This is an optimization exercise on Yosys and OpenROAD, whose aim is small area, not a production implementation. At most, simulation tests tie the RTL to the original design; equivalence was not proved. Not every run is shown, and edits may drop behaviour that the tests do not exercise. Only the layout flow was run in runs 2 and 3; the RTL was not checked for function there.

$ cat design/flow/design.v
module float_multiply (clk, reset, IN1, IN2, OUT);
input clk, reset;
input [31:0] IN1, IN2;
output [31:0] OUT;
reg [31:0] X1;
reg [31:0] X2;
reg [2:0]  stage;
reg [25:0] acc;      
wire changed = (IN1 != X1) || (IN2 != X2);
wire st0 = (stage == 3'd0);
wire st7 = (stage == 3'd7);
reg [3:0] digit;
always @(*) begin
    case (stage)
        3'd1: digit = X2[3:0];
        3'd2: digit = X2[7:4];
        3'd3: digit = X2[11:8];
        3'd4: digit = X2[15:12];
        3'd5: digit = X2[19:16];
        default: digit = {1'b1, X2[22:20]};
    endcase
end
wire [23:0] ma = {1'b1, X1[22:0]};
wire [27:0] sum = acc[25:2] + ma * digit;
always @(posedge clk) begin
    if (reset || (st7 && changed))
        stage <= 3'd0;
    else if (!st7)
        stage <= stage + 3'd1;
    if (st0) begin
        X1 <= IN1;
        X2 <= IN2;
    end
    if (st0)
        acc <= 26'd0;
    else if (!st7)
        acc <= sum[27:2];
end
wire p47 = acc[25];
wire [22:0] v = p47 ? acc[24:2] : acc[23:1];
wire rb = p47 ? acc[1] : acc[0];
wire [22:0] frac = v + rb;
wire [7:0] expo = X1[30:23] + X2[30:23] + 8'd129 + p47;
wire zero = (X1[30:0] == 31'd0) || (X2[30:0] == 31'd0);
assign OUT = (st7 && !zero) ? {X1[31] ^ X2[31], expo, frac} : 32'd0;
endmodule
$ cat design/flow/run.sh
#!/bin/bash
# synth_recipe.tcl (not shown) runs the flow's synth.tcl, then flattens the netlist and writes it again
# the make line also repeats each setting of config.mk as NAME=value (left out here)
make -C /OpenROAD-flow-scripts/flow DESIGN_CONFIG=/design/flow/config.mk WORK_HOME=/design/flow/orfs CLKGATE_MAP_FILE= SYNTH_SCRIPT=/design/flow/synth_recipe.tcl finish
$ cat design/flow/config.mk
export PLATFORM = sky130hd
export DESIGN_NAME = float_multiply
export DESIGN_NICKNAME = float_multiply
export VERILOG_FILES = /design/flow/design.v
export SDC_FILE = /design/flow/constraint.sdc
export NUM_CORES = 4
export LEC_CHECK = 0
export ABC_AREA = 1
export CAP_MARGIN = 20
export CORE_MARGIN = 2
export CORE_UTILIZATION = 50
export SLEW_MARGIN = 20
$ cat design/flow/constraint.sdc
create_clock -name core_clock -period 10.0 [get_ports {clk}]
set_input_delay 2.0000 -clock core_clock [delete_from_list [all_inputs] [get_ports {clk}]]
set_output_delay 2.0000 -clock core_clock [all_outputs]
set_load 0.01 [all_outputs]
Fig. 1: run 1, M3 wires
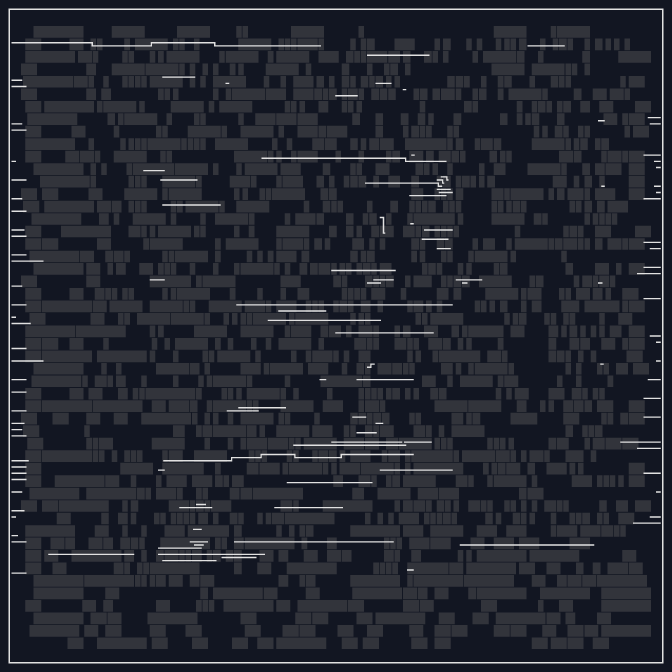
The layer carries 869 um of wire. 112 nets have wire on it. The longest straight run is 46.9 um. The layer holds 3.7% of the routed length.
GRT met3 Usage: 2.15%
final wirelength: 23,500 um
DR vias: 7,966

Fig. 2: run 1, signal metal coverage by tile
Bar = 50 um. 28 x 28 tiles, from dark purple (low) to yellow (high), scaled to the fullest tile. Values are wire area over tile area, all layers added.
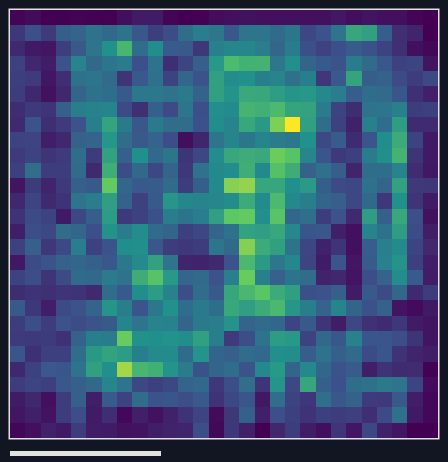
14% of the tiles are over half the peak. 2.2% of the tiles are nearly empty. The emptiest ninth of the die: bottom right. The densest ninth of the die: middle.

Fig. 3: run 1, cell placement
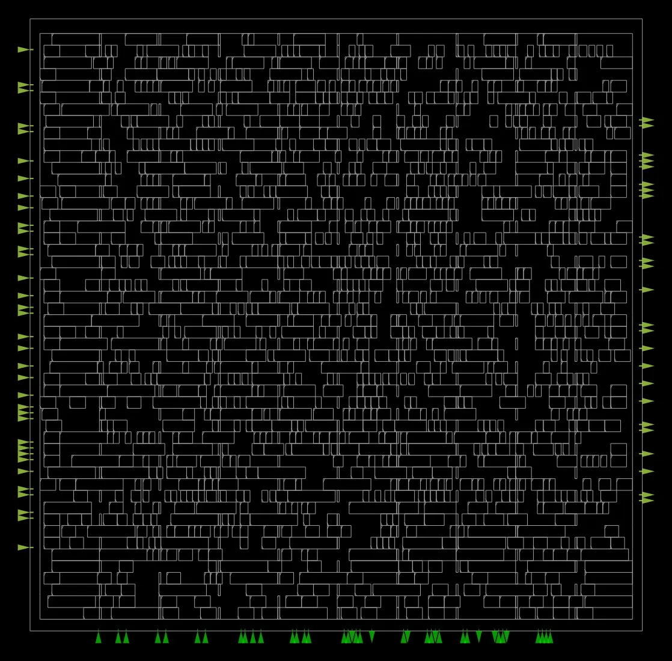
number of fill cells in the layout: 1,794
utilization after layout: 59.2%
Core ar.: 18,700 um2
Cell Count, Final, Fillers Out: 1,572

==> summary.txt, run 1 <==
Fin Clk Skew=13.1 ps; relative slew slack=38.4%; Ys Warns=1; CTS tree=done; H-tree depth=3; initial antenna violation count=0; Inserted Clock Buffers=9; Resized cells post-CTS=0; Num Clock Sinks=93; nets=1,524; CP peak stage delay=900 ps; most frequent cell after synthesis=inv_1; setup violators final=0; asr flop ratio synth=0%; number of synthesized flops with an enable pin=64; outcome=finished clean; most common cell after layout, fill and taps aside=inv_1; crit path time final=5980 ps; first-pass GRT wire length=38,800 um; Crit Path Category=register to output port; Final Hold Fails=0; Cell variety after synth=49; gpl congestion=0.900; grt total ovfl=0; largest net degree at the start of global routing=48; layout cells sized above 1=5.23%; Die Y=142 um; Slew @ Worst Pin=925 ps; fin area=11,100 um2; Avg WL per Cell=15.0 um; Achievable Freq=0.167 GHz; Syn Nets=1,433; Primary FF master, synth=edfxtp_1; IO Pins=98; final worst-path cycle share=59.8%; CP required=8000 ps; worst-path fanout max=47; Post-route DRC=0; TritonRoute pass-1 iters=5; Worst-Skew Late Latency=360 ps; Area Overhead vs Synth=16.0%; Worst path slowest cell=dfxtp_2; Slew Limit Fails=0; Mapped Cells=1,243; post-synth top area share=20.1%; Root Buffer=clkbuf_16; diode count=0; worst path cell trace=inv_1 -> ha_1 -> inv_1 -> ha_1 -> fa_1 -> nand2_1 -> nand2_1 -> a21oi_1 -> inv_1 -> nand2_1 -> inv_1 -> nor2_1 -> nor2_1 -> nor2_1 -> nor2_1 -> nor3_1 -> clkdlybuf4s50_1; Max Root-Sink Buffers=2; data arrival time of the worst path=3980 ps
-- run 1: state kept, by name, indices dropped and copies added, names as in the netlist --
register	flops
X2	32
stage	3
X1	32
acc	26
-- run 1: logic make-up (layout without fill, tap and decap cells) --
group	after synthesis	after routing	share of synthesized area, %
AND/OR/NAND/NOR	518	518	23.9
buffers and inverters	286	381	11.7
AO/OA/AOI/OAI	140	140	8.96
adder cells (fa/ha/maj)	124	124	21.6
flip-flops	93	93	26.2
XOR/XNOR	82	82	7.53
-- run 1: critical path, delay by kind of cell (launching register included) --
| family | cells | cell delay [ps] |
|---|---|---|
| compound gates | 1 | 130 |
| simple gates | 8 | 660 |
| fa+ha+maj | 3 | 940 |
| flops | 1 | 900 |
| buf+inv | 5 | 1000 |
-- run 1: layer usage --
metal  global-route usage (%)  wire length, um  up-vias
met5                        0                0        -
met4                     7.53              465        0
met3                     2.15              868       21
met2                     37.9            10200      179
met1                     36.4            12000     3646
li1                         -                -     4120
-- run 1: path summary, 6_finish.rpt --
path | start | endpoint | slack, ps | depth (start not counted)
hold reg to reg | acc[0]$_SDFFE_PN0N_ | acc[0]$_SDFFE_PN0N_ | 490 | 2
hold / removal | acc[0]$_SDFFE_PN0N_ | acc[0]$_SDFFE_PN0N_ | 490 | 2
setup / recovery | acc[25]$_SDFFE_PN0N_ | OUT[29] | 4020 | 17
setup reg to reg | stage[2]$_SDFFE_PP0N_ | acc[23]$_SDFFE_PN0N_ | 4440 | 26
-- run 1: layout make-up --
class | count | area, um2
Tap cell | 234 | 293
Clock inverter | 6 | 96.3
Inverter | 262 | 983
Timing Repair Buffer | 104 | 1040
Multi-Input combinational cell | 864 | 5920
Sequential cell | 93 | 2500
Fill cell | 1794 | 7640
Clock buffer | 9 | 225
-- run 1: metrics by stage --
step                hold WS (ps)  setup slack [ps]  instances  utilization (%)
detailed placement           477              4410       1556             57.3
CTS                          491              4010       1571             59.0
global route                 519              3690       1572             59.2
finish                       489              4020       1572             59.2
floorplan                    445              5010       1243                -
global placement             471              4480       1556             57.3
--- run 2 (changed files replaced; the others as in run 1) ---
==> design/flow/design.v <==
module fa (a, b, c, s, co);
input a, b, c;
output s, co;
assign s = a ^ b ^ c;
assign co = (a & b) | (a & c) | (b & c);
endmodule
module ha (a, b, s, co);
input a, b;
output s, co;
assign s = a ^ b;
assign co = a & b;
endmodule
module float_multiply (clk, reset, IN1, IN2, OUT);
input clk, reset;
input [31:0] IN1, IN2;
output [31:0] OUT;
reg [31:0] X1;
reg [31:0] X2;
reg [2:0]  stage;
reg [25:0] acc;    
reg        cf;     
wire changed = (IN1 != X1) || (IN2 != X2);
wire st0 = (stage == 3'd0);
wire st7 = (stage == 3'd7);
reg [3:0] digit;
always @(*) begin
    case (stage)
        3'd1: digit = X2[3:0];
        3'd2: digit = X2[7:4];
        3'd3: digit = X2[11:8];
        3'd4: digit = X2[15:12];
        3'd5: digit = X2[19:16];
        default: digit = {1'b1, X2[22:20]};
    endcase
end
wire [23:0] ma = {1'b1, X1[22:0]};
wire [23:0] pp0 = ma & {24{digit[0]}};
wire [23:0] pp1 = ma & {24{digit[1]}};
wire [23:0] pp2 = ma & {24{digit[2]}};
wire [23:0] pp3 = ma & {24{digit[3]}};
wire fs0;
wire fc0;
wire fs1;
wire fc1;
wire fs2;
wire fc2;
wire hs0;
wire hc0;
wire fs3;
wire fc3;
wire hs1;
wire hc1;
wire fs4;
wire fc4;
wire hs2;
wire hc2;
wire fs5;
wire fc5;
wire hs3;
wire hc3;
wire fs6;
wire fc6;
wire hs4;
wire hc4;
wire fs7;
wire fc7;
wire hs5;
wire hc5;
wire fs8;
wire fc8;
wire hs6;
wire hc6;
wire fs9;
wire fc9;
wire fs10;
wire fc10;
wire fs11;
wire fc11;
wire hs7;
wire hc7;
wire fs12;
wire fc12;
wire hs8;
wire hc8;
wire fs13;
wire fc13;
wire hs9;
wire hc9;
wire fs14;
wire fc14;
wire hs10;
wire hc10;
wire fs15;
wire fc15;
wire hs11;
wire hc11;
wire fs16;
wire fc16;
wire hs12;
wire hc12;
wire fs17;
wire fc17;
wire hs13;
wire hc13;
wire fs18;
wire fc18;
wire hs14;
wire hc14;
wire fs19;
wire fc19;
wire hs15;
wire hc15;
wire fs20;
wire fc20;
wire hs16;
wire hc16;
wire fs21;
wire fc21;
wire hs17;
wire hc17;
wire fs22;
wire fc22;
wire hs18;
wire hc18;
wire fs23;
wire fc23;
wire hs19;
wire hc19;
wire fs24;
wire fc24;
wire fs25;
wire fc25;
wire fs26;
wire fc26;
wire fs27;
wire fc27;
wire fs28;
wire fc28;
wire fs29;
wire fc29;
wire fs30;
wire fc30;
wire fs31;
wire fc31;
wire fs32;
wire fc32;
wire fs33;
wire fc33;
wire fs34;
wire fc34;
wire fs35;
wire fc35;
wire fs36;
wire fc36;
wire fs37;
wire fc37;
wire fs38;
wire fc38;
wire fs39;
wire fc39;
wire fs40;
wire fc40;
wire fs41;
wire fc41;
wire fs42;
wire fc42;
wire fs43;
wire fc43;
wire fs44;
wire fc44;
wire fs45;
wire fc45;
wire fs46;
wire fc46;
wire fs47;
wire fc47;
wire fs48;
wire fc48;
wire fs49;
wire fc49;
wire fs50;
wire fc50;
wire fs51;
wire fc51;
wire fs52;
wire fc52;
wire fs53;
wire fc53;
wire fs54;
wire fc54;
wire fs55;
wire fc55;
wire fs56;
wire fc56;
wire fs57;
wire fc57;
wire fs58;
wire fc58;
wire fs59;
wire fc59;
wire fs60;
wire fc60;
wire fs61;
wire fc61;
wire fs62;
wire fc62;
wire fs63;
wire fc63;
wire fs64;
wire fc64;
wire fs65;
wire fc65;
wire fs66;
wire fc66;
wire fs67;
wire fc67;
wire fs68;
wire fc68;
wire fs69;
wire fc69;
wire fs70;
wire fc70;
wire fs71;
wire fc71;
wire hs20;
wire hc20;
wire hs21;
wire hc21;
wire hs22;
wire hc22;
wire fs72;
wire fc72;
wire hs23;
wire hc23;
wire fs73;
wire fc73;
wire fs74;
wire fc74;
wire fs75;
wire fc75;
wire fs76;
wire fc76;
wire fs77;
wire fc77;
wire fs78;
wire fc78;
wire fs79;
wire fc79;
wire fs80;
wire fc80;
wire fs81;
wire fc81;
wire hs24;
wire hc24;
wire fs82;
wire fc82;
wire fs83;
wire fc83;
wire fs84;
wire fc84;
wire fs85;
wire fc85;
wire fs86;
wire fc86;
wire fs87;
wire fc87;
wire fs88;
wire fc88;
wire fs89;
wire fc89;
wire fs90;
wire fc90;
wire hs25;
wire hc25;
wire hs26;
wire hc26;
wire hs27;
wire hc27;
wire hs28;
wire hc28;
fa u_fa0 (.a(acc[3]), .b(pp0[1]), .c(pp1[0]), .s(fs0), .co(fc0));
fa u_fa1 (.a(acc[4]), .b(pp0[2]), .c(pp1[1]), .s(fs1), .co(fc1));
fa u_fa2 (.a(acc[5]), .b(pp0[3]), .c(pp1[2]), .s(fs2), .co(fc2));
ha u_ha0 (.a(pp2[1]), .b(pp3[0]), .s(hs0), .co(hc0));
fa u_fa3 (.a(acc[6]), .b(pp0[4]), .c(pp1[3]), .s(fs3), .co(fc3));
ha u_ha1 (.a(pp2[2]), .b(pp3[1]), .s(hs1), .co(hc1));
fa u_fa4 (.a(acc[7]), .b(pp0[5]), .c(pp1[4]), .s(fs4), .co(fc4));
ha u_ha2 (.a(pp2[3]), .b(pp3[2]), .s(hs2), .co(hc2));
fa u_fa5 (.a(acc[8]), .b(pp0[6]), .c(pp1[5]), .s(fs5), .co(fc5));
ha u_ha3 (.a(pp2[4]), .b(pp3[3]), .s(hs3), .co(hc3));
fa u_fa6 (.a(acc[9]), .b(pp0[7]), .c(pp1[6]), .s(fs6), .co(fc6));
ha u_ha4 (.a(pp2[5]), .b(pp3[4]), .s(hs4), .co(hc4));
fa u_fa7 (.a(acc[10]), .b(pp0[8]), .c(pp1[7]), .s(fs7), .co(fc7));
ha u_ha5 (.a(pp2[6]), .b(pp3[5]), .s(hs5), .co(hc5));
fa u_fa8 (.a(acc[11]), .b(pp0[9]), .c(pp1[8]), .s(fs8), .co(fc8));
ha u_ha6 (.a(pp2[7]), .b(pp3[6]), .s(hs6), .co(hc6));
fa u_fa9 (.a(acc[12]), .b(pp0[10]), .c(pp1[9]), .s(fs9), .co(fc9));
fa u_fa10 (.a(pp2[8]), .b(pp3[7]), .c(cf), .s(fs10), .co(fc10));
fa u_fa11 (.a(acc[13]), .b(pp0[11]), .c(pp1[10]), .s(fs11), .co(fc11));
ha u_ha7 (.a(pp2[9]), .b(pp3[8]), .s(hs7), .co(hc7));
fa u_fa12 (.a(acc[14]), .b(pp0[12]), .c(pp1[11]), .s(fs12), .co(fc12));
ha u_ha8 (.a(pp2[10]), .b(pp3[9]), .s(hs8), .co(hc8));
fa u_fa13 (.a(acc[15]), .b(pp0[13]), .c(pp1[12]), .s(fs13), .co(fc13));
ha u_ha9 (.a(pp2[11]), .b(pp3[10]), .s(hs9), .co(hc9));
fa u_fa14 (.a(acc[16]), .b(pp0[14]), .c(pp1[13]), .s(fs14), .co(fc14));
ha u_ha10 (.a(pp2[12]), .b(pp3[11]), .s(hs10), .co(hc10));
fa u_fa15 (.a(acc[17]), .b(pp0[15]), .c(pp1[14]), .s(fs15), .co(fc15));
ha u_ha11 (.a(pp2[13]), .b(pp3[12]), .s(hs11), .co(hc11));
fa u_fa16 (.a(acc[18]), .b(pp0[16]), .c(pp1[15]), .s(fs16), .co(fc16));
ha u_ha12 (.a(pp2[14]), .b(pp3[13]), .s(hs12), .co(hc12));
fa u_fa17 (.a(acc[19]), .b(pp0[17]), .c(pp1[16]), .s(fs17), .co(fc17));
ha u_ha13 (.a(pp2[15]), .b(pp3[14]), .s(hs13), .co(hc13));
fa u_fa18 (.a(acc[20]), .b(pp0[18]), .c(pp1[17]), .s(fs18), .co(fc18));
ha u_ha14 (.a(pp2[16]), .b(pp3[15]), .s(hs14), .co(hc14));
fa u_fa19 (.a(acc[21]), .b(pp0[19]), .c(pp1[18]), .s(fs19), .co(fc19));
ha u_ha15 (.a(pp2[17]), .b(pp3[16]), .s(hs15), .co(hc15));
fa u_fa20 (.a(acc[22]), .b(pp0[20]), .c(pp1[19]), .s(fs20), .co(fc20));
ha u_ha16 (.a(pp2[18]), .b(pp3[17]), .s(hs16), .co(hc16));
fa u_fa21 (.a(acc[23]), .b(pp0[21]), .c(pp1[20]), .s(fs21), .co(fc21));
ha u_ha17 (.a(pp2[19]), .b(pp3[18]), .s(hs17), .co(hc17));
fa u_fa22 (.a(acc[24]), .b(pp0[22]), .c(pp1[21]), .s(fs22), .co(fc22));
ha u_ha18 (.a(pp2[20]), .b(pp3[19]), .s(hs18), .co(hc18));
fa u_fa23 (.a(acc[25]), .b(pp0[23]), .c(pp1[22]), .s(fs23), .co(fc23));
ha u_ha19 (.a(pp2[21]), .b(pp3[20]), .s(hs19), .co(hc19));
fa u_fa24 (.a(pp1[23]), .b(pp2[22]), .c(pp3[21]), .s(fs24), .co(fc24));
fa u_fa25 (.a(fc0), .b(fs1), .c(pp2[0]), .s(fs25), .co(fc25));
fa u_fa26 (.a(fc1), .b(fs2), .c(hs0), .s(fs26), .co(fc26));
fa u_fa27 (.a(fc2), .b(hc0), .c(fs3), .s(fs27), .co(fc27));
fa u_fa28 (.a(fc3), .b(hc1), .c(fs4), .s(fs28), .co(fc28));
fa u_fa29 (.a(fc4), .b(hc2), .c(fs5), .s(fs29), .co(fc29));
fa u_fa30 (.a(fc5), .b(hc3), .c(fs6), .s(fs30), .co(fc30));
fa u_fa31 (.a(fc6), .b(hc4), .c(fs7), .s(fs31), .co(fc31));
fa u_fa32 (.a(fc7), .b(hc5), .c(fs8), .s(fs32), .co(fc32));
fa u_fa33 (.a(fc8), .b(hc6), .c(fs9), .s(fs33), .co(fc33));
fa u_fa34 (.a(fc9), .b(fc10), .c(fs11), .s(fs34), .co(fc34));
fa u_fa35 (.a(fc11), .b(hc7), .c(fs12), .s(fs35), .co(fc35));
fa u_fa36 (.a(fc12), .b(hc8), .c(fs13), .s(fs36), .co(fc36));
fa u_fa37 (.a(fc13), .b(hc9), .c(fs14), .s(fs37), .co(fc37));
fa u_fa38 (.a(fc14), .b(hc10), .c(fs15), .s(fs38), .co(fc38));
fa u_fa39 (.a(fc15), .b(hc11), .c(fs16), .s(fs39), .co(fc39));
fa u_fa40 (.a(fc16), .b(hc12), .c(fs17), .s(fs40), .co(fc40));
fa u_fa41 (.a(fc17), .b(hc13), .c(fs18), .s(fs41), .co(fc41));
fa u_fa42 (.a(fc18), .b(hc14), .c(fs19), .s(fs42), .co(fc42));
fa u_fa43 (.a(fc19), .b(hc15), .c(fs20), .s(fs43), .co(fc43));
fa u_fa44 (.a(fc20), .b(hc16), .c(fs21), .s(fs44), .co(fc44));
fa u_fa45 (.a(fc21), .b(hc17), .c(fs22), .s(fs45), .co(fc45));
fa u_fa46 (.a(fc22), .b(hc18), .c(fs23), .s(fs46), .co(fc46));
fa u_fa47 (.a(fc23), .b(hc19), .c(fs24), .s(fs47), .co(fc47));
fa u_fa48 (.a(fc24), .b(pp2[23]), .c(pp3[22]), .s(fs48), .co(fc48));
fa u_fa49 (.a(fc26), .b(fs27), .c(hs1), .s(fs49), .co(fc49));
fa u_fa50 (.a(fc27), .b(fs28), .c(hs2), .s(fs50), .co(fc50));
fa u_fa51 (.a(fc28), .b(fs29), .c(hs3), .s(fs51), .co(fc51));
fa u_fa52 (.a(fc29), .b(fs30), .c(hs4), .s(fs52), .co(fc52));
fa u_fa53 (.a(fc30), .b(fs31), .c(hs5), .s(fs53), .co(fc53));
fa u_fa54 (.a(fc31), .b(fs32), .c(hs6), .s(fs54), .co(fc54));
fa u_fa55 (.a(fc32), .b(fs33), .c(fs10), .s(fs55), .co(fc55));
fa u_fa56 (.a(fc33), .b(fs34), .c(hs7), .s(fs56), .co(fc56));
fa u_fa57 (.a(fc34), .b(fs35), .c(hs8), .s(fs57), .co(fc57));
fa u_fa58 (.a(fc35), .b(fs36), .c(hs9), .s(fs58), .co(fc58));
fa u_fa59 (.a(fc36), .b(fs37), .c(hs10), .s(fs59), .co(fc59));
fa u_fa60 (.a(fc37), .b(fs38), .c(hs11), .s(fs60), .co(fc60));
fa u_fa61 (.a(fc38), .b(fs39), .c(hs12), .s(fs61), .co(fc61));
fa u_fa62 (.a(fc39), .b(fs40), .c(hs13), .s(fs62), .co(fc62));
fa u_fa63 (.a(fc40), .b(fs41), .c(hs14), .s(fs63), .co(fc63));
fa u_fa64 (.a(fc41), .b(fs42), .c(hs15), .s(fs64), .co(fc64));
fa u_fa65 (.a(fc42), .b(fs43), .c(hs16), .s(fs65), .co(fc65));
fa u_fa66 (.a(fc43), .b(fs44), .c(hs17), .s(fs66), .co(fc66));
fa u_fa67 (.a(fc44), .b(fs45), .c(hs18), .s(fs67), .co(fc67));
fa u_fa68 (.a(fc45), .b(fs46), .c(hs19), .s(fs68), .co(fc68));
fa u_fa69 (.a(fc68), .b(fc46), .c(fs47), .s(fs69), .co(fc69));
fa u_fa70 (.a(fc69), .b(fc47), .c(fs48), .s(fs70), .co(fc70));
fa u_fa71 (.a(fc70), .b(fc48), .c(pp3[23]), .s(fs71), .co(fc71));
ha u_ha20 (.a(acc[2]), .b(pp0[0]), .s(hs20), .co(hc20));
ha u_ha21 (.a(fs0), .b(hc20), .s(hs21), .co(hc21));
ha u_ha22 (.a(fs25), .b(hc21), .s(hs22), .co(hc22));
fa u_fa72 (.a(fc25), .b(fs26), .c(hc22), .s(fs72), .co(fc72));
ha u_ha23 (.a(fs49), .b(fc72), .s(hs23), .co(hc23));
fa u_fa73 (.a(fc49), .b(fs50), .c(hc23), .s(fs73), .co(fc73));
fa u_fa74 (.a(fc50), .b(fs51), .c(fc73), .s(fs74), .co(fc74));
fa u_fa75 (.a(fc51), .b(fs52), .c(fc74), .s(fs75), .co(fc75));
fa u_fa76 (.a(fc52), .b(fs53), .c(fc75), .s(fs76), .co(fc76));
fa u_fa77 (.a(fc53), .b(fs54), .c(fc76), .s(fs77), .co(fc77));
fa u_fa78 (.a(fc54), .b(fs55), .c(fc77), .s(fs78), .co(fc78));
fa u_fa79 (.a(fc55), .b(fs56), .c(fc78), .s(fs79), .co(fc79));
fa u_fa80 (.a(fc56), .b(fs57), .c(fc79), .s(fs80), .co(fc80));
fa u_fa81 (.a(fc57), .b(fs58), .c(fc80), .s(fs81), .co(fc81));
ha u_ha24 (.a(fc58), .b(fs59), .s(hs24), .co(hc24));
fa u_fa82 (.a(fc59), .b(fs60), .c(hc24), .s(fs82), .co(fc82));
fa u_fa83 (.a(fc60), .b(fs61), .c(fc82), .s(fs83), .co(fc83));
fa u_fa84 (.a(fc61), .b(fs62), .c(fc83), .s(fs84), .co(fc84));
fa u_fa85 (.a(fc62), .b(fs63), .c(fc84), .s(fs85), .co(fc85));
fa u_fa86 (.a(fc63), .b(fs64), .c(fc85), .s(fs86), .co(fc86));
fa u_fa87 (.a(fc64), .b(fs65), .c(fc86), .s(fs87), .co(fc87));
fa u_fa88 (.a(fc65), .b(fs66), .c(fc87), .s(fs88), .co(fc88));
fa u_fa89 (.a(fc66), .b(fs67), .c(fc88), .s(fs89), .co(fc89));
fa u_fa90 (.a(fc67), .b(fs68), .c(fc89), .s(fs90), .co(fc90));
ha u_ha25 (.a(fs69), .b(fc90), .s(hs25), .co(hc25));
ha u_ha26 (.a(fs70), .b(hc25), .s(hs26), .co(hc26));
ha u_ha27 (.a(fs71), .b(hc26), .s(hs27), .co(hc27));
ha u_ha28 (.a(fc71), .b(hc27), .s(hs28), .co(hc28));
wire [27:0] sum = {hs28, hs27, hs26, hs25, fs90, fs89, fs88, fs87, fs86, fs85, fs84, fs83, fs82, hs24, fs81, fs80, fs79, fs78, fs77, fs76, fs75, fs74, fs73, hs23, fs72, hs22, hs21, hs20};
wire cf_n = fc81;
always @(posedge clk) begin
    if (reset || (st7 && changed))
        stage <= 3'd0;
    else if (!st7)
        stage <= stage + 3'd1;
    if (st0) begin
        X1 <= IN1;
        X2 <= IN2;
    end
    if (st0) begin
        acc <= 26'd0;
        cf <= 1'b0;
    end else if (!st7) begin
        acc <= sum[27:2];
        cf <= cf_n;
    end
end
wire [25:0] t = acc + {cf, 12'd0};
wire p47 = t[25];
wire [22:0] v = p47 ? t[24:2] : t[23:1];
wire rb = p47 ? t[1] : t[0];
wire [22:0] frac = v + rb;
wire [7:0] expo = X1[30:23] + X2[30:23] + 8'd129 + p47;
wire zero = (X1[30:0] == 31'd0) || (X2[30:0] == 31'd0);
assign OUT = (st7 && !zero) ? {X1[31] ^ X2[31], expo, frac} : 32'd0;
endmodule
==> design/flow/config.mk <==
export PLATFORM = sky130hd
export DESIGN_NAME = float_multiply
export DESIGN_NICKNAME = float_multiply
export VERILOG_FILES = /design/flow/design.v
export SDC_FILE = /design/flow/constraint.sdc
export NUM_CORES = 4
export LEC_CHECK = 0
export CAP_MARGIN = 20
export CORE_MARGIN = 2
export CORE_UTILIZATION = 50
export CTS_BUF_LIST = sky130_fd_sc_hd__clkbuf_8
export SLEW_MARGIN = 20
export SYNTH_HIERARCHICAL = 1
Fig. 4: run 2, cell placement
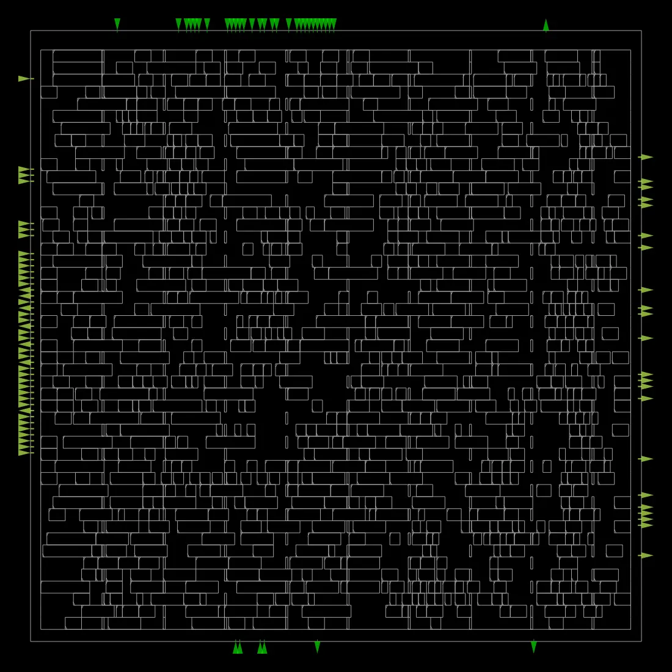
sequential share of cell area: 24.6%
FFs & Latches: 94
Rows: 48
well-tap cell count: 225
Cell Count, Final, Fillers Out: 1,159

Fig. 5: run 2, M3 wires
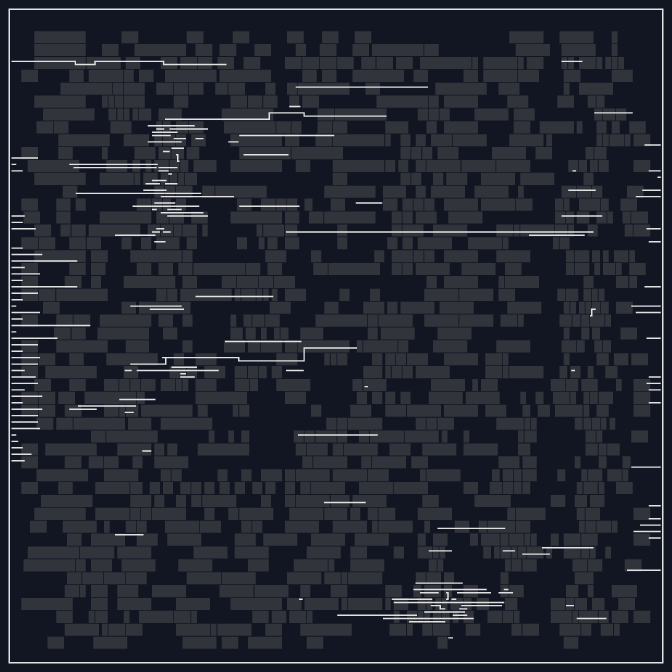
final wirelength: 23,300 um
GRT met3 Usage: 3.42%
DR vias: 6,851

==> run 2 against run 1 <==
Critical path depth increased by 9. Routed wire length down 0.85%. Area after synthesis down 6.4%. Highest routed layer unchanged.
==> summary.txt, run 2 <==
CP bufs+invs=1 (-4); Area Overhead vs Synth=14.9%; pre-CTS setup slack=1160 ps (-3260 ps); Worst-Skew Late Latency=400 ps (+40 ps); Max Used Layer=met4; post-synth top area share=21.5% (+1.4 points); diode count=0 (unchanged); first-pass GRT wire length=37,100 um (-4.4%); Cell variety after synth=69 (+41%); met1 Resource Use GR=36.4% (about the same); met3 WL=1100 um (+27%); number of fill cells in the layout=1,493 (-17%); asr flop ratio synth=0% (unchanged); outcome=finished clean; CP top delay family=adder cells; Worst path slowest cell=dfxtp_1; Slew @ Worst Pin=948 ps (+23.4 ps); nets=1,139 (-25%); data arrival time of the worst path=9190 ps (+5210 ps); Root Buffer=clkbuf_8; WHS=519 ps (+29.8 ps); final worst-path cycle share=89.3% (+29 points)
Fig. 6: run 2, pin map
Bar = 50 um. Pins as bars across the die edge, other pins in gray.
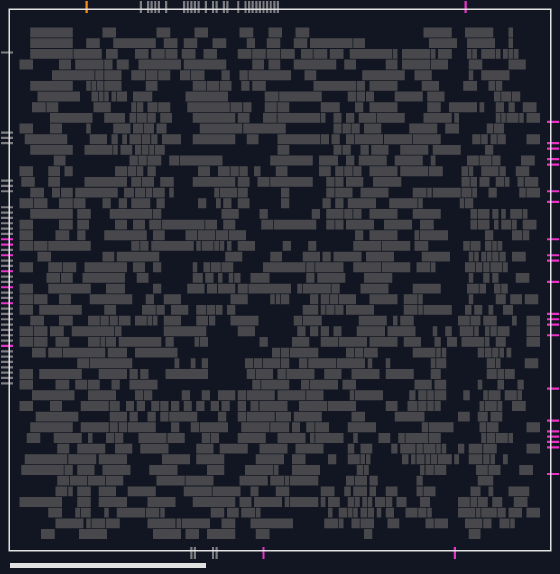
Key: orange = reset [pins 1, direction input, edge top]; magenta = OUT [pins 32, direction output, edge 22 right, 7 left, 2 bottom, 1 top]
Die Y: 138 um
Port Buffers: 97
Die W: 138 um

-- run 2: changes by cell type after synthesis, sizes merged, moves of 15 or more --
cell / previous run / this run
clkbuf: 15 / 33
a21oi: 40 / 17
fa: 68 / 92
mux2i: 0 / 31
nor2b: 0 / 26
xor2: 35 / 50
and2: 0 / 71
o21ai: 60 / 21
inv: 261 / 16
nand3: 50 / 26
nand2: 183 / 40
nor2: 199 / 75
-- run 2: path summary, 6_finish.rpt --
kind | startpoint | to | slack, ps | cells past startpoint
worst min register to register | acc[0]$_SDFFE_PN0N_ | acc[0]$_SDFFE_PN0N_ | 520 | 2
worst max register to register | stage[2]$_SDFFE_PP0N_ | acc[25]$_SDFFE_PN0N_ | 1070 | 26
worst max-delay path | stage[2]$_SDFFE_PP0N_ | acc[25]$_SDFFE_PN0N_ | 1070 | 26
worst min-delay path | acc[0]$_SDFFE_PN0N_ | acc[0]$_SDFFE_PN0N_ | 520 | 2
-- run 2: Yosys stat by module, one instance, submodules excluded --
module | copies in the design | cell area (um2) | flops+latches
fa | 91 | 20.0 | 0
float_multiply | 1 | 6750 | 94
ha | 29 | 12.5 | 0
-- run 2: final cells by class --
type / count / share of cell area (%)
Tap cell: 225 / 2.74
Clock buffer: 9 / 1.21
Inverter: 16 / 0.585
Timing Repair Buffer: 105 / 10.0
Clock inverter: 7 / 0.561
Sequential cell: 94 / 24.6
Multi-Input combinational cell: 703 / 60.3
-- run 2: worst reg2reg max path, cell delays in order, from the launching register on --
cell and delay [ps]:
dfxtp_1 690, inv_1 130, ha_1 290, a211oi_1 220, o21ai_0 290, o2111ai_1 180, o21a_1 650, and2_1 270
fa_1 440, fa_1 530, fa_1 430, ha_1 200, fa_1 380, fa_1 390, fa_1 390, fa_1 390
fa_1 380, fa_1 380, fa_1 390, fa_1 390, fa_1 380, ha_1 190, ha_1 180, ha_1 180
ha_1 270, mux2i_1 120, nor2_1 50
--- run 3 (diff from run 2) ---
==> design/flow/flow/run.sh (new file) <==
#!/bin/bash
# Standard layout, with the port buffers made from the smallest buffer cell.
set -euo pipefail
bash standard.sh BUFFER_PORTS_ARGS="-buffer_cell sky130_fd_sc_hd__buf_1" finish > flow.log 2>&1
==> design/flow/standard.sh (new file) <==
#!/bin/bash
# synth_recipe.tcl (not shown) runs the flow's synth.tcl, then flattens the netlist and writes it again
# the make line also repeats each setting of config.mk as NAME=value (left out here)
make -C /OpenROAD-flow-scripts/flow DESIGN_CONFIG=/design/flow/config.mk WORK_HOME=/design/flow/orfs CLKGATE_MAP_FILE= SYNTH_SCRIPT=/design/flow/synth_recipe.tcl "${@:-finish}"
removed: design/flow/run.sh
Fig. 7: run 3, M3 wires
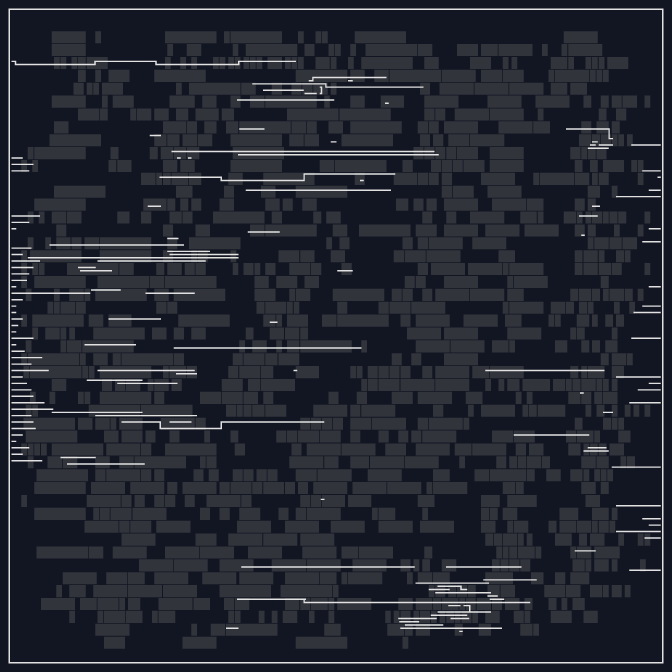
GRT met3 Usage: 3.38%
DR vias: 6,730

Fig. 8: run 3, pin map
Bar = 50 um. Pins as bars across the die edge, other pins in gray.
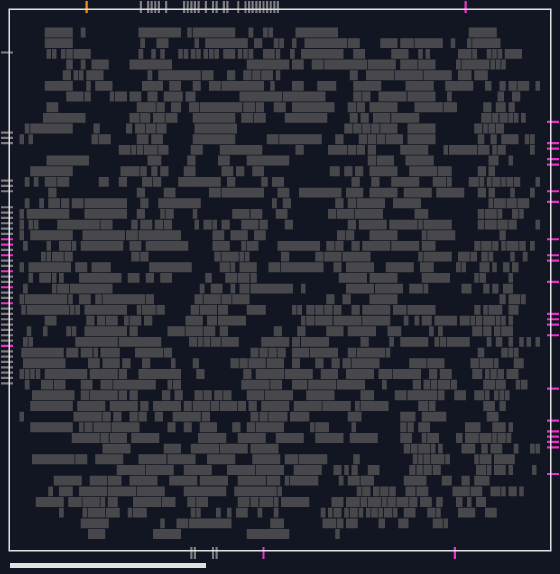
Key: orange = reset [pins 1, direction input, edge top]; magenta = OUT [pins 32, direction output, edge 22 right, 7 left, 2 bottom, 1 top]
All pins by edge: 41 left, 29 top, 22 right, 6 bottom.

==> run 3 against run 2 <==
Non-clock buffer count unchanged. Clock skew down 0.58 ps. Cell count unchanged. Flip-flop and latch count unchanged. Global-route usage down 0.31 points. Synthesized cell count unchanged. Area after synthesis unchanged. Setup slack worse by 6.9 ps. Cell area down 5.5%. Maximum frequency about the same. Register-to-register slack about the same.
==> summary.txt, run 3 <==
most frequent cell after synthesis=fa_1; CP top delay family=adder cells; Worst Hold Launch=acc[0]$_SDFFE_PN0N_; Cell variety after synth=69 (unchanged); Root Buffer=clkbuf_8; Seq/Total Area, Yosys=28.2%; Hold Crit Endpoint=acc[0]$_SDFFE_PN0N_; Port Buffers=97 (unchanged); Reg2Reg Setup Slack=1060 ps (about the same); worst r2r src=stage[2]$_SDFFE_PP0N_; nets=1,139 (unchanged); Rows=48 (unchanged); number of fill cells in the layout=1,548 (+3.7%); layout cells sized above 1=4.60%; outcome=finished clean; CP Launch Point=stage[2]$_SDFFE_PP0N_; Area Overhead vs Synth=8.59%; met1 Resource Use GR=36.1% (-0.29 points); Worst setup SP type=register; reg2reg end=acc[25]$_SDFFE_PN0N_; final worst-path cycle share=89.4% (about the same); Worst-Skew Late Latency=390 ps (about the same); data arrival time of the worst path=9200 ps (about the same); CP Depth=26 (unchanged); crit path to=acc[25]$_SDFFE_PN0N_; Die W=138 um (unchanged)
Fig. 9: run 3, signal metal coverage by tile
Bar = 50 um. 28 x 28 tiles, from dark purple (low) to yellow (high), scaled to the fullest tile. Values are wire area over tile area, all layers added.
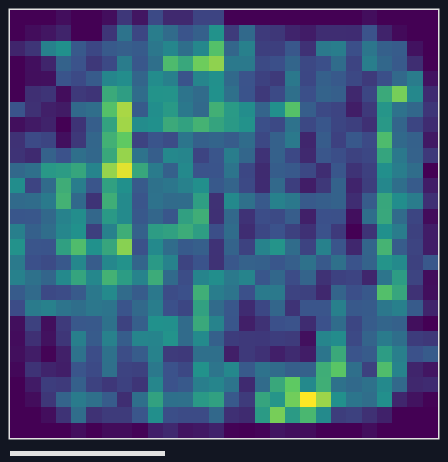
The fullest tile reaches 0.66. 13% of the tiles are over half the peak. The mean over all tiles is 0.20.
gr usage total: 25.8%
final wirelength: 23,400 um
Avg WL per Cell: 20.2 um

-- run 3: changes by cell type in the layout (fill, tap and decap cells not counted), sizes merged --
cell	delta
buf	+97
bufinv	+2
clkdlybuf4s50	-97
clkinvlp	-1
clkinv	-1
-- run 3: per-module statistics from Yosys (local to each module, per instance) --
module          cells  cell area, um2  flip-flops and latches  times used
float_multiply    736            6750                      94           1
ha                  1            12.5                       0          29
fa                  1            20.0                       0          91
-- run 3: area by class of cell --
cell class              instances  area (um2)  share of cell area [%]
inverters                      16        60.1                   0.619
clock inverters                 7         104                    1.07
clock buffers                   9         124                    1.28
flip-flops and latches         94        2520                    26.0
well taps                     225         282                    2.90
multi-input cells             703        6180                    63.8
repair buffers                105         424                    4.37
-- run 3: cell families after synthesis --
family,Yosys count
XOR/XNOR,89
AND/OR/NAND/NOR,333
multiplexers,31
AO/OA/AOI/OAI,106
flip-flops,94
buffers and inverters,59
adder cells (fa/ha/maj),144
-- run 3: metrics by stage --
| step | hold slack (ps) | instances | cell area [um2] | util [%] | worst slack (ps) |
|---|---|---|---|---|---|
| after global routing | 581 | 1159 | 9700 | 55.9 | 660 |
| after CTS | 530 | 1159 | 9700 | 55.9 | 1080 |
| after global placement | 480 | 1143 | 9470 | 54.6 | 1360 |
| final | 526 | 1159 | 9700 | 55.9 | 1060 |
| after detailed placement | 505 | 1143 | 9470 | 54.6 | 1140 |
| after floorplan | 463 | 856 | 8930 | - | 2100 |
-- run 3: worst min-delay path: stages (launching register included) --
cell and delay [ps]:
dfxtp_1 350, mux2i_1 70, nor2_1 70
-- run 3: routing by layer --
metal | routed length [um] | vias to the layer above
li1 | - | 3179
met1 | 10500 | 3303
met2 | 11200 | 221
met3 | 1300 | 27
met4 | 401 | 0
met5 | 0 | -
--- run 4 (diff from run 3) ---
--- a/design/flow/design.v
+++ b/design/flow/design.v
@@ -417,12 +417,62 @@
         cf <= cf_n;
     end
 end
-wire [25:0] t = acc + {cf, 12'd0};
-wire p47 = t[25];
-wire [22:0] v = p47 ? t[24:2] : t[23:1];
-wire rb = p47 ? t[1] : t[0];
-wire [22:0] frac = v + rb;
-wire [7:0] expo = X1[30:23] + X2[30:23] + 8'd129 + p47;
+wire p47 = acc[25] ^ (cf & (&acc[24:12]));
+wire [25:0] u;
+wire [26:0] uc;
+wire np47 = ~p47;
+ha u_t0 (.a(acc[0]), .b(np47), .s(u[0]), .co(uc[1]));
+fa u_t1 (.a(acc[1]), .b(p47), .c(uc[1]), .s(u[1]), .co(uc[2]));
+ha u_t2 (.a(acc[2]), .b(uc[2]), .s(u[2]), .co(uc[3]));
+ha u_t3 (.a(acc[3]), .b(uc[3]), .s(u[3]), .co(uc[4]));
+ha u_t4 (.a(acc[4]), .b(uc[4]), .s(u[4]), .co(uc[5]));
+ha u_t5 (.a(acc[5]), .b(uc[5]), .s(u[5]), .co(uc[6]));
+ha u_t6 (.a(acc[6]), .b(uc[6]), .s(u[6]), .co(uc[7]));
+ha u_t7 (.a(acc[7]), .b(uc[7]), .s(u[7]), .co(uc[8]));
+ha u_t8 (.a(acc[8]), .b(uc[8]), .s(u[8]), .co(uc[9]));
+ha u_t9 (.a(acc[9]), .b(uc[9]), .s(u[9]), .co(uc[10]));
+ha u_t10 (.a(acc[10]), .b(uc[10]), .s(u[10]), .co(uc[11]));
+ha u_t11 (.a(acc[11]), .b(uc[11]), .s(u[11]), .co(uc[12]));
+fa u_t12 (.a(acc[12]), .b(cf), .c(uc[12]), .s(u[12]), .co(uc[13]));
+ha u_t13 (.a(acc[13]), .b(uc[13]), .s(u[13]), .co(uc[14]));
+ha u_t14 (.a(acc[14]), .b(uc[14]), .s(u[14]), .co(uc[15]));
+ha u_t15 (.a(acc[15]), .b(uc[15]), .s(u[15]), .co(uc[16]));
+ha u_t16 (.a(acc[16]), .b(uc[16]), .s(u[16]), .co(uc[17]));
+ha u_t17 (.a(acc[17]), .b(uc[17]), .s(u[17]), .co(uc[18]));
+ha u_t18 (.a(acc[18]), .b(uc[18]), .s(u[18]), .co(uc[19]));
+ha u_t19 (.a(acc[19]), .b(uc[19]), .s(u[19]), .co(uc[20]));
+ha u_t20 (.a(acc[20]), .b(uc[20]), .s(u[20]), .co(uc[21]));
+ha u_t21 (.a(acc[21]), .b(uc[21]), .s(u[21]), .co(uc[22]));
+ha u_t22 (.a(acc[22]), .b(uc[22]), .s(u[22]), .co(uc[23]));
+ha u_t23 (.a(acc[23]), .b(uc[23]), .s(u[23]), .co(uc[24]));
+ha u_t24 (.a(acc[24]), .b(uc[24]), .s(u[24]), .co(uc[25]));
+ha u_t25 (.a(acc[25]), .b(uc[25]), .s(u[25]), .co(uc[26]));
+wire [22:0] frac = p47 ? u[24:2] : u[23:1];
+wire [7:0] ex = X1[30:23];
+wire [7:0] ey = X2[30:23];
+wire [7:0] es;
+wire [8:0] ec;
+assign ec[0] = p47;
+fa u_e0 (.a(ex[0]), .b(ey[0]), .c(ec[0]), .s(es[0]), .co(ec[1]));
+fa u_e1 (.a(ex[1]), .b(ey[1]), .c(ec[1]), .s(es[1]), .co(ec[2]));
+fa u_e2 (.a(ex[2]), .b(ey[2]), .c(ec[2]), .s(es[2]), .co(ec[3]));
+fa u_e3 (.a(ex[3]), .b(ey[3]), .c(ec[3]), .s(es[3]), .co(ec[4]));
+fa u_e4 (.a(ex[4]), .b(ey[4]), .c(ec[4]), .s(es[4]), .co(ec[5]));
+fa u_e5 (.a(ex[5]), .b(ey[5]), .c(ec[5]), .s(es[5]), .co(ec[6]));
+fa u_e6 (.a(ex[6]), .b(ey[6]), .c(ec[6]), .s(es[6]), .co(ec[7]));
+fa u_e7 (.a(ex[7]), .b(ey[7]), .c(ec[7]), .s(es[7]), .co(ec[8]));
+wire [7:0] ei;
+wire [8:0] eic;
+assign eic[0] = 1'b1;
+ha u_ei0 (.a(es[0]), .b(eic[0]), .s(ei[0]), .co(eic[1]));
+ha u_ei1 (.a(es[1]), .b(eic[1]), .s(ei[1]), .co(eic[2]));
+ha u_ei2 (.a(es[2]), .b(eic[2]), .s(ei[2]), .co(eic[3]));
+ha u_ei3 (.a(es[3]), .b(eic[3]), .s(ei[3]), .co(eic[4]));
+ha u_ei4 (.a(es[4]), .b(eic[4]), .s(ei[4]), .co(eic[5]));
+ha u_ei5 (.a(es[5]), .b(eic[5]), .s(ei[5]), .co(eic[6]));
+ha u_ei6 (.a(es[6]), .b(eic[6]), .s(ei[6]), .co(eic[7]));
+ha u_ei7 (.a(es[7]), .b(eic[7]), .s(ei[7]), .co(eic[8]));
+wire [7:0] expo = {~ei[7], ei[6:0]};
 wire zero = (X1[30:0] == 31'd0) || (X2[30:0] == 31'd0);
 assign OUT = (st7 && !zero) ? {X1[31] ^ X2[31], expo, frac} : 32'd0;
 endmodule
Fig. 10: run 4, cell placement
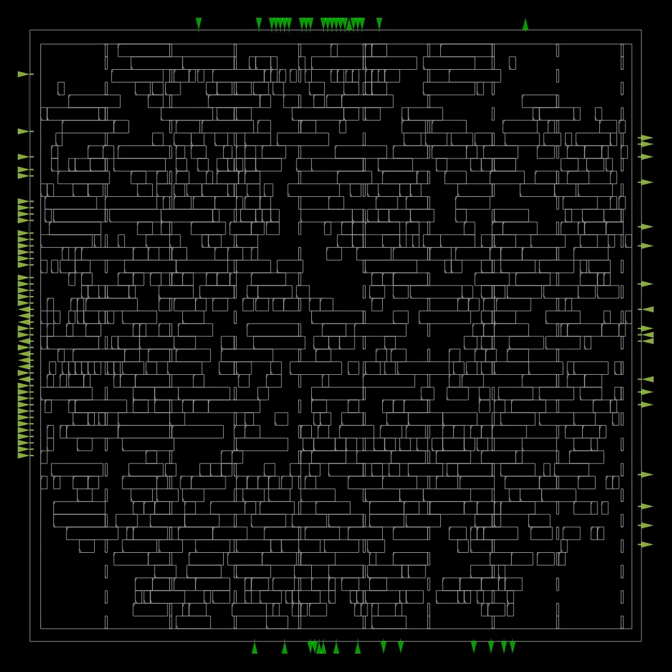
utilization after layout: 55.9%
well-tap cell count: 216
number of fill cells in the layout: 1,401
Rows: 46

Fig. 11: run 4, pin map
Bar = 50 um. Pins as bars across the die edge, other pins in gray.
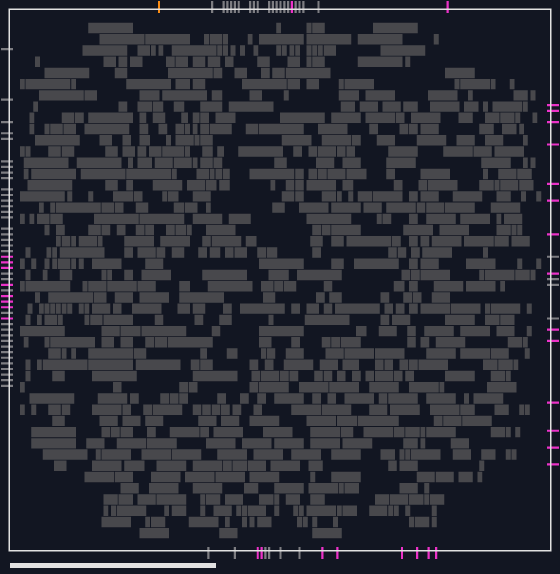
Key: magenta = OUT [pins 32, direction output, edge 14 right, 8 bottom, 8 left, 2 top]; orange = reset [pins 1, direction input, edge top]
All pins by edge: 44 left, 22 top, 18 right, 14 bottom.

==> run 4 against run 3 <==
Largest cell class unchanged. Clock-buffer cell count unchanged. Still clean. Register-to-register slack improved by 290 ps. Routed wire length decreased by 17%. Critical endpoint is now OUT[22]. Critical path type is now register to output port. Critical path depth increased by 5. Global-route usage decreased by 1.4 points. Utilization about the same. Worst hold slack improved by 7.5 ps. Cell area decreased by 8.8%. Sequential share of layout area increased by 2.5 points.
==> summary.txt, run 4 <==
outcome=finished clean; Cell variety after synth=45 (-35%); Seq/Total Area, Yosys=31.4% (+3.1 points); Routed Antenna Nets=0; Cell Count, Final, Fillers Out=967 (-17%); layout cells sized above 1=4.53% (-0.077 points); nets=979 (-14%); worst r2r src=stage[1]$_SDFFE_PP0N_; Die W=131 um (-4.9%); Worst path slowest cell=nor4_2; Core ar.=15,800 um2; Port Buffers=97 (unchanged); CP Launch Point=acc[24]$_SDFFE_PN0N_; Worst setup SP type=register; fin area=8840 um2 (-8.8%); number of cells after detailed placement=951 (-17%); most frequent cell after synthesis=fa_1; Reg2Reg Setup Slack=1350 ps (+290 ps); data arrival time of the worst path=7220 ps (-1980 ps); Area Overhead vs Synth=9.91%; Worst Hold Launch=acc[0]$_SDFFE_PN0N_; Post-route DRC=0; Root Buffer=clkbuf_8; RSZ-0062 raised after global routing=no; final worst-path cycle share=92.2% (+2.8 points)
Fig. 12: run 4, signal metal coverage by tile
Bar = 50 um. 26 x 26 tiles, from dark purple (low) to yellow (high), scaled to the fullest tile. Values are wire area over tile area, all layers added.
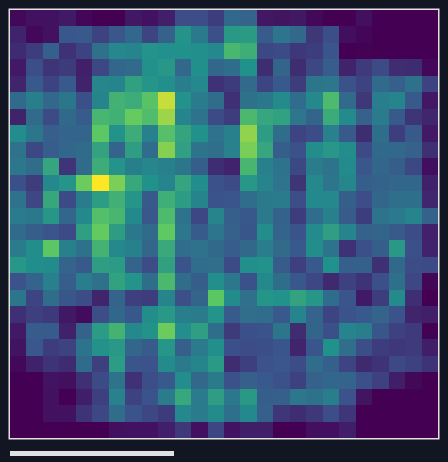
15% of the tiles are over half the peak. The densest ninth of the die: left middle. The mean over all tiles is 0.18. 7.8% of the tiles are nearly empty. The fullest tile reaches 0.58.
DR vias: 5,256
gr usage total: 24.4%
Avg WL per Cell: 20.1 um
final wirelength: 19,400 um

[run 4: cell count changes after synthesis, moves of 7 or more]
cell	delta
nor2_1	-15
buf_2	+7
xnor2_1	+28
mux2i_1	+19
nand3_1	-25
o21ai_0	-20
nor3_1	-13
xor2_1	-50
fa_1	+9
clkbuf_1	-30
ha_1	+14
nand2_1	-32
a21oi_1	-16
nor4_1	-10
[run 4: worst paths after layout]
check	to	cells after the start
hold reg to reg	acc[0]$_SDFFE_PN0N_	2
hold / removal	acc[0]$_SDFFE_PN0N_	2
setup / recovery	OUT[22]	31
setup reg to reg	acc[25]$_SDFFE_PN0N_	26
[run 4: cell families (layout without fill, tap and decap cells)]
group           count (synthesis)  in the layout  share of synthesized area, %
buf+inv                        36            134                          2.44
compound gates                 25             25                          2.64
simple gates                  214            214                          14.6
mux                            50             50                          6.22
other cells                     1              1                        0.0466
xor+xnor                       66             66                          7.28
fa+ha+maj                     167            167                          35.4
flops                          94             94                          31.4
[run 4: metrics by stage]
stage	worst slack [ps]	hold WS, ps
after floorplan	1770	470
after global placement	1290	491
after detailed placement	1190	506
after CTS	729	534
after global routing	459	565
final	779	533
[run 4: Yosys stat by module, one instance, submodules excluded]
module	cells	flops+latches	area, um2	times used
float_multiply	492	94	5270	1
fa	1	0	20.0	101
ha	1	0	12.5	60
[run 4: metal layers]
layer | up-vias | routed length [um] | GRT usage [%]
met3 | 37 | 756 | 3.18
li1 | 2440 | - | -
met1 | 2634 | 8910 | 34.3
met5 | - | 0 | 0
met4 | 0 | 662 | 10.3
met2 | 145 | 9070 | 38.5
[run 4: critical path: cells and delay by family, from the launching register on]
kind / cells / cell delay [ps]
xor+xnor: 1 / 190
simple gates: 3 / 770
buf+inv: 2 / 260
fa+ha+maj: 24 / 5010
mux: 1 / 140
flops: 1 / 450
[run 4: layout make-up]
cell class | count | area [um2]
multi-input combinational | 523 | 5350
clock buffer | 9 | 124
tap | 216 | 270
sequential | 94 | 2520
inverter | 13 | 48.8
timing repair buffer | 105 | 424
fill | 1401 | 6990
clock inverter | 7 | 101
## Run 5: files that changed since run 4, shown whole
==> design/flow/design.v <==
module fa (a, b, c, s, co);
input a, b, c;
output s, co;
assign s = a ^ b ^ c;
assign co = (a & b) | (a & c) | (b & c);
endmodule
module ha (a, b, s, co);
input a, b;
output s, co;
assign s = a ^ b;
assign co = a & b;
endmodule
module float_multiply (clk, reset, IN1, IN2, OUT);
input clk, reset;
input [31:0] IN1, IN2;
output [31:0] OUT;
reg [31:0] X1;
reg [31:0] X2;
reg [2:0]  stage;
reg [25:0] acc;    
reg        cf;     
wire changed = (IN1 != X1) || (IN2 != X2);
wire st0 = (stage == 3'd0);
wire st7 = (stage == 3'd7);
reg [3:0] digit;
always @(*) begin
    case (stage)
        3'd1: digit = X2[3:0];
        3'd2: digit = X2[7:4];
        3'd3: digit = X2[11:8];
        3'd4: digit = X2[15:12];
        3'd5: digit = X2[19:16];
        default: digit = {1'b1, X2[22:20]};
    endcase
end
wire [23:0] ma = {1'b1, X1[22:0]};
wire [23:0] pp0 = ma & {24{digit[0]}};
wire [23:0] pp1 = ma & {24{digit[1]}};
wire [23:0] pp2 = ma & {24{digit[2]}};
wire [23:0] pp3 = ma & {24{digit[3]}};
wire hs0;
wire hc0;
wire fs0;
wire fc0;
wire fs1;
wire fc1;
wire fs2;
wire fc2;
wire fs3;
wire fc3;
wire fs4;
wire fc4;
wire fs5;
wire fc5;
wire fs6;
wire fc6;
wire hs1;
wire hc1;
wire fs7;
wire fc7;
wire hs2;
wire hc2;
wire fs8;
wire fc8;
wire hs3;
wire hc3;
wire fs9;
wire fc9;
wire hs4;
wire hc4;
wire fs10;
wire fc10;
wire hs5;
wire hc5;
wire fs11;
wire fc11;
wire hs6;
wire hc6;
wire fs12;
wire fc12;
wire hs7;
wire hc7;
wire fs13;
wire fc13;
wire hs8;
wire hc8;
wire fs14;
wire fc14;
wire hs9;
wire hc9;
wire fs15;
wire fc15;
wire hs10;
wire hc10;
wire fs16;
wire fc16;
wire hs11;
wire hc11;
wire fs17;
wire fc17;
wire hs12;
wire hc12;
wire fs18;
wire fc18;
wire hs13;
wire hc13;
wire fs19;
wire fc19;
wire hs14;
wire hc14;
wire hs15;
wire hc15;
wire hs16;
wire hc16;
wire fs20;
wire fc20;
wire fs21;
wire fc21;
wire fs22;
wire fc22;
wire fs23;
wire fc23;
wire fs24;
wire fc24;
wire fs25;
wire fc25;
wire fs26;
wire fc26;
wire fs27;
wire fc27;
wire fs28;
wire fc28;
wire fs29;
wire fc29;
wire fs30;
wire fc30;
wire fs31;
wire fc31;
wire fs32;
wire fc32;
wire fs33;
wire fc33;
wire fs34;
wire fc34;
wire fs35;
wire fc35;
wire fs36;
wire fc36;
wire fs37;
wire fc37;
wire fs38;
wire fc38;
wire fs39;
wire fc39;
wire fs40;
wire fc40;
wire fs41;
wire fc41;
wire hs17;
wire hc17;
wire hs18;
wire hc18;
wire fs42;
wire fc42;
wire fs43;
wire fc43;
wire fs44;
wire fc44;
wire fs45;
wire fc45;
wire fs46;
wire fc46;
wire fs47;
wire fc47;
wire fs48;
wire fc48;
wire fs49;
wire fc49;
wire fs50;
wire fc50;
wire fs51;
wire fc51;
wire fs52;
wire fc52;
wire fs53;
wire fc53;
wire fs54;
wire fc54;
wire fs55;
wire fc55;
wire fs56;
wire fc56;
wire fs57;
wire fc57;
wire fs58;
wire fc58;
wire fs59;
wire fc59;
wire fs60;
wire fc60;
wire fs61;
wire fc61;
wire fs62;
wire fc62;
wire fs63;
wire fc63;
wire fs64;
wire fc64;
wire fs65;
wire fc65;
wire hs19;
wire hc19;
wire hs20;
wire hc20;
wire fs66;
wire fc66;
wire fs67;
wire fc67;
wire fs68;
wire fc68;
wire fs69;
wire fc69;
wire fs70;
wire fc70;
wire fs71;
wire fc71;
wire fs72;
wire fc72;
wire fs73;
wire fc73;
wire fs74;
wire fc74;
wire fs75;
wire fc75;
wire fs76;
wire fc76;
wire fs77;
wire fc77;
wire fs78;
wire fc78;
wire hs21;
wire hc21;
wire fs79;
wire fc79;
wire fs80;
wire fc80;
wire fs81;
wire fc81;
wire fs82;
wire fc82;
wire fs83;
wire fc83;
wire fs84;
wire fc84;
wire fs85;
wire fc85;
wire fs86;
wire fc86;
wire fs87;
wire fc87;
wire fs88;
wire fc88;
wire fs89;
wire fc89;
wire fs90;
wire fc90;
wire hs22;
wire hc22;
ha u_ha0 (.a(acc[5]), .b(pp0[3]), .s(hs0), .co(hc0));
fa u_fa0 (.a(acc[6]), .b(pp0[4]), .c(pp1[3]), .s(fs0), .co(fc0));
fa u_fa1 (.a(acc[7]), .b(pp0[5]), .c(pp1[4]), .s(fs1), .co(fc1));
fa u_fa2 (.a(acc[8]), .b(pp0[6]), .c(pp1[5]), .s(fs2), .co(fc2));
fa u_fa3 (.a(acc[9]), .b(pp0[7]), .c(pp1[6]), .s(fs3), .co(fc3));
fa u_fa4 (.a(acc[10]), .b(pp0[8]), .c(pp1[7]), .s(fs4), .co(fc4));
fa u_fa5 (.a(acc[11]), .b(pp0[9]), .c(pp1[8]), .s(fs5), .co(fc5));
fa u_fa6 (.a(acc[12]), .b(pp0[10]), .c(pp1[9]), .s(fs6), .co(fc6));
ha u_ha1 (.a(pp2[8]), .b(pp3[7]), .s(hs1), .co(hc1));
fa u_fa7 (.a(acc[13]), .b(pp0[11]), .c(pp1[10]), .s(fs7), .co(fc7));
ha u_ha2 (.a(pp2[9]), .b(pp3[8]), .s(hs2), .co(hc2));
fa u_fa8 (.a(acc[14]), .b(pp0[12]), .c(pp1[11]), .s(fs8), .co(fc8));
ha u_ha3 (.a(pp2[10]), .b(pp3[9]), .s(hs3), .co(hc3));
fa u_fa9 (.a(acc[15]), .b(pp0[13]), .c(pp1[12]), .s(fs9), .co(fc9));
ha u_ha4 (.a(pp2[11]), .b(pp3[10]), .s(hs4), .co(hc4));
fa u_fa10 (.a(acc[16]), .b(pp0[14]), .c(pp1[13]), .s(fs10), .co(fc10));
ha u_ha5 (.a(pp2[12]), .b(pp3[11]), .s(hs5), .co(hc5));
fa u_fa11 (.a(acc[17]), .b(pp0[15]), .c(pp1[14]), .s(fs11), .co(fc11));
ha u_ha6 (.a(pp2[13]), .b(pp3[12]), .s(hs6), .co(hc6));
fa u_fa12 (.a(acc[18]), .b(pp0[16]), .c(pp1[15]), .s(fs12), .co(fc12));
ha u_ha7 (.a(pp2[14]), .b(pp3[13]), .s(hs7), .co(hc7));
fa u_fa13 (.a(acc[19]), .b(pp0[17]), .c(pp1[16]), .s(fs13), .co(fc13));
ha u_ha8 (.a(pp2[15]), .b(pp3[14]), .s(hs8), .co(hc8));
fa u_fa14 (.a(acc[20]), .b(pp0[18]), .c(pp1[17]), .s(fs14), .co(fc14));
ha u_ha9 (.a(pp2[16]), .b(pp3[15]), .s(hs9), .co(hc9));
fa u_fa15 (.a(acc[21]), .b(pp0[19]), .c(pp1[18]), .s(fs15), .co(fc15));
ha u_ha10 (.a(pp2[17]), .b(pp3[16]), .s(hs10), .co(hc10));
fa u_fa16 (.a(acc[22]), .b(pp0[20]), .c(pp1[19]), .s(fs16), .co(fc16));
ha u_ha11 (.a(pp2[18]), .b(pp3[17]), .s(hs11), .co(hc11));
fa u_fa17 (.a(acc[23]), .b(pp0[21]), .c(pp1[20]), .s(fs17), .co(fc17));
ha u_ha12 (.a(pp2[19]), .b(pp3[18]), .s(hs12), .co(hc12));
fa u_fa18 (.a(acc[24]), .b(pp0[22]), .c(pp1[21]), .s(fs18), .co(fc18));
ha u_ha13 (.a(pp2[20]), .b(pp3[19]), .s(hs13), .co(hc13));
fa u_fa19 (.a(acc[25]), .b(pp0[23]), .c(pp1[22]), .s(fs19), .co(fc19));
ha u_ha14 (.a(pp2[21]), .b(pp3[20]), .s(hs14), .co(hc14));
ha u_ha15 (.a(pp1[23]), .b(pp2[22]), .s(hs15), .co(hc15));
ha u_ha16 (.a(acc[4]), .b(pp0[2]), .s(hs16), .co(hc16));
fa u_fa20 (.a(pp1[2]), .b(pp2[1]), .c(pp3[0]), .s(fs20), .co(fc20));
fa u_fa21 (.a(pp2[2]), .b(pp3[1]), .c(fs0), .s(fs21), .co(fc21));
fa u_fa22 (.a(pp2[3]), .b(pp3[2]), .c(fs1), .s(fs22), .co(fc22));
fa u_fa23 (.a(pp2[4]), .b(pp3[3]), .c(fs2), .s(fs23), .co(fc23));
fa u_fa24 (.a(pp2[5]), .b(pp3[4]), .c(fs3), .s(fs24), .co(fc24));
fa u_fa25 (.a(pp2[6]), .b(pp3[5]), .c(fs4), .s(fs25), .co(fc25));
fa u_fa26 (.a(pp2[7]), .b(pp3[6]), .c(fs5), .s(fs26), .co(fc26));
fa u_fa27 (.a(cf), .b(fs6), .c(hs1), .s(fs27), .co(fc27));
fa u_fa28 (.a(fs7), .b(hs2), .c(fc6), .s(fs28), .co(fc28));
fa u_fa29 (.a(fs8), .b(hs3), .c(fc7), .s(fs29), .co(fc29));
fa u_fa30 (.a(fs9), .b(hs4), .c(fc8), .s(fs30), .co(fc30));
fa u_fa31 (.a(fs10), .b(hs5), .c(fc9), .s(fs31), .co(fc31));
fa u_fa32 (.a(fs11), .b(hs6), .c(fc10), .s(fs32), .co(fc32));
fa u_fa33 (.a(fs12), .b(hs7), .c(fc11), .s(fs33), .co(fc33));
fa u_fa34 (.a(fs13), .b(hs8), .c(fc12), .s(fs34), .co(fc34));
fa u_fa35 (.a(fs14), .b(hs9), .c(fc13), .s(fs35), .co(fc35));
fa u_fa36 (.a(fs15), .b(hs10), .c(fc14), .s(fs36), .co(fc36));
fa u_fa37 (.a(fs16), .b(hs11), .c(fc15), .s(fs37), .co(fc37));
fa u_fa38 (.a(fs17), .b(hs12), .c(fc16), .s(fs38), .co(fc38));
fa u_fa39 (.a(fs18), .b(hs13), .c(fc17), .s(fs39), .co(fc39));
fa u_fa40 (.a(fs19), .b(hs14), .c(fc18), .s(fs40), .co(fc40));
fa u_fa41 (.a(pp3[21]), .b(hs15), .c(fc19), .s(fs41), .co(fc41));
ha u_ha17 (.a(pp2[23]), .b(pp3[22]), .s(hs17), .co(hc17));
ha u_ha18 (.a(acc[3]), .b(pp0[1]), .s(hs18), .co(hc18));
fa u_fa42 (.a(pp1[1]), .b(pp2[0]), .c(hs16), .s(fs42), .co(fc42));
fa u_fa43 (.a(hs0), .b(fs20), .c(hc16), .s(fs43), .co(fc43));
fa u_fa44 (.a(hc0), .b(fs21), .c(fc20), .s(fs44), .co(fc44));
fa u_fa45 (.a(fc0), .b(fs22), .c(fc21), .s(fs45), .co(fc45));
fa u_fa46 (.a(fc1), .b(fs23), .c(fc22), .s(fs46), .co(fc46));
fa u_fa47 (.a(fc2), .b(fs24), .c(fc23), .s(fs47), .co(fc47));
fa u_fa48 (.a(fc3), .b(fs25), .c(fc24), .s(fs48), .co(fc48));
fa u_fa49 (.a(fc4), .b(fs26), .c(fc25), .s(fs49), .co(fc49));
fa u_fa50 (.a(fc5), .b(fs27), .c(fc26), .s(fs50), .co(fc50));
fa u_fa51 (.a(hc1), .b(fs28), .c(fc27), .s(fs51), .co(fc51));
fa u_fa52 (.a(hc2), .b(fs29), .c(fc28), .s(fs52), .co(fc52));
fa u_fa53 (.a(hc3), .b(fs30), .c(fc29), .s(fs53), .co(fc53));
fa u_fa54 (.a(hc4), .b(fs31), .c(fc30), .s(fs54), .co(fc54));
fa u_fa55 (.a(hc5), .b(fs32), .c(fc31), .s(fs55), .co(fc55));
fa u_fa56 (.a(hc6), .b(fs33), .c(fc32), .s(fs56), .co(fc56));
fa u_fa57 (.a(hc7), .b(fs34), .c(fc33), .s(fs57), .co(fc57));
fa u_fa58 (.a(hc8), .b(fs35), .c(fc34), .s(fs58), .co(fc58));
fa u_fa59 (.a(hc9), .b(fs36), .c(fc35), .s(fs59), .co(fc59));
fa u_fa60 (.a(hc10), .b(fs37), .c(fc36), .s(fs60), .co(fc60));
fa u_fa61 (.a(hc11), .b(fs38), .c(fc37), .s(fs61), .co(fc61));
fa u_fa62 (.a(hc12), .b(fs39), .c(fc38), .s(fs62), .co(fc62));
fa u_fa63 (.a(hc13), .b(fs40), .c(fc39), .s(fs63), .co(fc63));
fa u_fa64 (.a(hc14), .b(fs41), .c(fc40), .s(fs64), .co(fc64));
fa u_fa65 (.a(hc15), .b(hs17), .c(fc41), .s(fs65), .co(fc65));
ha u_ha19 (.a(pp3[23]), .b(hc17), .s(hs19), .co(hc19));
ha u_ha20 (.a(acc[2]), .b(pp0[0]), .s(hs20), .co(hc20));
fa u_fa66 (.a(pp1[0]), .b(hs18), .c(hc20), .s(fs66), .co(fc66));
fa u_fa67 (.a(fs42), .b(hc18), .c(fc66), .s(fs67), .co(fc67));
fa u_fa68 (.a(fs43), .b(fc42), .c(fc67), .s(fs68), .co(fc68));
fa u_fa69 (.a(fs44), .b(fc43), .c(fc68), .s(fs69), .co(fc69));
fa u_fa70 (.a(fs45), .b(fc44), .c(fc69), .s(fs70), .co(fc70));
fa u_fa71 (.a(fs46), .b(fc45), .c(fc70), .s(fs71), .co(fc71));
fa u_fa72 (.a(fs47), .b(fc46), .c(fc71), .s(fs72), .co(fc72));
fa u_fa73 (.a(fs48), .b(fc47), .c(fc72), .s(fs73), .co(fc73));
fa u_fa74 (.a(fs49), .b(fc48), .c(fc73), .s(fs74), .co(fc74));
fa u_fa75 (.a(fs50), .b(fc49), .c(fc74), .s(fs75), .co(fc75));
fa u_fa76 (.a(fs51), .b(fc50), .c(fc75), .s(fs76), .co(fc76));
fa u_fa77 (.a(fs52), .b(fc51), .c(fc76), .s(fs77), .co(fc77));
fa u_fa78 (.a(fs53), .b(fc52), .c(fc77), .s(fs78), .co(fc78));
ha u_ha21 (.a(fs54), .b(fc53), .s(hs21), .co(hc21));
fa u_fa79 (.a(fs55), .b(fc54), .c(hc21), .s(fs79), .co(fc79));
fa u_fa80 (.a(fs56), .b(fc55), .c(fc79), .s(fs80), .co(fc80));
fa u_fa81 (.a(fs57), .b(fc56), .c(fc80), .s(fs81), .co(fc81));
fa u_fa82 (.a(fs58), .b(fc57), .c(fc81), .s(fs82), .co(fc82));
fa u_fa83 (.a(fs59), .b(fc58), .c(fc82), .s(fs83), .co(fc83));
fa u_fa84 (.a(fs60), .b(fc59), .c(fc83), .s(fs84), .co(fc84));
fa u_fa85 (.a(fs61), .b(fc60), .c(fc84), .s(fs85), .co(fc85));
fa u_fa86 (.a(fs62), .b(fc61), .c(fc85), .s(fs86), .co(fc86));
fa u_fa87 (.a(fs63), .b(fc62), .c(fc86), .s(fs87), .co(fc87));
fa u_fa88 (.a(fs64), .b(fc63), .c(fc87), .s(fs88), .co(fc88));
fa u_fa89 (.a(fs65), .b(fc64), .c(fc88), .s(fs89), .co(fc89));
fa u_fa90 (.a(hs19), .b(fc65), .c(fc89), .s(fs90), .co(fc90));
ha u_ha22 (.a(hc19), .b(fc90), .s(hs22), .co(hc22));
wire [27:0] sum = {hs22, fs90, fs89, fs88, fs87, fs86, fs85, fs84, fs83, fs82, fs81, fs80, fs79, hs21, fs78, fs77, fs76, fs75, fs74, fs73, fs72, fs71, fs70, fs69, fs68, fs67, fs66, hs20};
wire cf_n = fc78;
always @(posedge clk) begin
    if (reset || (st7 && changed))
        stage <= 3'd0;
    else if (!st7)
        stage <= stage + 3'd1;
    if (st0) begin
        X1 <= IN1;
        X2 <= IN2;
    end
    if (st0) begin
        acc <= 26'd0;
        cf <= 1'b0;
    end else if (!st7) begin
        acc <= sum[27:2];
        cf <= cf_n;
    end
end
wire p47 = acc[25] ^ (cf & (&acc[24:12]));
wire [25:0] u;
wire [26:0] uc;
wire np47 = ~p47;
ha u_t0 (.a(acc[0]), .b(np47), .s(u[0]), .co(uc[1]));
fa u_t1 (.a(acc[1]), .b(p47), .c(uc[1]), .s(u[1]), .co(uc[2]));
ha u_t2 (.a(acc[2]), .b(uc[2]), .s(u[2]), .co(uc[3]));
ha u_t3 (.a(acc[3]), .b(uc[3]), .s(u[3]), .co(uc[4]));
ha u_t4 (.a(acc[4]), .b(uc[4]), .s(u[4]), .co(uc[5]));
ha u_t5 (.a(acc[5]), .b(uc[5]), .s(u[5]), .co(uc[6]));
ha u_t6 (.a(acc[6]), .b(uc[6]), .s(u[6]), .co(uc[7]));
ha u_t7 (.a(acc[7]), .b(uc[7]), .s(u[7]), .co(uc[8]));
ha u_t8 (.a(acc[8]), .b(uc[8]), .s(u[8]), .co(uc[9]));
ha u_t9 (.a(acc[9]), .b(uc[9]), .s(u[9]), .co(uc[10]));
ha u_t10 (.a(acc[10]), .b(uc[10]), .s(u[10]), .co(uc[11]));
ha u_t11 (.a(acc[11]), .b(uc[11]), .s(u[11]), .co(uc[12]));
fa u_t12 (.a(acc[12]), .b(cf), .c(uc[12]), .s(u[12]), .co(uc[13]));
ha u_t13 (.a(acc[13]), .b(uc[13]), .s(u[13]), .co(uc[14]));
ha u_t14 (.a(acc[14]), .b(uc[14]), .s(u[14]), .co(uc[15]));
ha u_t15 (.a(acc[15]), .b(uc[15]), .s(u[15]), .co(uc[16]));
ha u_t16 (.a(acc[16]), .b(uc[16]), .s(u[16]), .co(uc[17]));
ha u_t17 (.a(acc[17]), .b(uc[17]), .s(u[17]), .co(uc[18]));
ha u_t18 (.a(acc[18]), .b(uc[18]), .s(u[18]), .co(uc[19]));
ha u_t19 (.a(acc[19]), .b(uc[19]), .s(u[19]), .co(uc[20]));
ha u_t20 (.a(acc[20]), .b(uc[20]), .s(u[20]), .co(uc[21]));
ha u_t21 (.a(acc[21]), .b(uc[21]), .s(u[21]), .co(uc[22]));
ha u_t22 (.a(acc[22]), .b(uc[22]), .s(u[22]), .co(uc[23]));
ha u_t23 (.a(acc[23]), .b(uc[23]), .s(u[23]), .co(uc[24]));
ha u_t24 (.a(acc[24]), .b(uc[24]), .s(u[24]), .co(uc[25]));
ha u_t25 (.a(acc[25]), .b(uc[25]), .s(u[25]), .co(uc[26]));
wire [22:0] frac = p47 ? u[24:2] : u[23:1];
wire [7:0] ex = X1[30:23];
wire [7:0] ey = X2[30:23];
wire [7:0] es;
wire [8:0] ec;
assign ec[0] = p47;
fa u_e0 (.a(ex[0]), .b(ey[0]), .c(ec[0]), .s(es[0]), .co(ec[1]));
fa u_e1 (.a(ex[1]), .b(ey[1]), .c(ec[1]), .s(es[1]), .co(ec[2]));
fa u_e2 (.a(ex[2]), .b(ey[2]), .c(ec[2]), .s(es[2]), .co(ec[3]));
fa u_e3 (.a(ex[3]), .b(ey[3]), .c(ec[3]), .s(es[3]), .co(ec[4]));
fa u_e4 (.a(ex[4]), .b(ey[4]), .c(ec[4]), .s(es[4]), .co(ec[5]));
fa u_e5 (.a(ex[5]), .b(ey[5]), .c(ec[5]), .s(es[5]), .co(ec[6]));
fa u_e6 (.a(ex[6]), .b(ey[6]), .c(ec[6]), .s(es[6]), .co(ec[7]));
fa u_e7 (.a(ex[7]), .b(ey[7]), .c(ec[7]), .s(es[7]), .co(ec[8]));
wire [7:0] ei;
wire [8:0] eic;
assign eic[0] = 1'b1;
ha u_ei0 (.a(es[0]), .b(eic[0]), .s(ei[0]), .co(eic[1]));
ha u_ei1 (.a(es[1]), .b(eic[1]), .s(ei[1]), .co(eic[2]));
ha u_ei2 (.a(es[2]), .b(eic[2]), .s(ei[2]), .co(eic[3]));
ha u_ei3 (.a(es[3]), .b(eic[3]), .s(ei[3]), .co(eic[4]));
ha u_ei4 (.a(es[4]), .b(eic[4]), .s(ei[4]), .co(eic[5]));
ha u_ei5 (.a(es[5]), .b(eic[5]), .s(ei[5]), .co(eic[6]));
ha u_ei6 (.a(es[6]), .b(eic[6]), .s(ei[6]), .co(eic[7]));
ha u_ei7 (.a(es[7]), .b(eic[7]), .s(ei[7]), .co(eic[8]));
wire [7:0] expo = {~ei[7], ei[6:0]};
wire zero = (X1[30:0] == 31'd0) || (X2[30:0] == 31'd0);
assign OUT = (st7 && !zero) ? {X1[31] ^ X2[31], expo, frac} : 32'd0;
endmodule
Fig. 13: run 5, cell placement
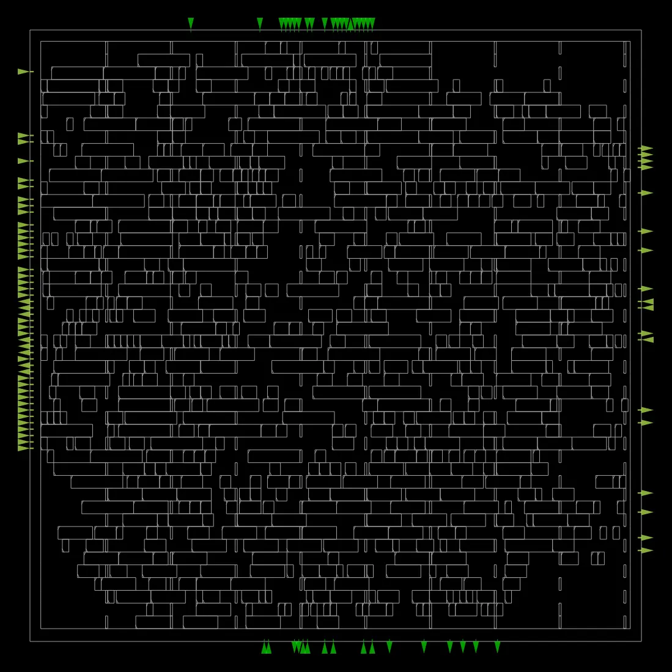
Core ar.: 15,700 um2
Cell Count, Final, Fillers Out: 959
utilization after layout: 55.4%
number of fill cells in the layout: 1,385

Fig. 14: run 5, pin map
Bar = 50 um. Pins as bars across the die edge, other pins in gray.
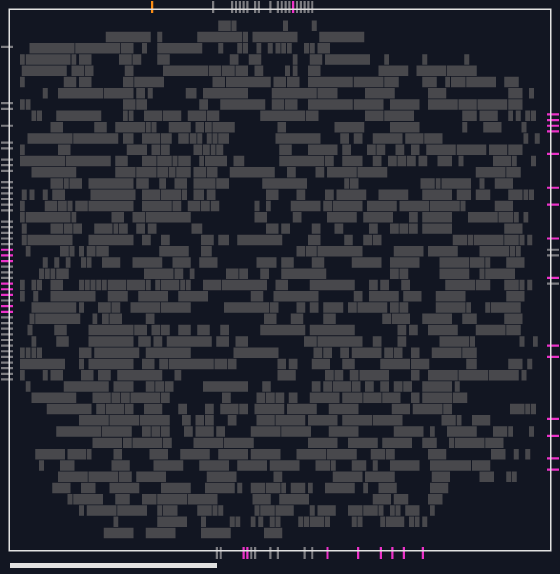
Die Y: 130 um
Die W: 130 um

==> run 5 against run 4 <==
Setup slack got worse by 300 ps. Critical path depth decreased by 5. Cell area shrank 1.5%. Utilization shrank 0.44 points. Largest cell class unchanged. Global-route usage decreased by 1.1 points. Clock-buffer cell count rose by 1. Non-clock buffer count is 2 lower. Register-to-register slack got worse by 870 ps. Still clean on timing, DRC and antenna. Sequential share of layout area is 0.44 points higher. Flip-flop and latch count stayed put.
==> summary.txt, run 5 <==
outcome=finished clean; final wirelength=18,600 um (-4.1%); Synth Area in XOR/XNOR=7.35% (+0.069 points); initial antenna violation count=0; Seq/Total Area, Yosys=31.6% (+0.30 points); CP bufs+invs=1 (-1); layout cells sized above 1=4.17% (-0.36 points); Post-Synth Adder-Cell Area=34.8% (-0.61 points); Area Overhead vs Synth=9.26%; Worst setup SP type=register; CP top delay family=adder cells; Max Cap Violations=0; relative slew slack=37.8%; met1 Resource Use GR=32.4% (-1.9 points); pre-CTS setup slack=422 ps (-765 ps); data arrival time of the worst path=9770 ps (+2550 ps); Root Buffer=clkbuf_8; Port Buffers=97 (unchanged); Cell variety after synth=45 (unchanged); worst-path fanout max=24; GRT met3 Usage=3.81% (+0.64 points); diode count=0; RSZ-0062 raised after global routing=no; Achievable Freq=0.105 GHz; setup tns final=0 ps; Rows=46 (unchanged); GRT busiest layer=met2; H-tree depth=3; Mapped Cells=647; mux contribution to synthesized area=6.28% (+0.059 points); Max Root-Sink Buffers=2; IO Pins=98; CP Capture Type=register; Compound-Gate Fraction of Synth Area=2.67% (+0.025 points); CP required=10,250 ps; final worst-path cycle share=95.2% (+3.0 points); Post-route DRC=0 (unchanged); Crit path top cell by count=fa_1; most frequent cell after synthesis=fa_1; largest net degree at the start of global routing=59; nets=965 (-1.4%); WHS=530 ps (-2.97 ps); Routed Antenna Nets=0 (unchanged); gr usage total=23.3% (-1.1 points); M2 GR Usage=38.6% (+0.078 points); post-synthesis simple-gate area fraction=14.8% (+0.14 points); fin area=8710 um2 (-1.5%); worst setup margin=482 ps (-297 ps); Worst path slowest cell=a21oi_2; main combinational cell family by area after synthesis=adder cells
Fig. 15: run 5, signal metal coverage by tile
Bar = 50 um. 26 x 26 tiles, from dark purple (low) to yellow (high), scaled to the fullest tile. Values are wire area over tile area, all layers added.
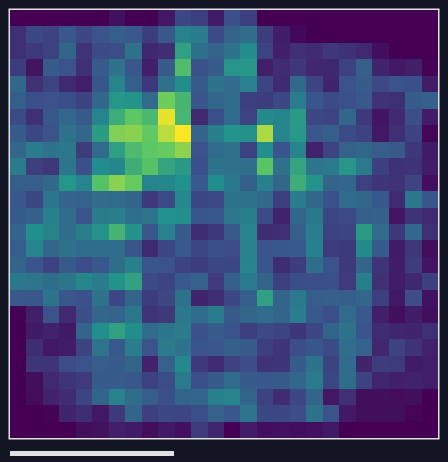
The emptiest ninth of the die: top right. The fullest tile reaches 0.66. 7.7% of the tiles are over half the peak. 8.1% of the tiles are nearly empty.
DR vias: 5,157
Avg WL per Cell: 19.4 um

==> run 5: cell count changes in the layout (fill, tap and decap cells not counted) <==
cell	change
clkinvlp_4	-1
buf_4	-2
clkinv_1	+1
ha_1	-6
bufinv_16	-2
clkbuf_8	+1
inv_8	-1
clkinv_4	+2
==> run 5: path summary, 6_finish.rpt <==
check                             start                    to  slack [ps]  cells past startpoint
hold reg to reg     acc[0]$_SDFFE_PN0N_   acc[0]$_SDFFE_PN0N_         530                      2
setup reg to reg  stage[1]$_SDFFE_PP0N_  acc[25]$_SDFFE_PN0N_         480                     26
setup / recovery  stage[1]$_SDFFE_PP0N_  acc[25]$_SDFFE_PN0N_         480                     26
hold / removal      acc[0]$_SDFFE_PN0N_   acc[0]$_SDFFE_PN0N_         530                      2
==> run 5: through the flow <==
| stage | utilization (%) | std cells |
|---|---|---|
| after floorplan | - | 647 |
| after global placement | 54.3 | 943 |
| after detailed placement | 54.3 | 943 |
| after CTS | 55.4 | 959 |
| after global routing | 55.4 | 959 |
| final | 55.4 | 959 |
==> run 5: Yosys stat by module (local to each module, per instance) <==
module	cells inside	flip-flops and latches	copies in the design	cell area [um2]
float_multiply	492	94	1	5270
fa	1	0	101	20.0
ha	1	0	54	12.5
==> run 5: area by class of cell <==
cell class	instances	area (um2)	share of cell area (%)
Timing Repair Buffer	103	409	4.70
Clock inverter	6	43.8	0.503
Multi-Input combinational cell	517	5280	60.6
Inverter	13	48.8	0.560
Clock buffer	10	138	1.58
Tap cell	216	270	3.10
Sequential cell	94	2520	29.0
==> run 5: cells by family after synthesis <==
| family | Yosys count |
|---|---|
| adders and majority gates | 161 |
| DFF | 94 |
| and+or+nand+nor | 214 |
| other | 1 |
| muxes | 50 |
| AOI/OAI and AO/OA | 25 |
| buffers and inverters | 36 |
| xor gates and xnor gates | 66 |
==> run 5: routing by layer <==
metal | routed length (um) | vias to the layer above
li1 | - | 2412
met5 | 0 | -
met4 | 282 | 0
met3 | 905 | 20
met2 | 8950 | 149
met1 | 8460 | 2576
## Run 6: files that changed since run 5, shown whole
==> design/flow/design.v <==
module fa (a, b, c, s, co);
input a, b, c;
output s, co;
assign s = a ^ b ^ c;
assign co = (a & b) | (a & c) | (b & c);
endmodule
module ha (a, b, s, co);
input a, b;
output s, co;
assign s = a ^ b;
assign co = a & b;
endmodule
module float_multiply (clk, reset, IN1, IN2, OUT);
input clk, reset;
input [31:0] IN1, IN2;
output [31:0] OUT;
reg [31:0] X1;
reg [31:0] X2;
reg [2:0]  stage;
reg [28:0] acc;     
reg [1:0]  cf;      
wire changed = (IN1 != X1) || (IN2 != X2);
wire st0 = (stage == 3'd0);
wire st7 = (stage == 3'd7);
wire [22:0] fa_m = (IN1[22:0] & {23{st0}}) | (X1[22:0] & {23{~st0}});
reg [4:0] win;
always @(*) begin
    case (stage)
        3'd0: win = {IN2[1:0], 3'b000};
        3'd1: win = X2[5:1];
        3'd2: win = X2[9:5];
        3'd3: win = X2[13:9];
        3'd4: win = X2[17:13];
        3'd5: win = X2[21:17];
        default: win = {3'b001, X2[22:21]};
    endcase
end
wire one0 = win[0] ^ win[1];
wire two0 = (win[2] & ~win[1] & ~win[0]) | (~win[2] & win[1] & win[0]);
wire neg0 = win[2] & ~(win[1] & win[0]);
wire one1 = win[2] ^ win[3];
wire two1 = (win[4] & ~win[3] & ~win[2]) | (~win[4] & win[3] & win[2]);
wire neg1 = win[4] & ~(win[3] & win[2]);
wire [23:0] m0 = {1'b1, X1[22:0]};
wire [23:0] m1 = {1'b1, fa_m};
wire [25:0] e0 = {neg0, {m0 ^ {24{neg0}}}, neg0};    
wire [25:0] e1 = {neg1, {m1 ^ {24{neg1}}}, neg1};
wire [24:0] pp0 = ({25{one0}} & e0[25:1]) | ({25{two0}} & e0[24:0]);
wire [24:0] pp1 = ({25{one1}} & e1[25:1]) | ({25{two1}} & e1[24:0]);
wire [24:0] A = acc[28:4] & {25{~st0}};
wire [1:0] cfg = cf & {2{~st0}};
wire nA24 = ~A[24];
wire nneg0 = ~neg0;
wire nneg1 = ~neg1;
wire npp1_24 = ~pp1[24];
wire fs0;
wire fc0;
wire fs1;
wire fc1;
wire fs2;
wire fc2;
wire fs3;
wire fc3;
wire fs4;
wire fc4;
wire fs5;
wire fc5;
wire fs6;
wire fc6;
wire fs7;
wire fc7;
wire fs8;
wire fc8;
wire fs9;
wire fc9;
wire fs10;
wire fc10;
wire fs11;
wire fc11;
wire fs12;
wire fc12;
wire fs13;
wire fc13;
wire fs14;
wire fc14;
wire fs15;
wire fc15;
wire hs0;
wire hc0;
wire fs16;
wire fc16;
wire fs17;
wire fc17;
wire hs1;
wire hc1;
wire fs18;
wire fc18;
wire fs19;
wire fc19;
wire hs2;
wire hc2;
wire fs20;
wire fc20;
wire fs21;
wire fc21;
wire hs3;
wire hc3;
wire fs22;
wire fc22;
wire fs23;
wire fc23;
wire fs24;
wire fc24;
wire fs25;
wire fc25;
wire fs26;
wire fc26;
wire fs27;
wire fc27;
wire fs28;
wire fc28;
wire fs29;
wire fc29;
wire fs30;
wire fc30;
wire fs31;
wire fc31;
wire fs32;
wire fc32;
wire fs33;
wire fc33;
wire hs4;
wire hc4;
wire fs34;
wire fc34;
wire fs35;
wire fc35;
wire hs5;
wire hc5;
wire fs36;
wire fc36;
wire fs37;
wire fc37;
wire hs6;
wire hc6;
wire fs38;
wire fc38;
wire fs39;
wire fc39;
wire hs7;
wire hc7;
wire fs40;
wire fc40;
wire fs41;
wire fc41;
wire fs42;
wire fc42;
wire fs43;
wire fc43;
wire fs44;
wire fc44;
wire fs45;
wire fc45;
wire fs46;
wire fc46;
wire fs47;
wire fc47;
wire fs48;
wire fc48;
wire fs49;
wire fc49;
wire fs50;
wire fc50;
wire fs51;
wire fc51;
fa u_fa0 (.a(A[0]), .b(neg0), .c(pp0[0]), .s(fs0), .co(fc0));
fa u_fa1 (.a(A[1]), .b(pp0[1]), .c(fc0), .s(fs1), .co(fc1));
fa u_fa2 (.a(A[2]), .b(neg1), .c(pp0[2]), .s(fs2), .co(fc2));
fa u_fa3 (.a(pp1[0]), .b(fs2), .c(fc1), .s(fs3), .co(fc3));
fa u_fa4 (.a(A[3]), .b(pp0[3]), .c(pp1[1]), .s(fs4), .co(fc4));
fa u_fa5 (.a(fc2), .b(fs4), .c(fc3), .s(fs5), .co(fc5));
fa u_fa6 (.a(A[4]), .b(pp0[4]), .c(pp1[2]), .s(fs6), .co(fc6));
fa u_fa7 (.a(fc4), .b(fs6), .c(fc5), .s(fs7), .co(fc7));
fa u_fa8 (.a(A[5]), .b(pp0[5]), .c(pp1[3]), .s(fs8), .co(fc8));
fa u_fa9 (.a(fc6), .b(fs8), .c(fc7), .s(fs9), .co(fc9));
fa u_fa10 (.a(A[6]), .b(pp0[6]), .c(pp1[4]), .s(fs10), .co(fc10));
fa u_fa11 (.a(fc8), .b(fs10), .c(fc9), .s(fs11), .co(fc11));
fa u_fa12 (.a(A[7]), .b(pp0[7]), .c(pp1[5]), .s(fs12), .co(fc12));
fa u_fa13 (.a(fc10), .b(fs12), .c(fc11), .s(fs13), .co(fc13));
fa u_fa14 (.a(A[8]), .b(cfg[0]), .c(pp0[8]), .s(fs14), .co(fc14));
fa u_fa15 (.a(pp1[6]), .b(fc12), .c(fs14), .s(fs15), .co(fc15));
ha u_ha0 (.a(fs15), .b(fc13), .s(hs0), .co(hc0));
fa u_fa16 (.a(A[9]), .b(pp0[9]), .c(pp1[7]), .s(fs16), .co(fc16));
fa u_fa17 (.a(fc14), .b(fs16), .c(fc15), .s(fs17), .co(fc17));
ha u_ha1 (.a(fs17), .b(hc0), .s(hs1), .co(hc1));
fa u_fa18 (.a(A[10]), .b(pp0[10]), .c(pp1[8]), .s(fs18), .co(fc18));
fa u_fa19 (.a(fc16), .b(fs18), .c(fc17), .s(fs19), .co(fc19));
ha u_ha2 (.a(fs19), .b(hc1), .s(hs2), .co(hc2));
fa u_fa20 (.a(A[11]), .b(pp0[11]), .c(pp1[9]), .s(fs20), .co(fc20));
fa u_fa21 (.a(fc18), .b(fs20), .c(fc19), .s(fs21), .co(fc21));
ha u_ha3 (.a(fs21), .b(hc2), .s(hs3), .co(hc3));
fa u_fa22 (.a(A[12]), .b(pp0[12]), .c(pp1[10]), .s(fs22), .co(fc22));
fa u_fa23 (.a(fc20), .b(fs22), .c(fc21), .s(fs23), .co(fc23));
fa u_fa24 (.a(A[13]), .b(pp0[13]), .c(pp1[11]), .s(fs24), .co(fc24));
fa u_fa25 (.a(fc22), .b(fs24), .c(fc23), .s(fs25), .co(fc25));
fa u_fa26 (.a(A[14]), .b(pp0[14]), .c(pp1[12]), .s(fs26), .co(fc26));
fa u_fa27 (.a(fc24), .b(fs26), .c(fc25), .s(fs27), .co(fc27));
fa u_fa28 (.a(A[15]), .b(pp0[15]), .c(pp1[13]), .s(fs28), .co(fc28));
fa u_fa29 (.a(fc26), .b(fs28), .c(fc27), .s(fs29), .co(fc29));
fa u_fa30 (.a(A[16]), .b(pp0[16]), .c(pp1[14]), .s(fs30), .co(fc30));
fa u_fa31 (.a(fc28), .b(fs30), .c(fc29), .s(fs31), .co(fc31));
fa u_fa32 (.a(A[17]), .b(cfg[1]), .c(pp0[17]), .s(fs32), .co(fc32));
fa u_fa33 (.a(pp1[15]), .b(fc30), .c(fs32), .s(fs33), .co(fc33));
ha u_ha4 (.a(fs33), .b(fc31), .s(hs4), .co(hc4));
fa u_fa34 (.a(A[18]), .b(pp0[18]), .c(pp1[16]), .s(fs34), .co(fc34));
fa u_fa35 (.a(fc32), .b(fs34), .c(fc33), .s(fs35), .co(fc35));
ha u_ha5 (.a(fs35), .b(hc4), .s(hs5), .co(hc5));
fa u_fa36 (.a(A[19]), .b(pp0[19]), .c(pp1[17]), .s(fs36), .co(fc36));
fa u_fa37 (.a(fc34), .b(fs36), .c(fc35), .s(fs37), .co(fc37));
ha u_ha6 (.a(fs37), .b(hc5), .s(hs6), .co(hc6));
fa u_fa38 (.a(A[20]), .b(pp0[20]), .c(pp1[18]), .s(fs38), .co(fc38));
fa u_fa39 (.a(fc36), .b(fs38), .c(fc37), .s(fs39), .co(fc39));
ha u_ha7 (.a(fs39), .b(hc6), .s(hs7), .co(hc7));
fa u_fa40 (.a(A[21]), .b(pp0[21]), .c(pp1[19]), .s(fs40), .co(fc40));
fa u_fa41 (.a(fc38), .b(fs40), .c(fc39), .s(fs41), .co(fc41));
fa u_fa42 (.a(A[22]), .b(pp0[22]), .c(pp1[20]), .s(fs42), .co(fc42));
fa u_fa43 (.a(fc40), .b(fs42), .c(fc41), .s(fs43), .co(fc43));
fa u_fa44 (.a(A[23]), .b(pp0[23]), .c(pp1[21]), .s(fs44), .co(fc44));
fa u_fa45 (.a(fc42), .b(fs44), .c(fc43), .s(fs45), .co(fc45));
fa u_fa46 (.a(A[24]), .b(pp0[24]), .c(pp1[22]), .s(fs46), .co(fc46));
fa u_fa47 (.a(fc44), .b(fs46), .c(fc45), .s(fs47), .co(fc47));
fa u_fa48 (.a(nA24), .b(nneg0), .c(pp1[23]), .s(fs48), .co(fc48));
fa u_fa49 (.a(fc46), .b(fs48), .c(fc47), .s(fs49), .co(fc49));
fa u_fa50 (.a(npp1_24), .b(fc48), .c(fc49), .s(fs50), .co(fc50));
fa u_fa51 (.a(nneg1), .b(pp1[24]), .c(fc50), .s(fs51), .co(fc51));
wire [28:0] sum = {
    ~(fc51),
    fs51,
    fs50,
    fs49,
    fs47,
    fs45,
    fs43,
    fs41,
    hs7,
    hs6,
    hs5,
    hs4,
    fs31,
    fs29,
    fs27,
    fs25,
    fs23,
    hs3,
    hs2,
    hs1,
    hs0,
    fs13,
    fs11,
    fs9,
    fs7,
    fs5,
    fs3,
    fs1,
    fs0};
wire [1:0] cf_n = {hc7, hc3};
always @(posedge clk) begin
    if (reset || (st7 && changed))
        stage <= 3'd0;
    else if (!st7)
        stage <= stage + 3'd1;
    X1 <= {X1[31:23], fa_m};
    if (st0) begin
        X1[31:23] <= IN1[31:23];
        X2 <= IN2;
    end
    if (!st7) begin
        acc <= sum;
        cf <= cf_n;
    end
end
wire tc_in12 = 1'b0;
wire tc_out12 = (acc[12] & cf[0]) | ((acc[12] | cf[0]) & tc_in12);
wire tc_in21 = tc_out12 & (&acc[20:13]);
wire tc_out21 = (acc[21] & cf[1]) | ((acc[21] | cf[1]) & tc_in21);
wire p47 = acc[25] ^ (tc_out21 & (&acc[24:22]));
wire np47 = ~p47;
wire [25:0] u;
wire [26:0] uc;
ha u_t0 (.a(acc[0]), .b(np47), .s(u[0]), .co(uc[1]));
fa u_t1 (.a(acc[1]), .b(p47), .c(uc[1]), .s(u[1]), .co(uc[2]));
ha u_t2 (.a(acc[2]), .b(uc[2]), .s(u[2]), .co(uc[3]));
ha u_t3 (.a(acc[3]), .b(uc[3]), .s(u[3]), .co(uc[4]));
ha u_t4 (.a(acc[4]), .b(uc[4]), .s(u[4]), .co(uc[5]));
ha u_t5 (.a(acc[5]), .b(uc[5]), .s(u[5]), .co(uc[6]));
ha u_t6 (.a(acc[6]), .b(uc[6]), .s(u[6]), .co(uc[7]));
ha u_t7 (.a(acc[7]), .b(uc[7]), .s(u[7]), .co(uc[8]));
ha u_t8 (.a(acc[8]), .b(uc[8]), .s(u[8]), .co(uc[9]));
ha u_t9 (.a(acc[9]), .b(uc[9]), .s(u[9]), .co(uc[10]));
ha u_t10 (.a(acc[10]), .b(uc[10]), .s(u[10]), .co(uc[11]));
ha u_t11 (.a(acc[11]), .b(uc[11]), .s(u[11]), .co(uc[12]));
fa u_t12 (.a(acc[12]), .b(cf[0]), .c(uc[12]), .s(u[12]), .co(uc[13]));
ha u_t13 (.a(acc[13]), .b(uc[13]), .s(u[13]), .co(uc[14]));
ha u_t14 (.a(acc[14]), .b(uc[14]), .s(u[14]), .co(uc[15]));
ha u_t15 (.a(acc[15]), .b(uc[15]), .s(u[15]), .co(uc[16]));
ha u_t16 (.a(acc[16]), .b(uc[16]), .s(u[16]), .co(uc[17]));
ha u_t17 (.a(acc[17]), .b(uc[17]), .s(u[17]), .co(uc[18]));
ha u_t18 (.a(acc[18]), .b(uc[18]), .s(u[18]), .co(uc[19]));
ha u_t19 (.a(acc[19]), .b(uc[19]), .s(u[19]), .co(uc[20]));
ha u_t20 (.a(acc[20]), .b(uc[20]), .s(u[20]), .co(uc[21]));
fa u_t21 (.a(acc[21]), .b(cf[1]), .c(uc[21]), .s(u[21]), .co(uc[22]));
ha u_t22 (.a(acc[22]), .b(uc[22]), .s(u[22]), .co(uc[23]));
ha u_t23 (.a(acc[23]), .b(uc[23]), .s(u[23]), .co(uc[24]));
ha u_t24 (.a(acc[24]), .b(uc[24]), .s(u[24]), .co(uc[25]));
ha u_t25 (.a(acc[25]), .b(uc[25]), .s(u[25]), .co(uc[26]));
wire [22:0] frac = p47 ? u[24:2] : u[23:1];
wire [7:0] ex = X1[30:23];
wire [7:0] ey = X2[30:23];
wire [7:0] es;
wire [8:0] ec;
assign ec[0] = p47;
fa u_e0 (.a(ex[0]), .b(ey[0]), .c(ec[0]), .s(es[0]), .co(ec[1]));
fa u_e1 (.a(ex[1]), .b(ey[1]), .c(ec[1]), .s(es[1]), .co(ec[2]));
fa u_e2 (.a(ex[2]), .b(ey[2]), .c(ec[2]), .s(es[2]), .co(ec[3]));
fa u_e3 (.a(ex[3]), .b(ey[3]), .c(ec[3]), .s(es[3]), .co(ec[4]));
fa u_e4 (.a(ex[4]), .b(ey[4]), .c(ec[4]), .s(es[4]), .co(ec[5]));
fa u_e5 (.a(ex[5]), .b(ey[5]), .c(ec[5]), .s(es[5]), .co(ec[6]));
fa u_e6 (.a(ex[6]), .b(ey[6]), .c(ec[6]), .s(es[6]), .co(ec[7]));
fa u_e7 (.a(ex[7]), .b(ey[7]), .c(ec[7]), .s(es[7]), .co(ec[8]));
wire [7:0] ei;
wire [8:0] eic;
assign eic[0] = 1'b1;
ha u_ei0 (.a(es[0]), .b(eic[0]), .s(ei[0]), .co(eic[1]));
ha u_ei1 (.a(es[1]), .b(eic[1]), .s(ei[1]), .co(eic[2]));
ha u_ei2 (.a(es[2]), .b(eic[2]), .s(ei[2]), .co(eic[3]));
ha u_ei3 (.a(es[3]), .b(eic[3]), .s(ei[3]), .co(eic[4]));
ha u_ei4 (.a(es[4]), .b(eic[4]), .s(ei[4]), .co(eic[5]));
ha u_ei5 (.a(es[5]), .b(eic[5]), .s(ei[5]), .co(eic[6]));
ha u_ei6 (.a(es[6]), .b(eic[6]), .s(ei[6]), .co(eic[7]));
ha u_ei7 (.a(es[7]), .b(eic[7]), .s(ei[7]), .co(eic[8]));
wire [7:0] expo = {~ei[7], ei[6:0]};
wire zero = (X1[30:0] == 31'd0) || (X2[30:0] == 31'd0);
assign OUT = (st7 && !zero) ? {X1[31] ^ X2[31], expo, frac} : 32'd0;
endmodule
==> design/flow/config.mk <==
export PLATFORM = sky130hd
export DESIGN_NAME = float_multiply
export DESIGN_NICKNAME = float_multiply
export VERILOG_FILES = /design/flow/design.v
export SDC_FILE = /design/flow/constraint.sdc
export NUM_CORES = 4
export LEC_CHECK = 0
export CAP_MARGIN = 20
export CORE_MARGIN = 2
export CORE_UTILIZATION = 50
export CTS_BUF_LIST = sky130_fd_sc_hd__clkbuf_16
export CTS_CLUSTER_SIZE = 50
export SLEW_MARGIN = 20
export SYNTH_HIERARCHICAL = 1
Fig. 16: run 6, signal metal coverage by tile
Bar = 50 um. 26 x 26 tiles, from dark purple (low) to yellow (high), scaled to the fullest tile. Values are wire area over tile area, all layers added.
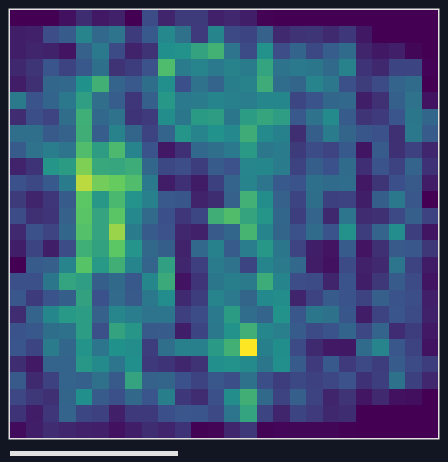
12% of the tiles are over half the peak. 6.5% of the tiles are nearly empty. The emptiest ninth of the die: bottom right. The densest ninth of the die: left middle. The mean over all tiles is 0.18.
DR vias: 5,209
final wirelength: 18,900 um

Fig. 17: run 6, gate families picked out
Bar = 50 um.
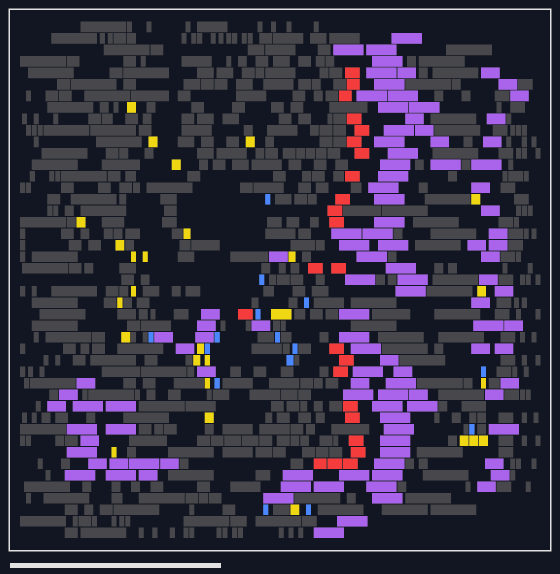
Key: blue = inverters [cells 15]; yellow = NAND gates [cells 27]; purple = adder and majority cells [cells 109, where widely spread]; red = AND-OR and OR-AND gates [cells 24]

==> run 6 against run 5 <==
Utilization grew 0.56 points. Clock-buffer cell count shrank 1. Still clean. Highest routed layer unchanged. Maximum frequency grew 3.0%.
==> summary.txt, run 6 <==
layout cells sized above 1=10.4% (+6.3 points); CP Capture Type=output port; number of fill cells in the layout=1,349 (-2.6%); Achievable Freq=0.108 GHz (+3.0%); worst r2r src=stage[2]$_SDFFE_PP0N_; reg2reg end=acc[20]$_DFFE_PN_; Core ar.=15,100 um2 (-4.0%); outcome=finished clean; Avg WL per Cell=20.9 um (+7.7%); most frequent cell after synthesis=xor2_1; largest net degree at the start of global routing=60 (+1.7%); Root Buffer=clkbuf_16; crit path to=OUT[22]; WHS Path Cells=2 (unchanged); Max Cap Violations=0 (unchanged); Reg2Reg Setup Slack=1340 ps (+860 ps); Worst path slowest cell=edfxtp_1; Post-route DRC=0 (unchanged); Max Root-Sink Buffers=2 (unchanged); Rows=45 (-2.2%); initial antenna violation count=0 (unchanged); nets=888 (-8.0%); register area=2680 um2 (+6.3%); IO Pins=98 (unchanged); multi-input logic area=4750 um2 (-10%); Seq/Total Area, Yosys=35.0% (+3.4 points); final worst-path cycle share=92.4% (-2.8 points); relative slew slack=35.1% (-2.7 points); Die Y=128 um (-1.9%); Reg2Reg Depth=24 (-7.7%); setup tns final=0 ps (unchanged); gr usage total=24.3% (+0.97 points); Hold Crit Endpoint=stage[1]$_SDFFE_PP0N_; Mapped Cells=626 (-3.2%)
Fig. 18: run 6, pin map
Bar = 50 um. Pins as bars across the die edge, other pins in gray.
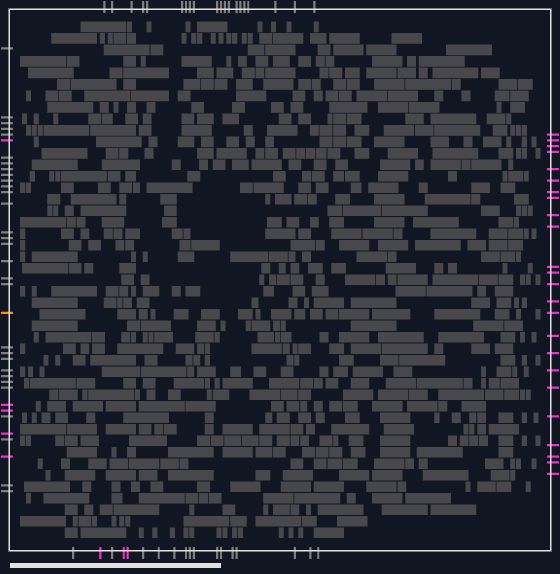
Key: magenta = OUT [pins 32, direction output, edge 24 right, 5 left, 3 bottom]; orange = reset [pins 1, direction input, edge left]

==> run 6: logic make-up (layout without fill, tap and decap cells) <==
family	count (synthesis)	in the layout	synth area share (%)
and+or+nand+nor	141	141	10.2
xor gates and xnor gates	112	112	12.8
adders and majority gates	109	109	24.0
DFF	98	98	35.0
AOI/OAI and AO/OA	70	70	7.45
muxes	53	53	7.40
buffers and inverters	42	134	3.02
other	1	1	0.0490
==> run 6: stage by stage <==
stage	area [um2]	worst slack [ps]	util, %	std cells	hold slack (ps)
finish	8450	761	56.0	906	535
global route	8450	331	56.0	906	577
CTS	8450	702	56.0	906	533
detailed placement	8140	687	53.9	890	525
global placement	8140	850	53.9	890	513
floorplan	7650	1250	-	626	490
==> run 6: final cells by class <==
cell class | count | area share [%]
multi-input cells | 486 | 56.2
repair buffers | 103 | 4.84
flip-flops and latches | 98 | 31.8
well taps | 188 | 2.78
inverters | 15 | 0.681
clock buffers | 9 | 2.67
clock inverters | 7 | 1.02
==> run 6: critical path: cells and delay by family, from the launching register on <==
kind / cells / cell delay [ps]
adders and majority gates: 24 / 5140
and+or+nand+nor: 4 / 600
DFF: 1 / 450
buffers and inverters: 2 / 340
xor gates and xnor gates: 1 / 210
muxes: 1 / 130
==> run 6: routing by layer <==
metal  global-route usage (%)  part of all wire, %  up-vias
met5                        0                    0        -
met4                     8.99                  2.6        0
met3                     2.67                  3.2       25
met2                     42.2                   50      132
met1                     31.5                   44     2598
li1                         -                    -     2454
==> run 6: Yosys stat by module, one instance, submodules excluded <==
module	cells inside	area, um2	copies in the design	flops+latches
ha	1	12.5	38	0
float_multiply	525	5920	1	98
fa	1	20.0	63	0
--- run 7 (diff from run 6) ---
--- a/design/flow/config.mk
+++ b/design/flow/config.mk
@@ -8,7 +8,7 @@
 export CAP_MARGIN = 20
 export CORE_MARGIN = 2
 export CORE_UTILIZATION = 50
-export CTS_BUF_LIST = sky130_fd_sc_hd__clkbuf_16
-export CTS_CLUSTER_SIZE = 50
+export CTS_BUF_LIST = sky130_fd_sc_hd__clkbuf_8
+export CTS_CLUSTER_SIZE = 30
 export SLEW_MARGIN = 20
 export SYNTH_HIERARCHICAL = 1
Fig. 19: run 7, M3 wires
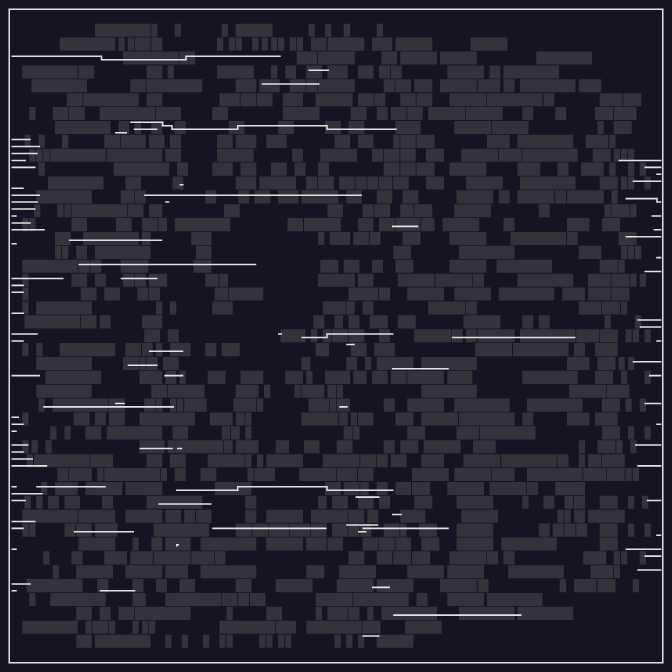
The longest straight run is 42.3 um. The layer carries 710 um of wire. 86 nets have wire on it.
GRT met3 Usage: 3.55%
DR vias: 5,193
final wirelength: 18,900 um

Fig. 20: run 7, signal metal coverage by tile
Bar = 50 um. 26 x 26 tiles, from dark purple (low) to yellow (high), scaled to the fullest tile. Values are wire area over tile area, all layers added.
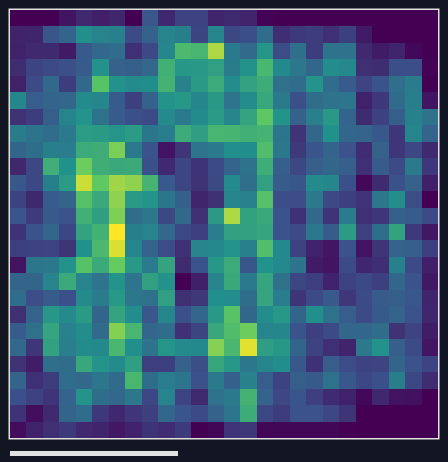
gr usage total: 24.3%
Avg WL per Cell: 20.8 um

==> run 7 against run 6 <==
Worst hold slack better by 3.2 ps. Sequential share of layout area is 0.39 points higher. Area after synthesis unchanged. Setup slack got worse by 46 ps.
==> summary.txt, run 7 <==
outcome=finished clean; Max Root-Sink Buffers=2 (unchanged); number of cells after detailed placement=890 (unchanged); relative slew slack=35.1% (about the same); Core ar.=15,100 um2 (unchanged); M2 GR Usage=42.5% (+0.25 points); multi-input logic area=4750 um2 (unchanged); DIE AREA=16,300 um2; Die Y=128 um (unchanged); largest net degree at the start of global routing=60 (unchanged); Synth Cell Area=7650 um2; Yosys top cell by area=edfxtp_1; H-tree depth=3; final worst-path cycle share=92.8% (+0.46 points); Mapped Cells=626 (unchanged); utilization after layout=55.3% (-0.67 points); Top Registers=X1: 32 flops, X2: 32 flops, acc: 29 flops; nets=888 (unchanged); GRT busiest layer=met2; Cell variety after synth=52; layout cells sized above 1=10.4% (unchanged); post-synth top area share=28.2%; setup tns final=0 ps (unchanged); Achievable Freq=0.108 GHz (-0.49%); Root Buffer=clkbuf_8; Worst path slowest cell=edfxtp_1; number of fill cells in the layout=1,364 (+1.1%); CTS tree=done; CP Capture Type=output port; most frequent cell after synthesis=xor2_1; Post-route DRC=0 (unchanged); Inserted Clock Buffers=9; initial antenna violation count=0 (unchanged); Seq/Total Area, Yosys=35.0% (unchanged); TritonRoute pass-1 iters=4; met1 Resource Use GR=31.6% (+0.055 points); register area=2680 um2 (unchanged); Max Cap Violations=0 (unchanged); IO Pins=98 (unchanged); Commonest cells post-synth=xor2_1 (86), edfxtp_1 (72), fa_1 (63)
Fig. 21: run 7, cell placement
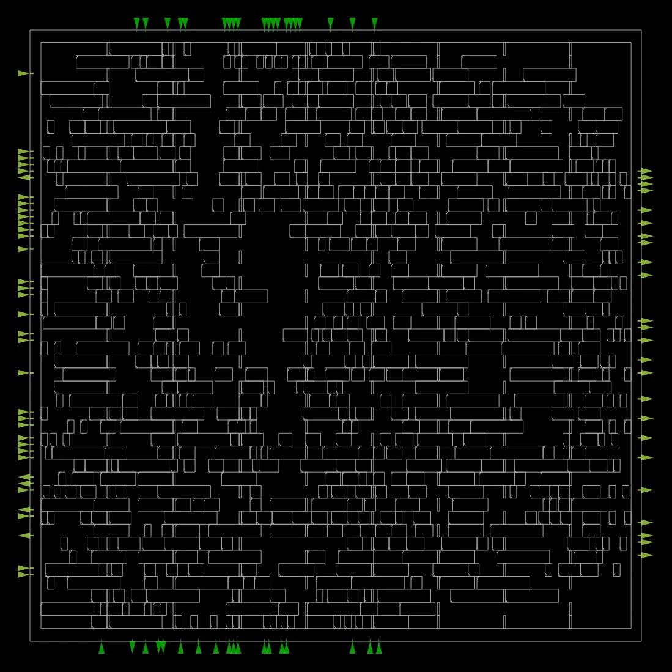
Rows: 45
Cell Count, Final, Fillers Out: 906

## run 7: logic make-up (layout without fill, tap and decap cells)
logic type      count (synthesis)  in the layout  share of synthesized area (%)
simple gates                  141            141                           10.2
xor+xnor                      112            112                           12.8
buf+inv                        42            134                           3.02
flops                          98             98                           35.0
fa+ha+maj                     109            109                           24.0
compound gates                 70             70                           7.45
other cells                     1              1                         0.0490
mux                            53             53                           7.40
## run 7: metal layers
metal	routed length, um	part of all wire, %
met5	0	0
met4	406	2.1
met3	710	3.8
met2	9540	51
met1	8230	44
## run 7: worst max-delay path, delay by kind of cell, from the launching register on
kind                       cells  cell delay (ps)
adders and majority gates     24             5130
and+or+nand+nor                4              600
DFF                            1              470
buffers and inverters          2              340
xor gates and xnor gates       1              210
muxes                          1              130
## run 7: Yosys stat by module, one instance, submodules excluded
module	cells	cell area, um2
fa	1	20.0
float_multiply	525	5920
ha	1	12.5
## run 7: worst paths after layout
path	startpoint	endpoint	slack [ps]	cells past startpoint
hold reg to reg	stage[1]$_SDFFE_PP0N_	stage[1]$_SDFFE_PP0N_	540	2
setup / recovery	acc[18]$_DFFE_PN_	OUT[22]	720	32
hold / removal	stage[1]$_SDFFE_PP0N_	stage[1]$_SDFFE_PP0N_	540	2
setup reg to reg	stage[2]$_SDFFE_PP0N_	acc[20]$_DFFE_PN_	1340	24
## run 7: per-stage QoR
step	instance area [um2]	hold slack, ps	worst slack [ps]
final	8350	538	716
after global routing	8350	581	274
after CTS	8350	537	653
after detailed placement	8140	525	687
after global placement	8140	513	850
after floorplan	7650	490	1250
## run 7: final cells by class
type,instances,area share [%]
Timing Repair Buffer,103,4.90
Clock inverter,7,1.03
Multi-Input combinational cell,486,56.9
Tap cell,188,2.82
Inverter,15,0.690
Clock buffer,9,1.48
Sequential cell,98,32.1
--- run 8 (diff from run 7) ---
--- a/design/flow/config.mk
+++ b/design/flow/config.mk
@@ -9,6 +9,5 @@
 export CORE_MARGIN = 2
 export CORE_UTILIZATION = 50
 export CTS_BUF_LIST = sky130_fd_sc_hd__clkbuf_8
-export CTS_CLUSTER_SIZE = 30
 export SLEW_MARGIN = 20
 export SYNTH_HIERARCHICAL = 1
Fig. 22: run 8, pin map
Bar = 50 um. Pins as bars across the die edge, other pins in gray.
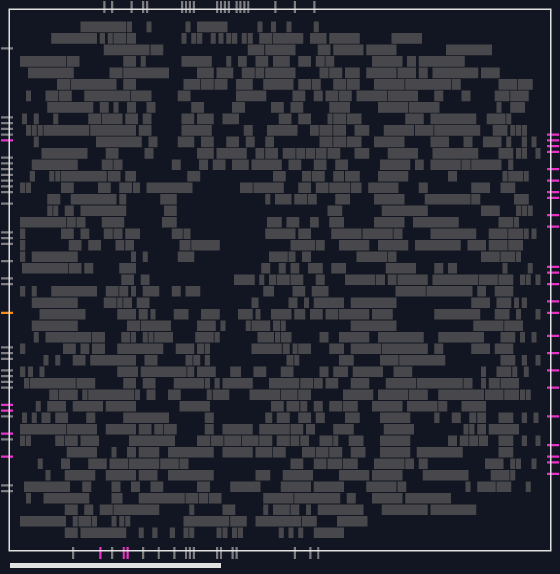
Key: orange = reset [pins 1, direction input, edge left]; magenta = OUT [pins 32, direction output, edge 24 right, 5 left, 3 bottom]
Die W: 128 um
Die Y: 128 um

==> run 8 against run 7 <==
Still clean on timing, DRC and antenna. Maximum frequency unchanged. Register-to-register slack is essentially flat. Area after synthesis unchanged. Cell count did not move. Synthesized cell count unchanged. Setup slack is the same. Die area unchanged. Clock-buffer cell count unchanged. Critical endpoint unchanged.
==> summary.txt, run 8 <==
Achievable Freq=0.108 GHz (unchanged); H-tree depth=3 (unchanged); fin area=8350 um2 (unchanged); outcome=finished clean; Seq/Total Area, Yosys=35.0% (unchanged); most frequent cell after synthesis=xor2_1; DR vias=5,193 (unchanged); Core ar.=15,100 um2 (unchanged); nets=888 (unchanged); Max Cap Violations=0 (unchanged); Synth Cell Area=7650 um2 (unchanged); Root Buffer=clkbuf_8; Mapped Cells=626 (unchanged); Worst path slowest cell=edfxtp_1; Avg WL per Cell=20.8 um (unchanged); CTS tree=done; DIE AREA=16,300 um2 (unchanged); Max Root-Sink Buffers=2 (unchanged); setup tns final=0 ps (unchanged); largest net degree at the start of global routing=60 (unchanged); layout cells sized above 1=10.4% (unchanged); Post-DP Area=8140 um2 (unchanged)
Fig. 23: run 8, gate families picked out
Bar = 50 um.
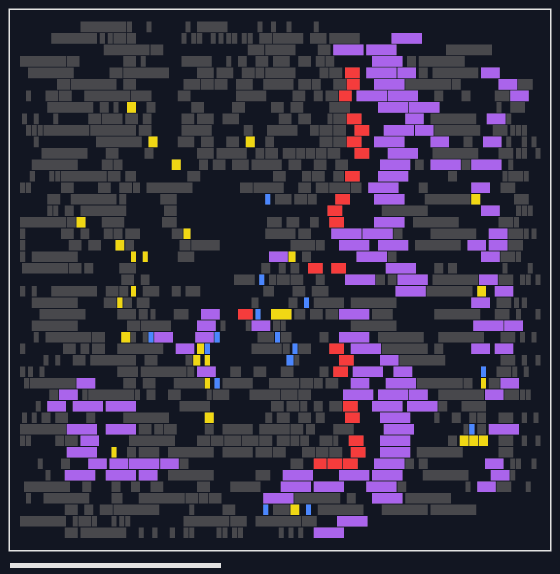
Key: red = AND-OR and OR-AND gates [cells 24]; purple = adder and majority cells [cells 109, where widely spread]; blue = inverters [cells 15]; yellow = NAND gates [cells 27]
multi-input gate share of total cell area: 56.9%
most common cell after layout, fill and taps aside: buf_1

==> run 8: cell counts after synthesis <==
Identical to the previous run, type by type.
==> run 8: worst min-delay path: cells and delay by family (launching register included) <==
kind            cells  cell delay [ps]
simple gates        1               90
compound gates      1               60
flops               1              350
==> run 8: stage by stage <==
stage | setup slack [ps]
finish | 716
global route | 274
CTS | 653
detailed placement | 687
global placement | 850
floorplan | 1250
==> run 8: cell type report <==
cell class | count | area [um2]
clock inverters | 7 | 86.3
fillers | 1364 | 6740
well taps | 188 | 235
clock buffers | 9 | 124
flip-flops and latches | 98 | 2680
inverters | 15 | 57.6
multi-input cells | 486 | 4750
repair buffers | 103 | 409
==> run 8: path summary, 6_finish.rpt <==
kind / startpoint / end / slack, ps / cells past startpoint
hold reg to reg: stage[1]$_SDFFE_PP0N_ / stage[1]$_SDFFE_PP0N_ / 540 / 2
hold / removal: stage[1]$_SDFFE_PP0N_ / stage[1]$_SDFFE_PP0N_ / 540 / 2
setup / recovery: acc[18]$_DFFE_PN_ / OUT[22] / 720 / 32
setup reg to reg: stage[2]$_SDFFE_PP0N_ / acc[20]$_DFFE_PN_ / 1340 / 24
==> run 8: modules after synthesis, one instance, submodules excluded <==
| module | times used | flip-flops and latches |
|---|---|---|
| fa | 63 | 0 |
| float_multiply | 1 | 98 |
| ha | 38 | 0 |
==> run 8: cells by family (layout without fill, tap and decap cells) <==
group | Yosys count | after routing | synth area share [%]
AO/OA/AOI/OAI | 70 | 70 | 7.45
buffers and inverters | 42 | 134 | 3.02
AND/OR/NAND/NOR | 141 | 141 | 10.2
adder cells (fa/ha/maj) | 109 | 109 | 24.0
flip-flops | 98 | 98 | 35.0
multiplexers | 53 | 53 | 7.40
XOR/XNOR | 112 | 112 | 12.8
other | 1 | 1 | 0.0490
==> run 8: metal layers <==
metal  global-route usage, %  wire length, um  up-vias
li1                        -                -     2456
met1                    31.6             8230     2590
met5                       0                0        -
met3                    3.55              710       21
met4                    7.11              406        0
met2                    42.5             9540      126

==> gallery <==
M3 wires.
picture 1
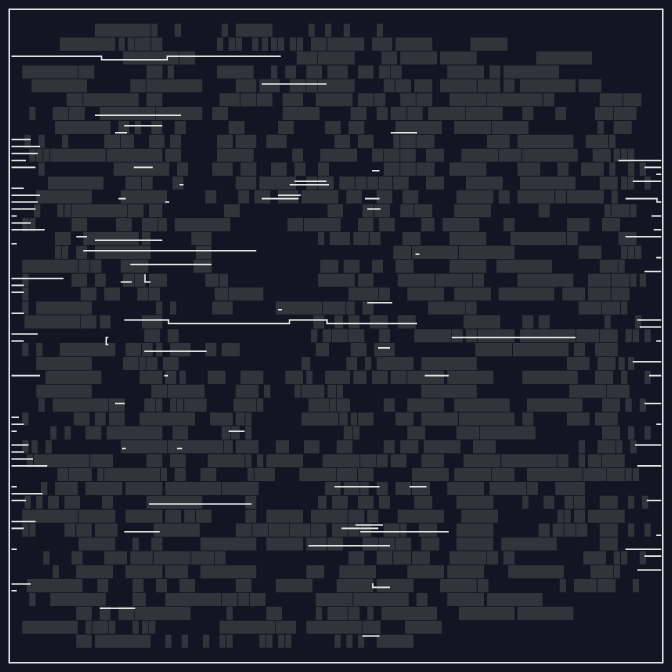
picture 2
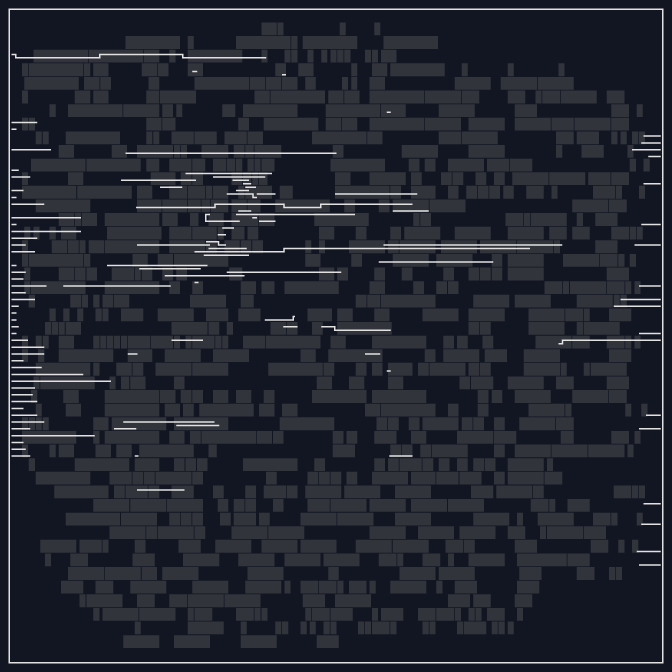
picture 3
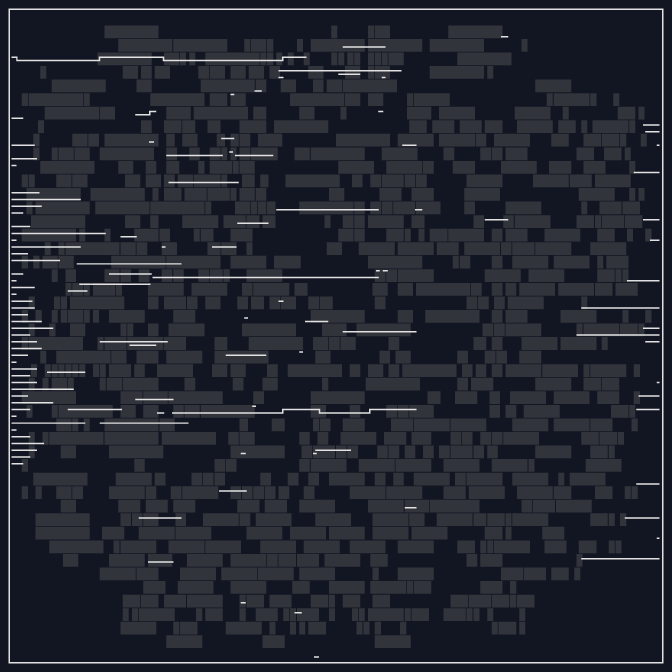
picture 2 -> run 5
picture 1 -> run 6
picture 3 -> run 4

Key to picture 2:
The wires run mostly horizontal. The longest straight run is 49.0 um. 97 nets have wire on it. The layer holds 4.9% of the routed length. The layer carries 905 um of wire.


==> screenshots <==
Gate families picked out.
Bar = 50 um.
shot_01.png
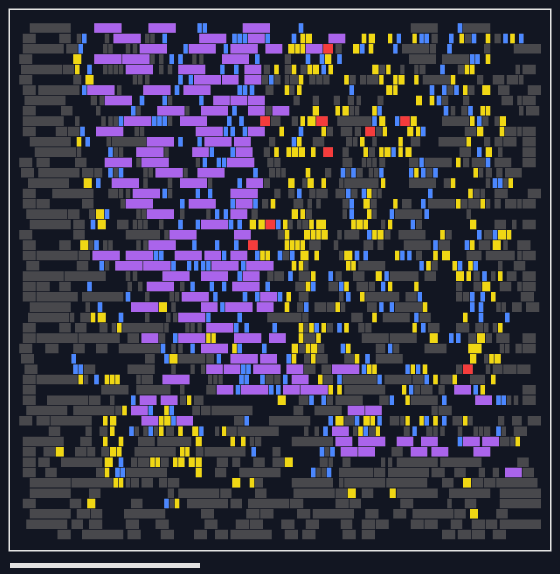
shot_02.png
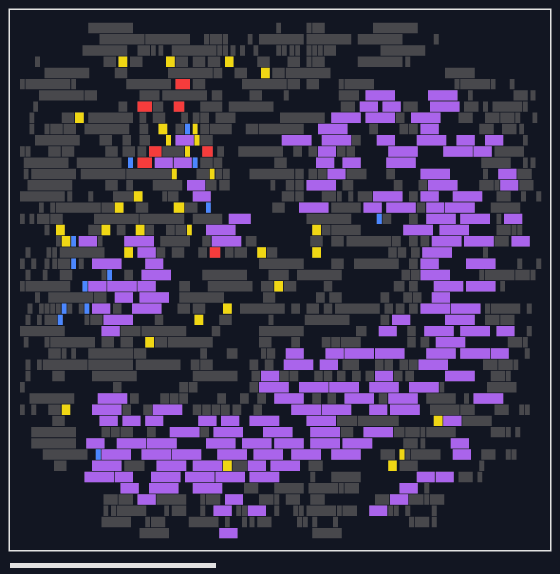
shot_03.png
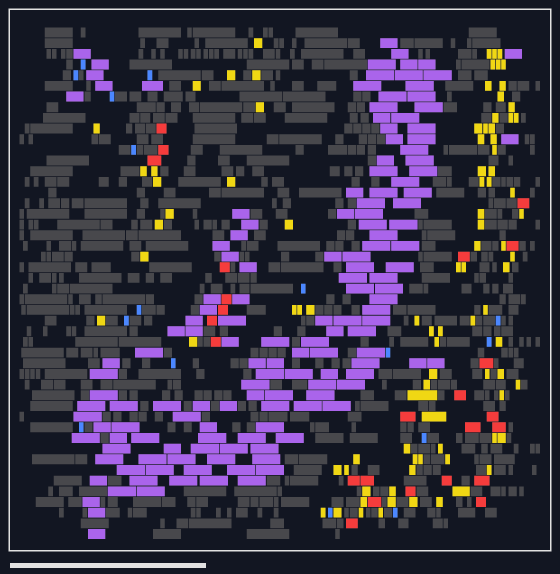
shot_01.png: run 1
shot_02.png: run 4
shot_03.png: run 3
The one with the most cells is shot_01.png.
The one with the fewest cells is shot_02.png.

Key to shot_01.png:
Key: yellow = NAND gates [cells 260, where widely spread]; red = AND-OR and OR-AND gates [cells 9, where top middle]; blue = inverters [cells 262, where widely spread]; purple = adder and majority cells [cells 124]

## what the ideal ports hide
Ports are ideal in the flow. The routed layouts listed here were re-timed in OpenROAD. Step 1: set_driving_cell puts a clkbuf_16 on clk and a buf_2 on each other input, an assumption about the parent block. Step 2 moves the port delays by t, midway between the first and last clock arrival at a register: inputs arrive t later, outputs are due t later. That takes back most of the time a late clock gives input paths. Three values: no drivers, after step 1, after step 2; two values: the first two.
run	shift t [ns]	slack for setup (ns)	cell pins on the clock port's net
run 1	0.403	4.015 / 3.969 / 4.372	1
run 2	0.429	1.066 / 1.066 / 1.066	1
run 3	0.427	1.059 / 1.059 / 1.059	1
run 4	0.428	0.779 / 0.740 / 1.168	1
run 5	0.418	0.482 / 0.482 / 0.482	1
run 6	0.391	0.761 / 0.723 / 0.685	1
run 7	0.426	0.716 / 0.681 / 0.698	1
run 8	0.426	0.716 / 0.681 / 0.698	1
After both steps every run listed still meets setup and hold. The setup slack of run 6, which loses most, moves by -0.038 ns with the drivers and by -0.076 ns with both steps.
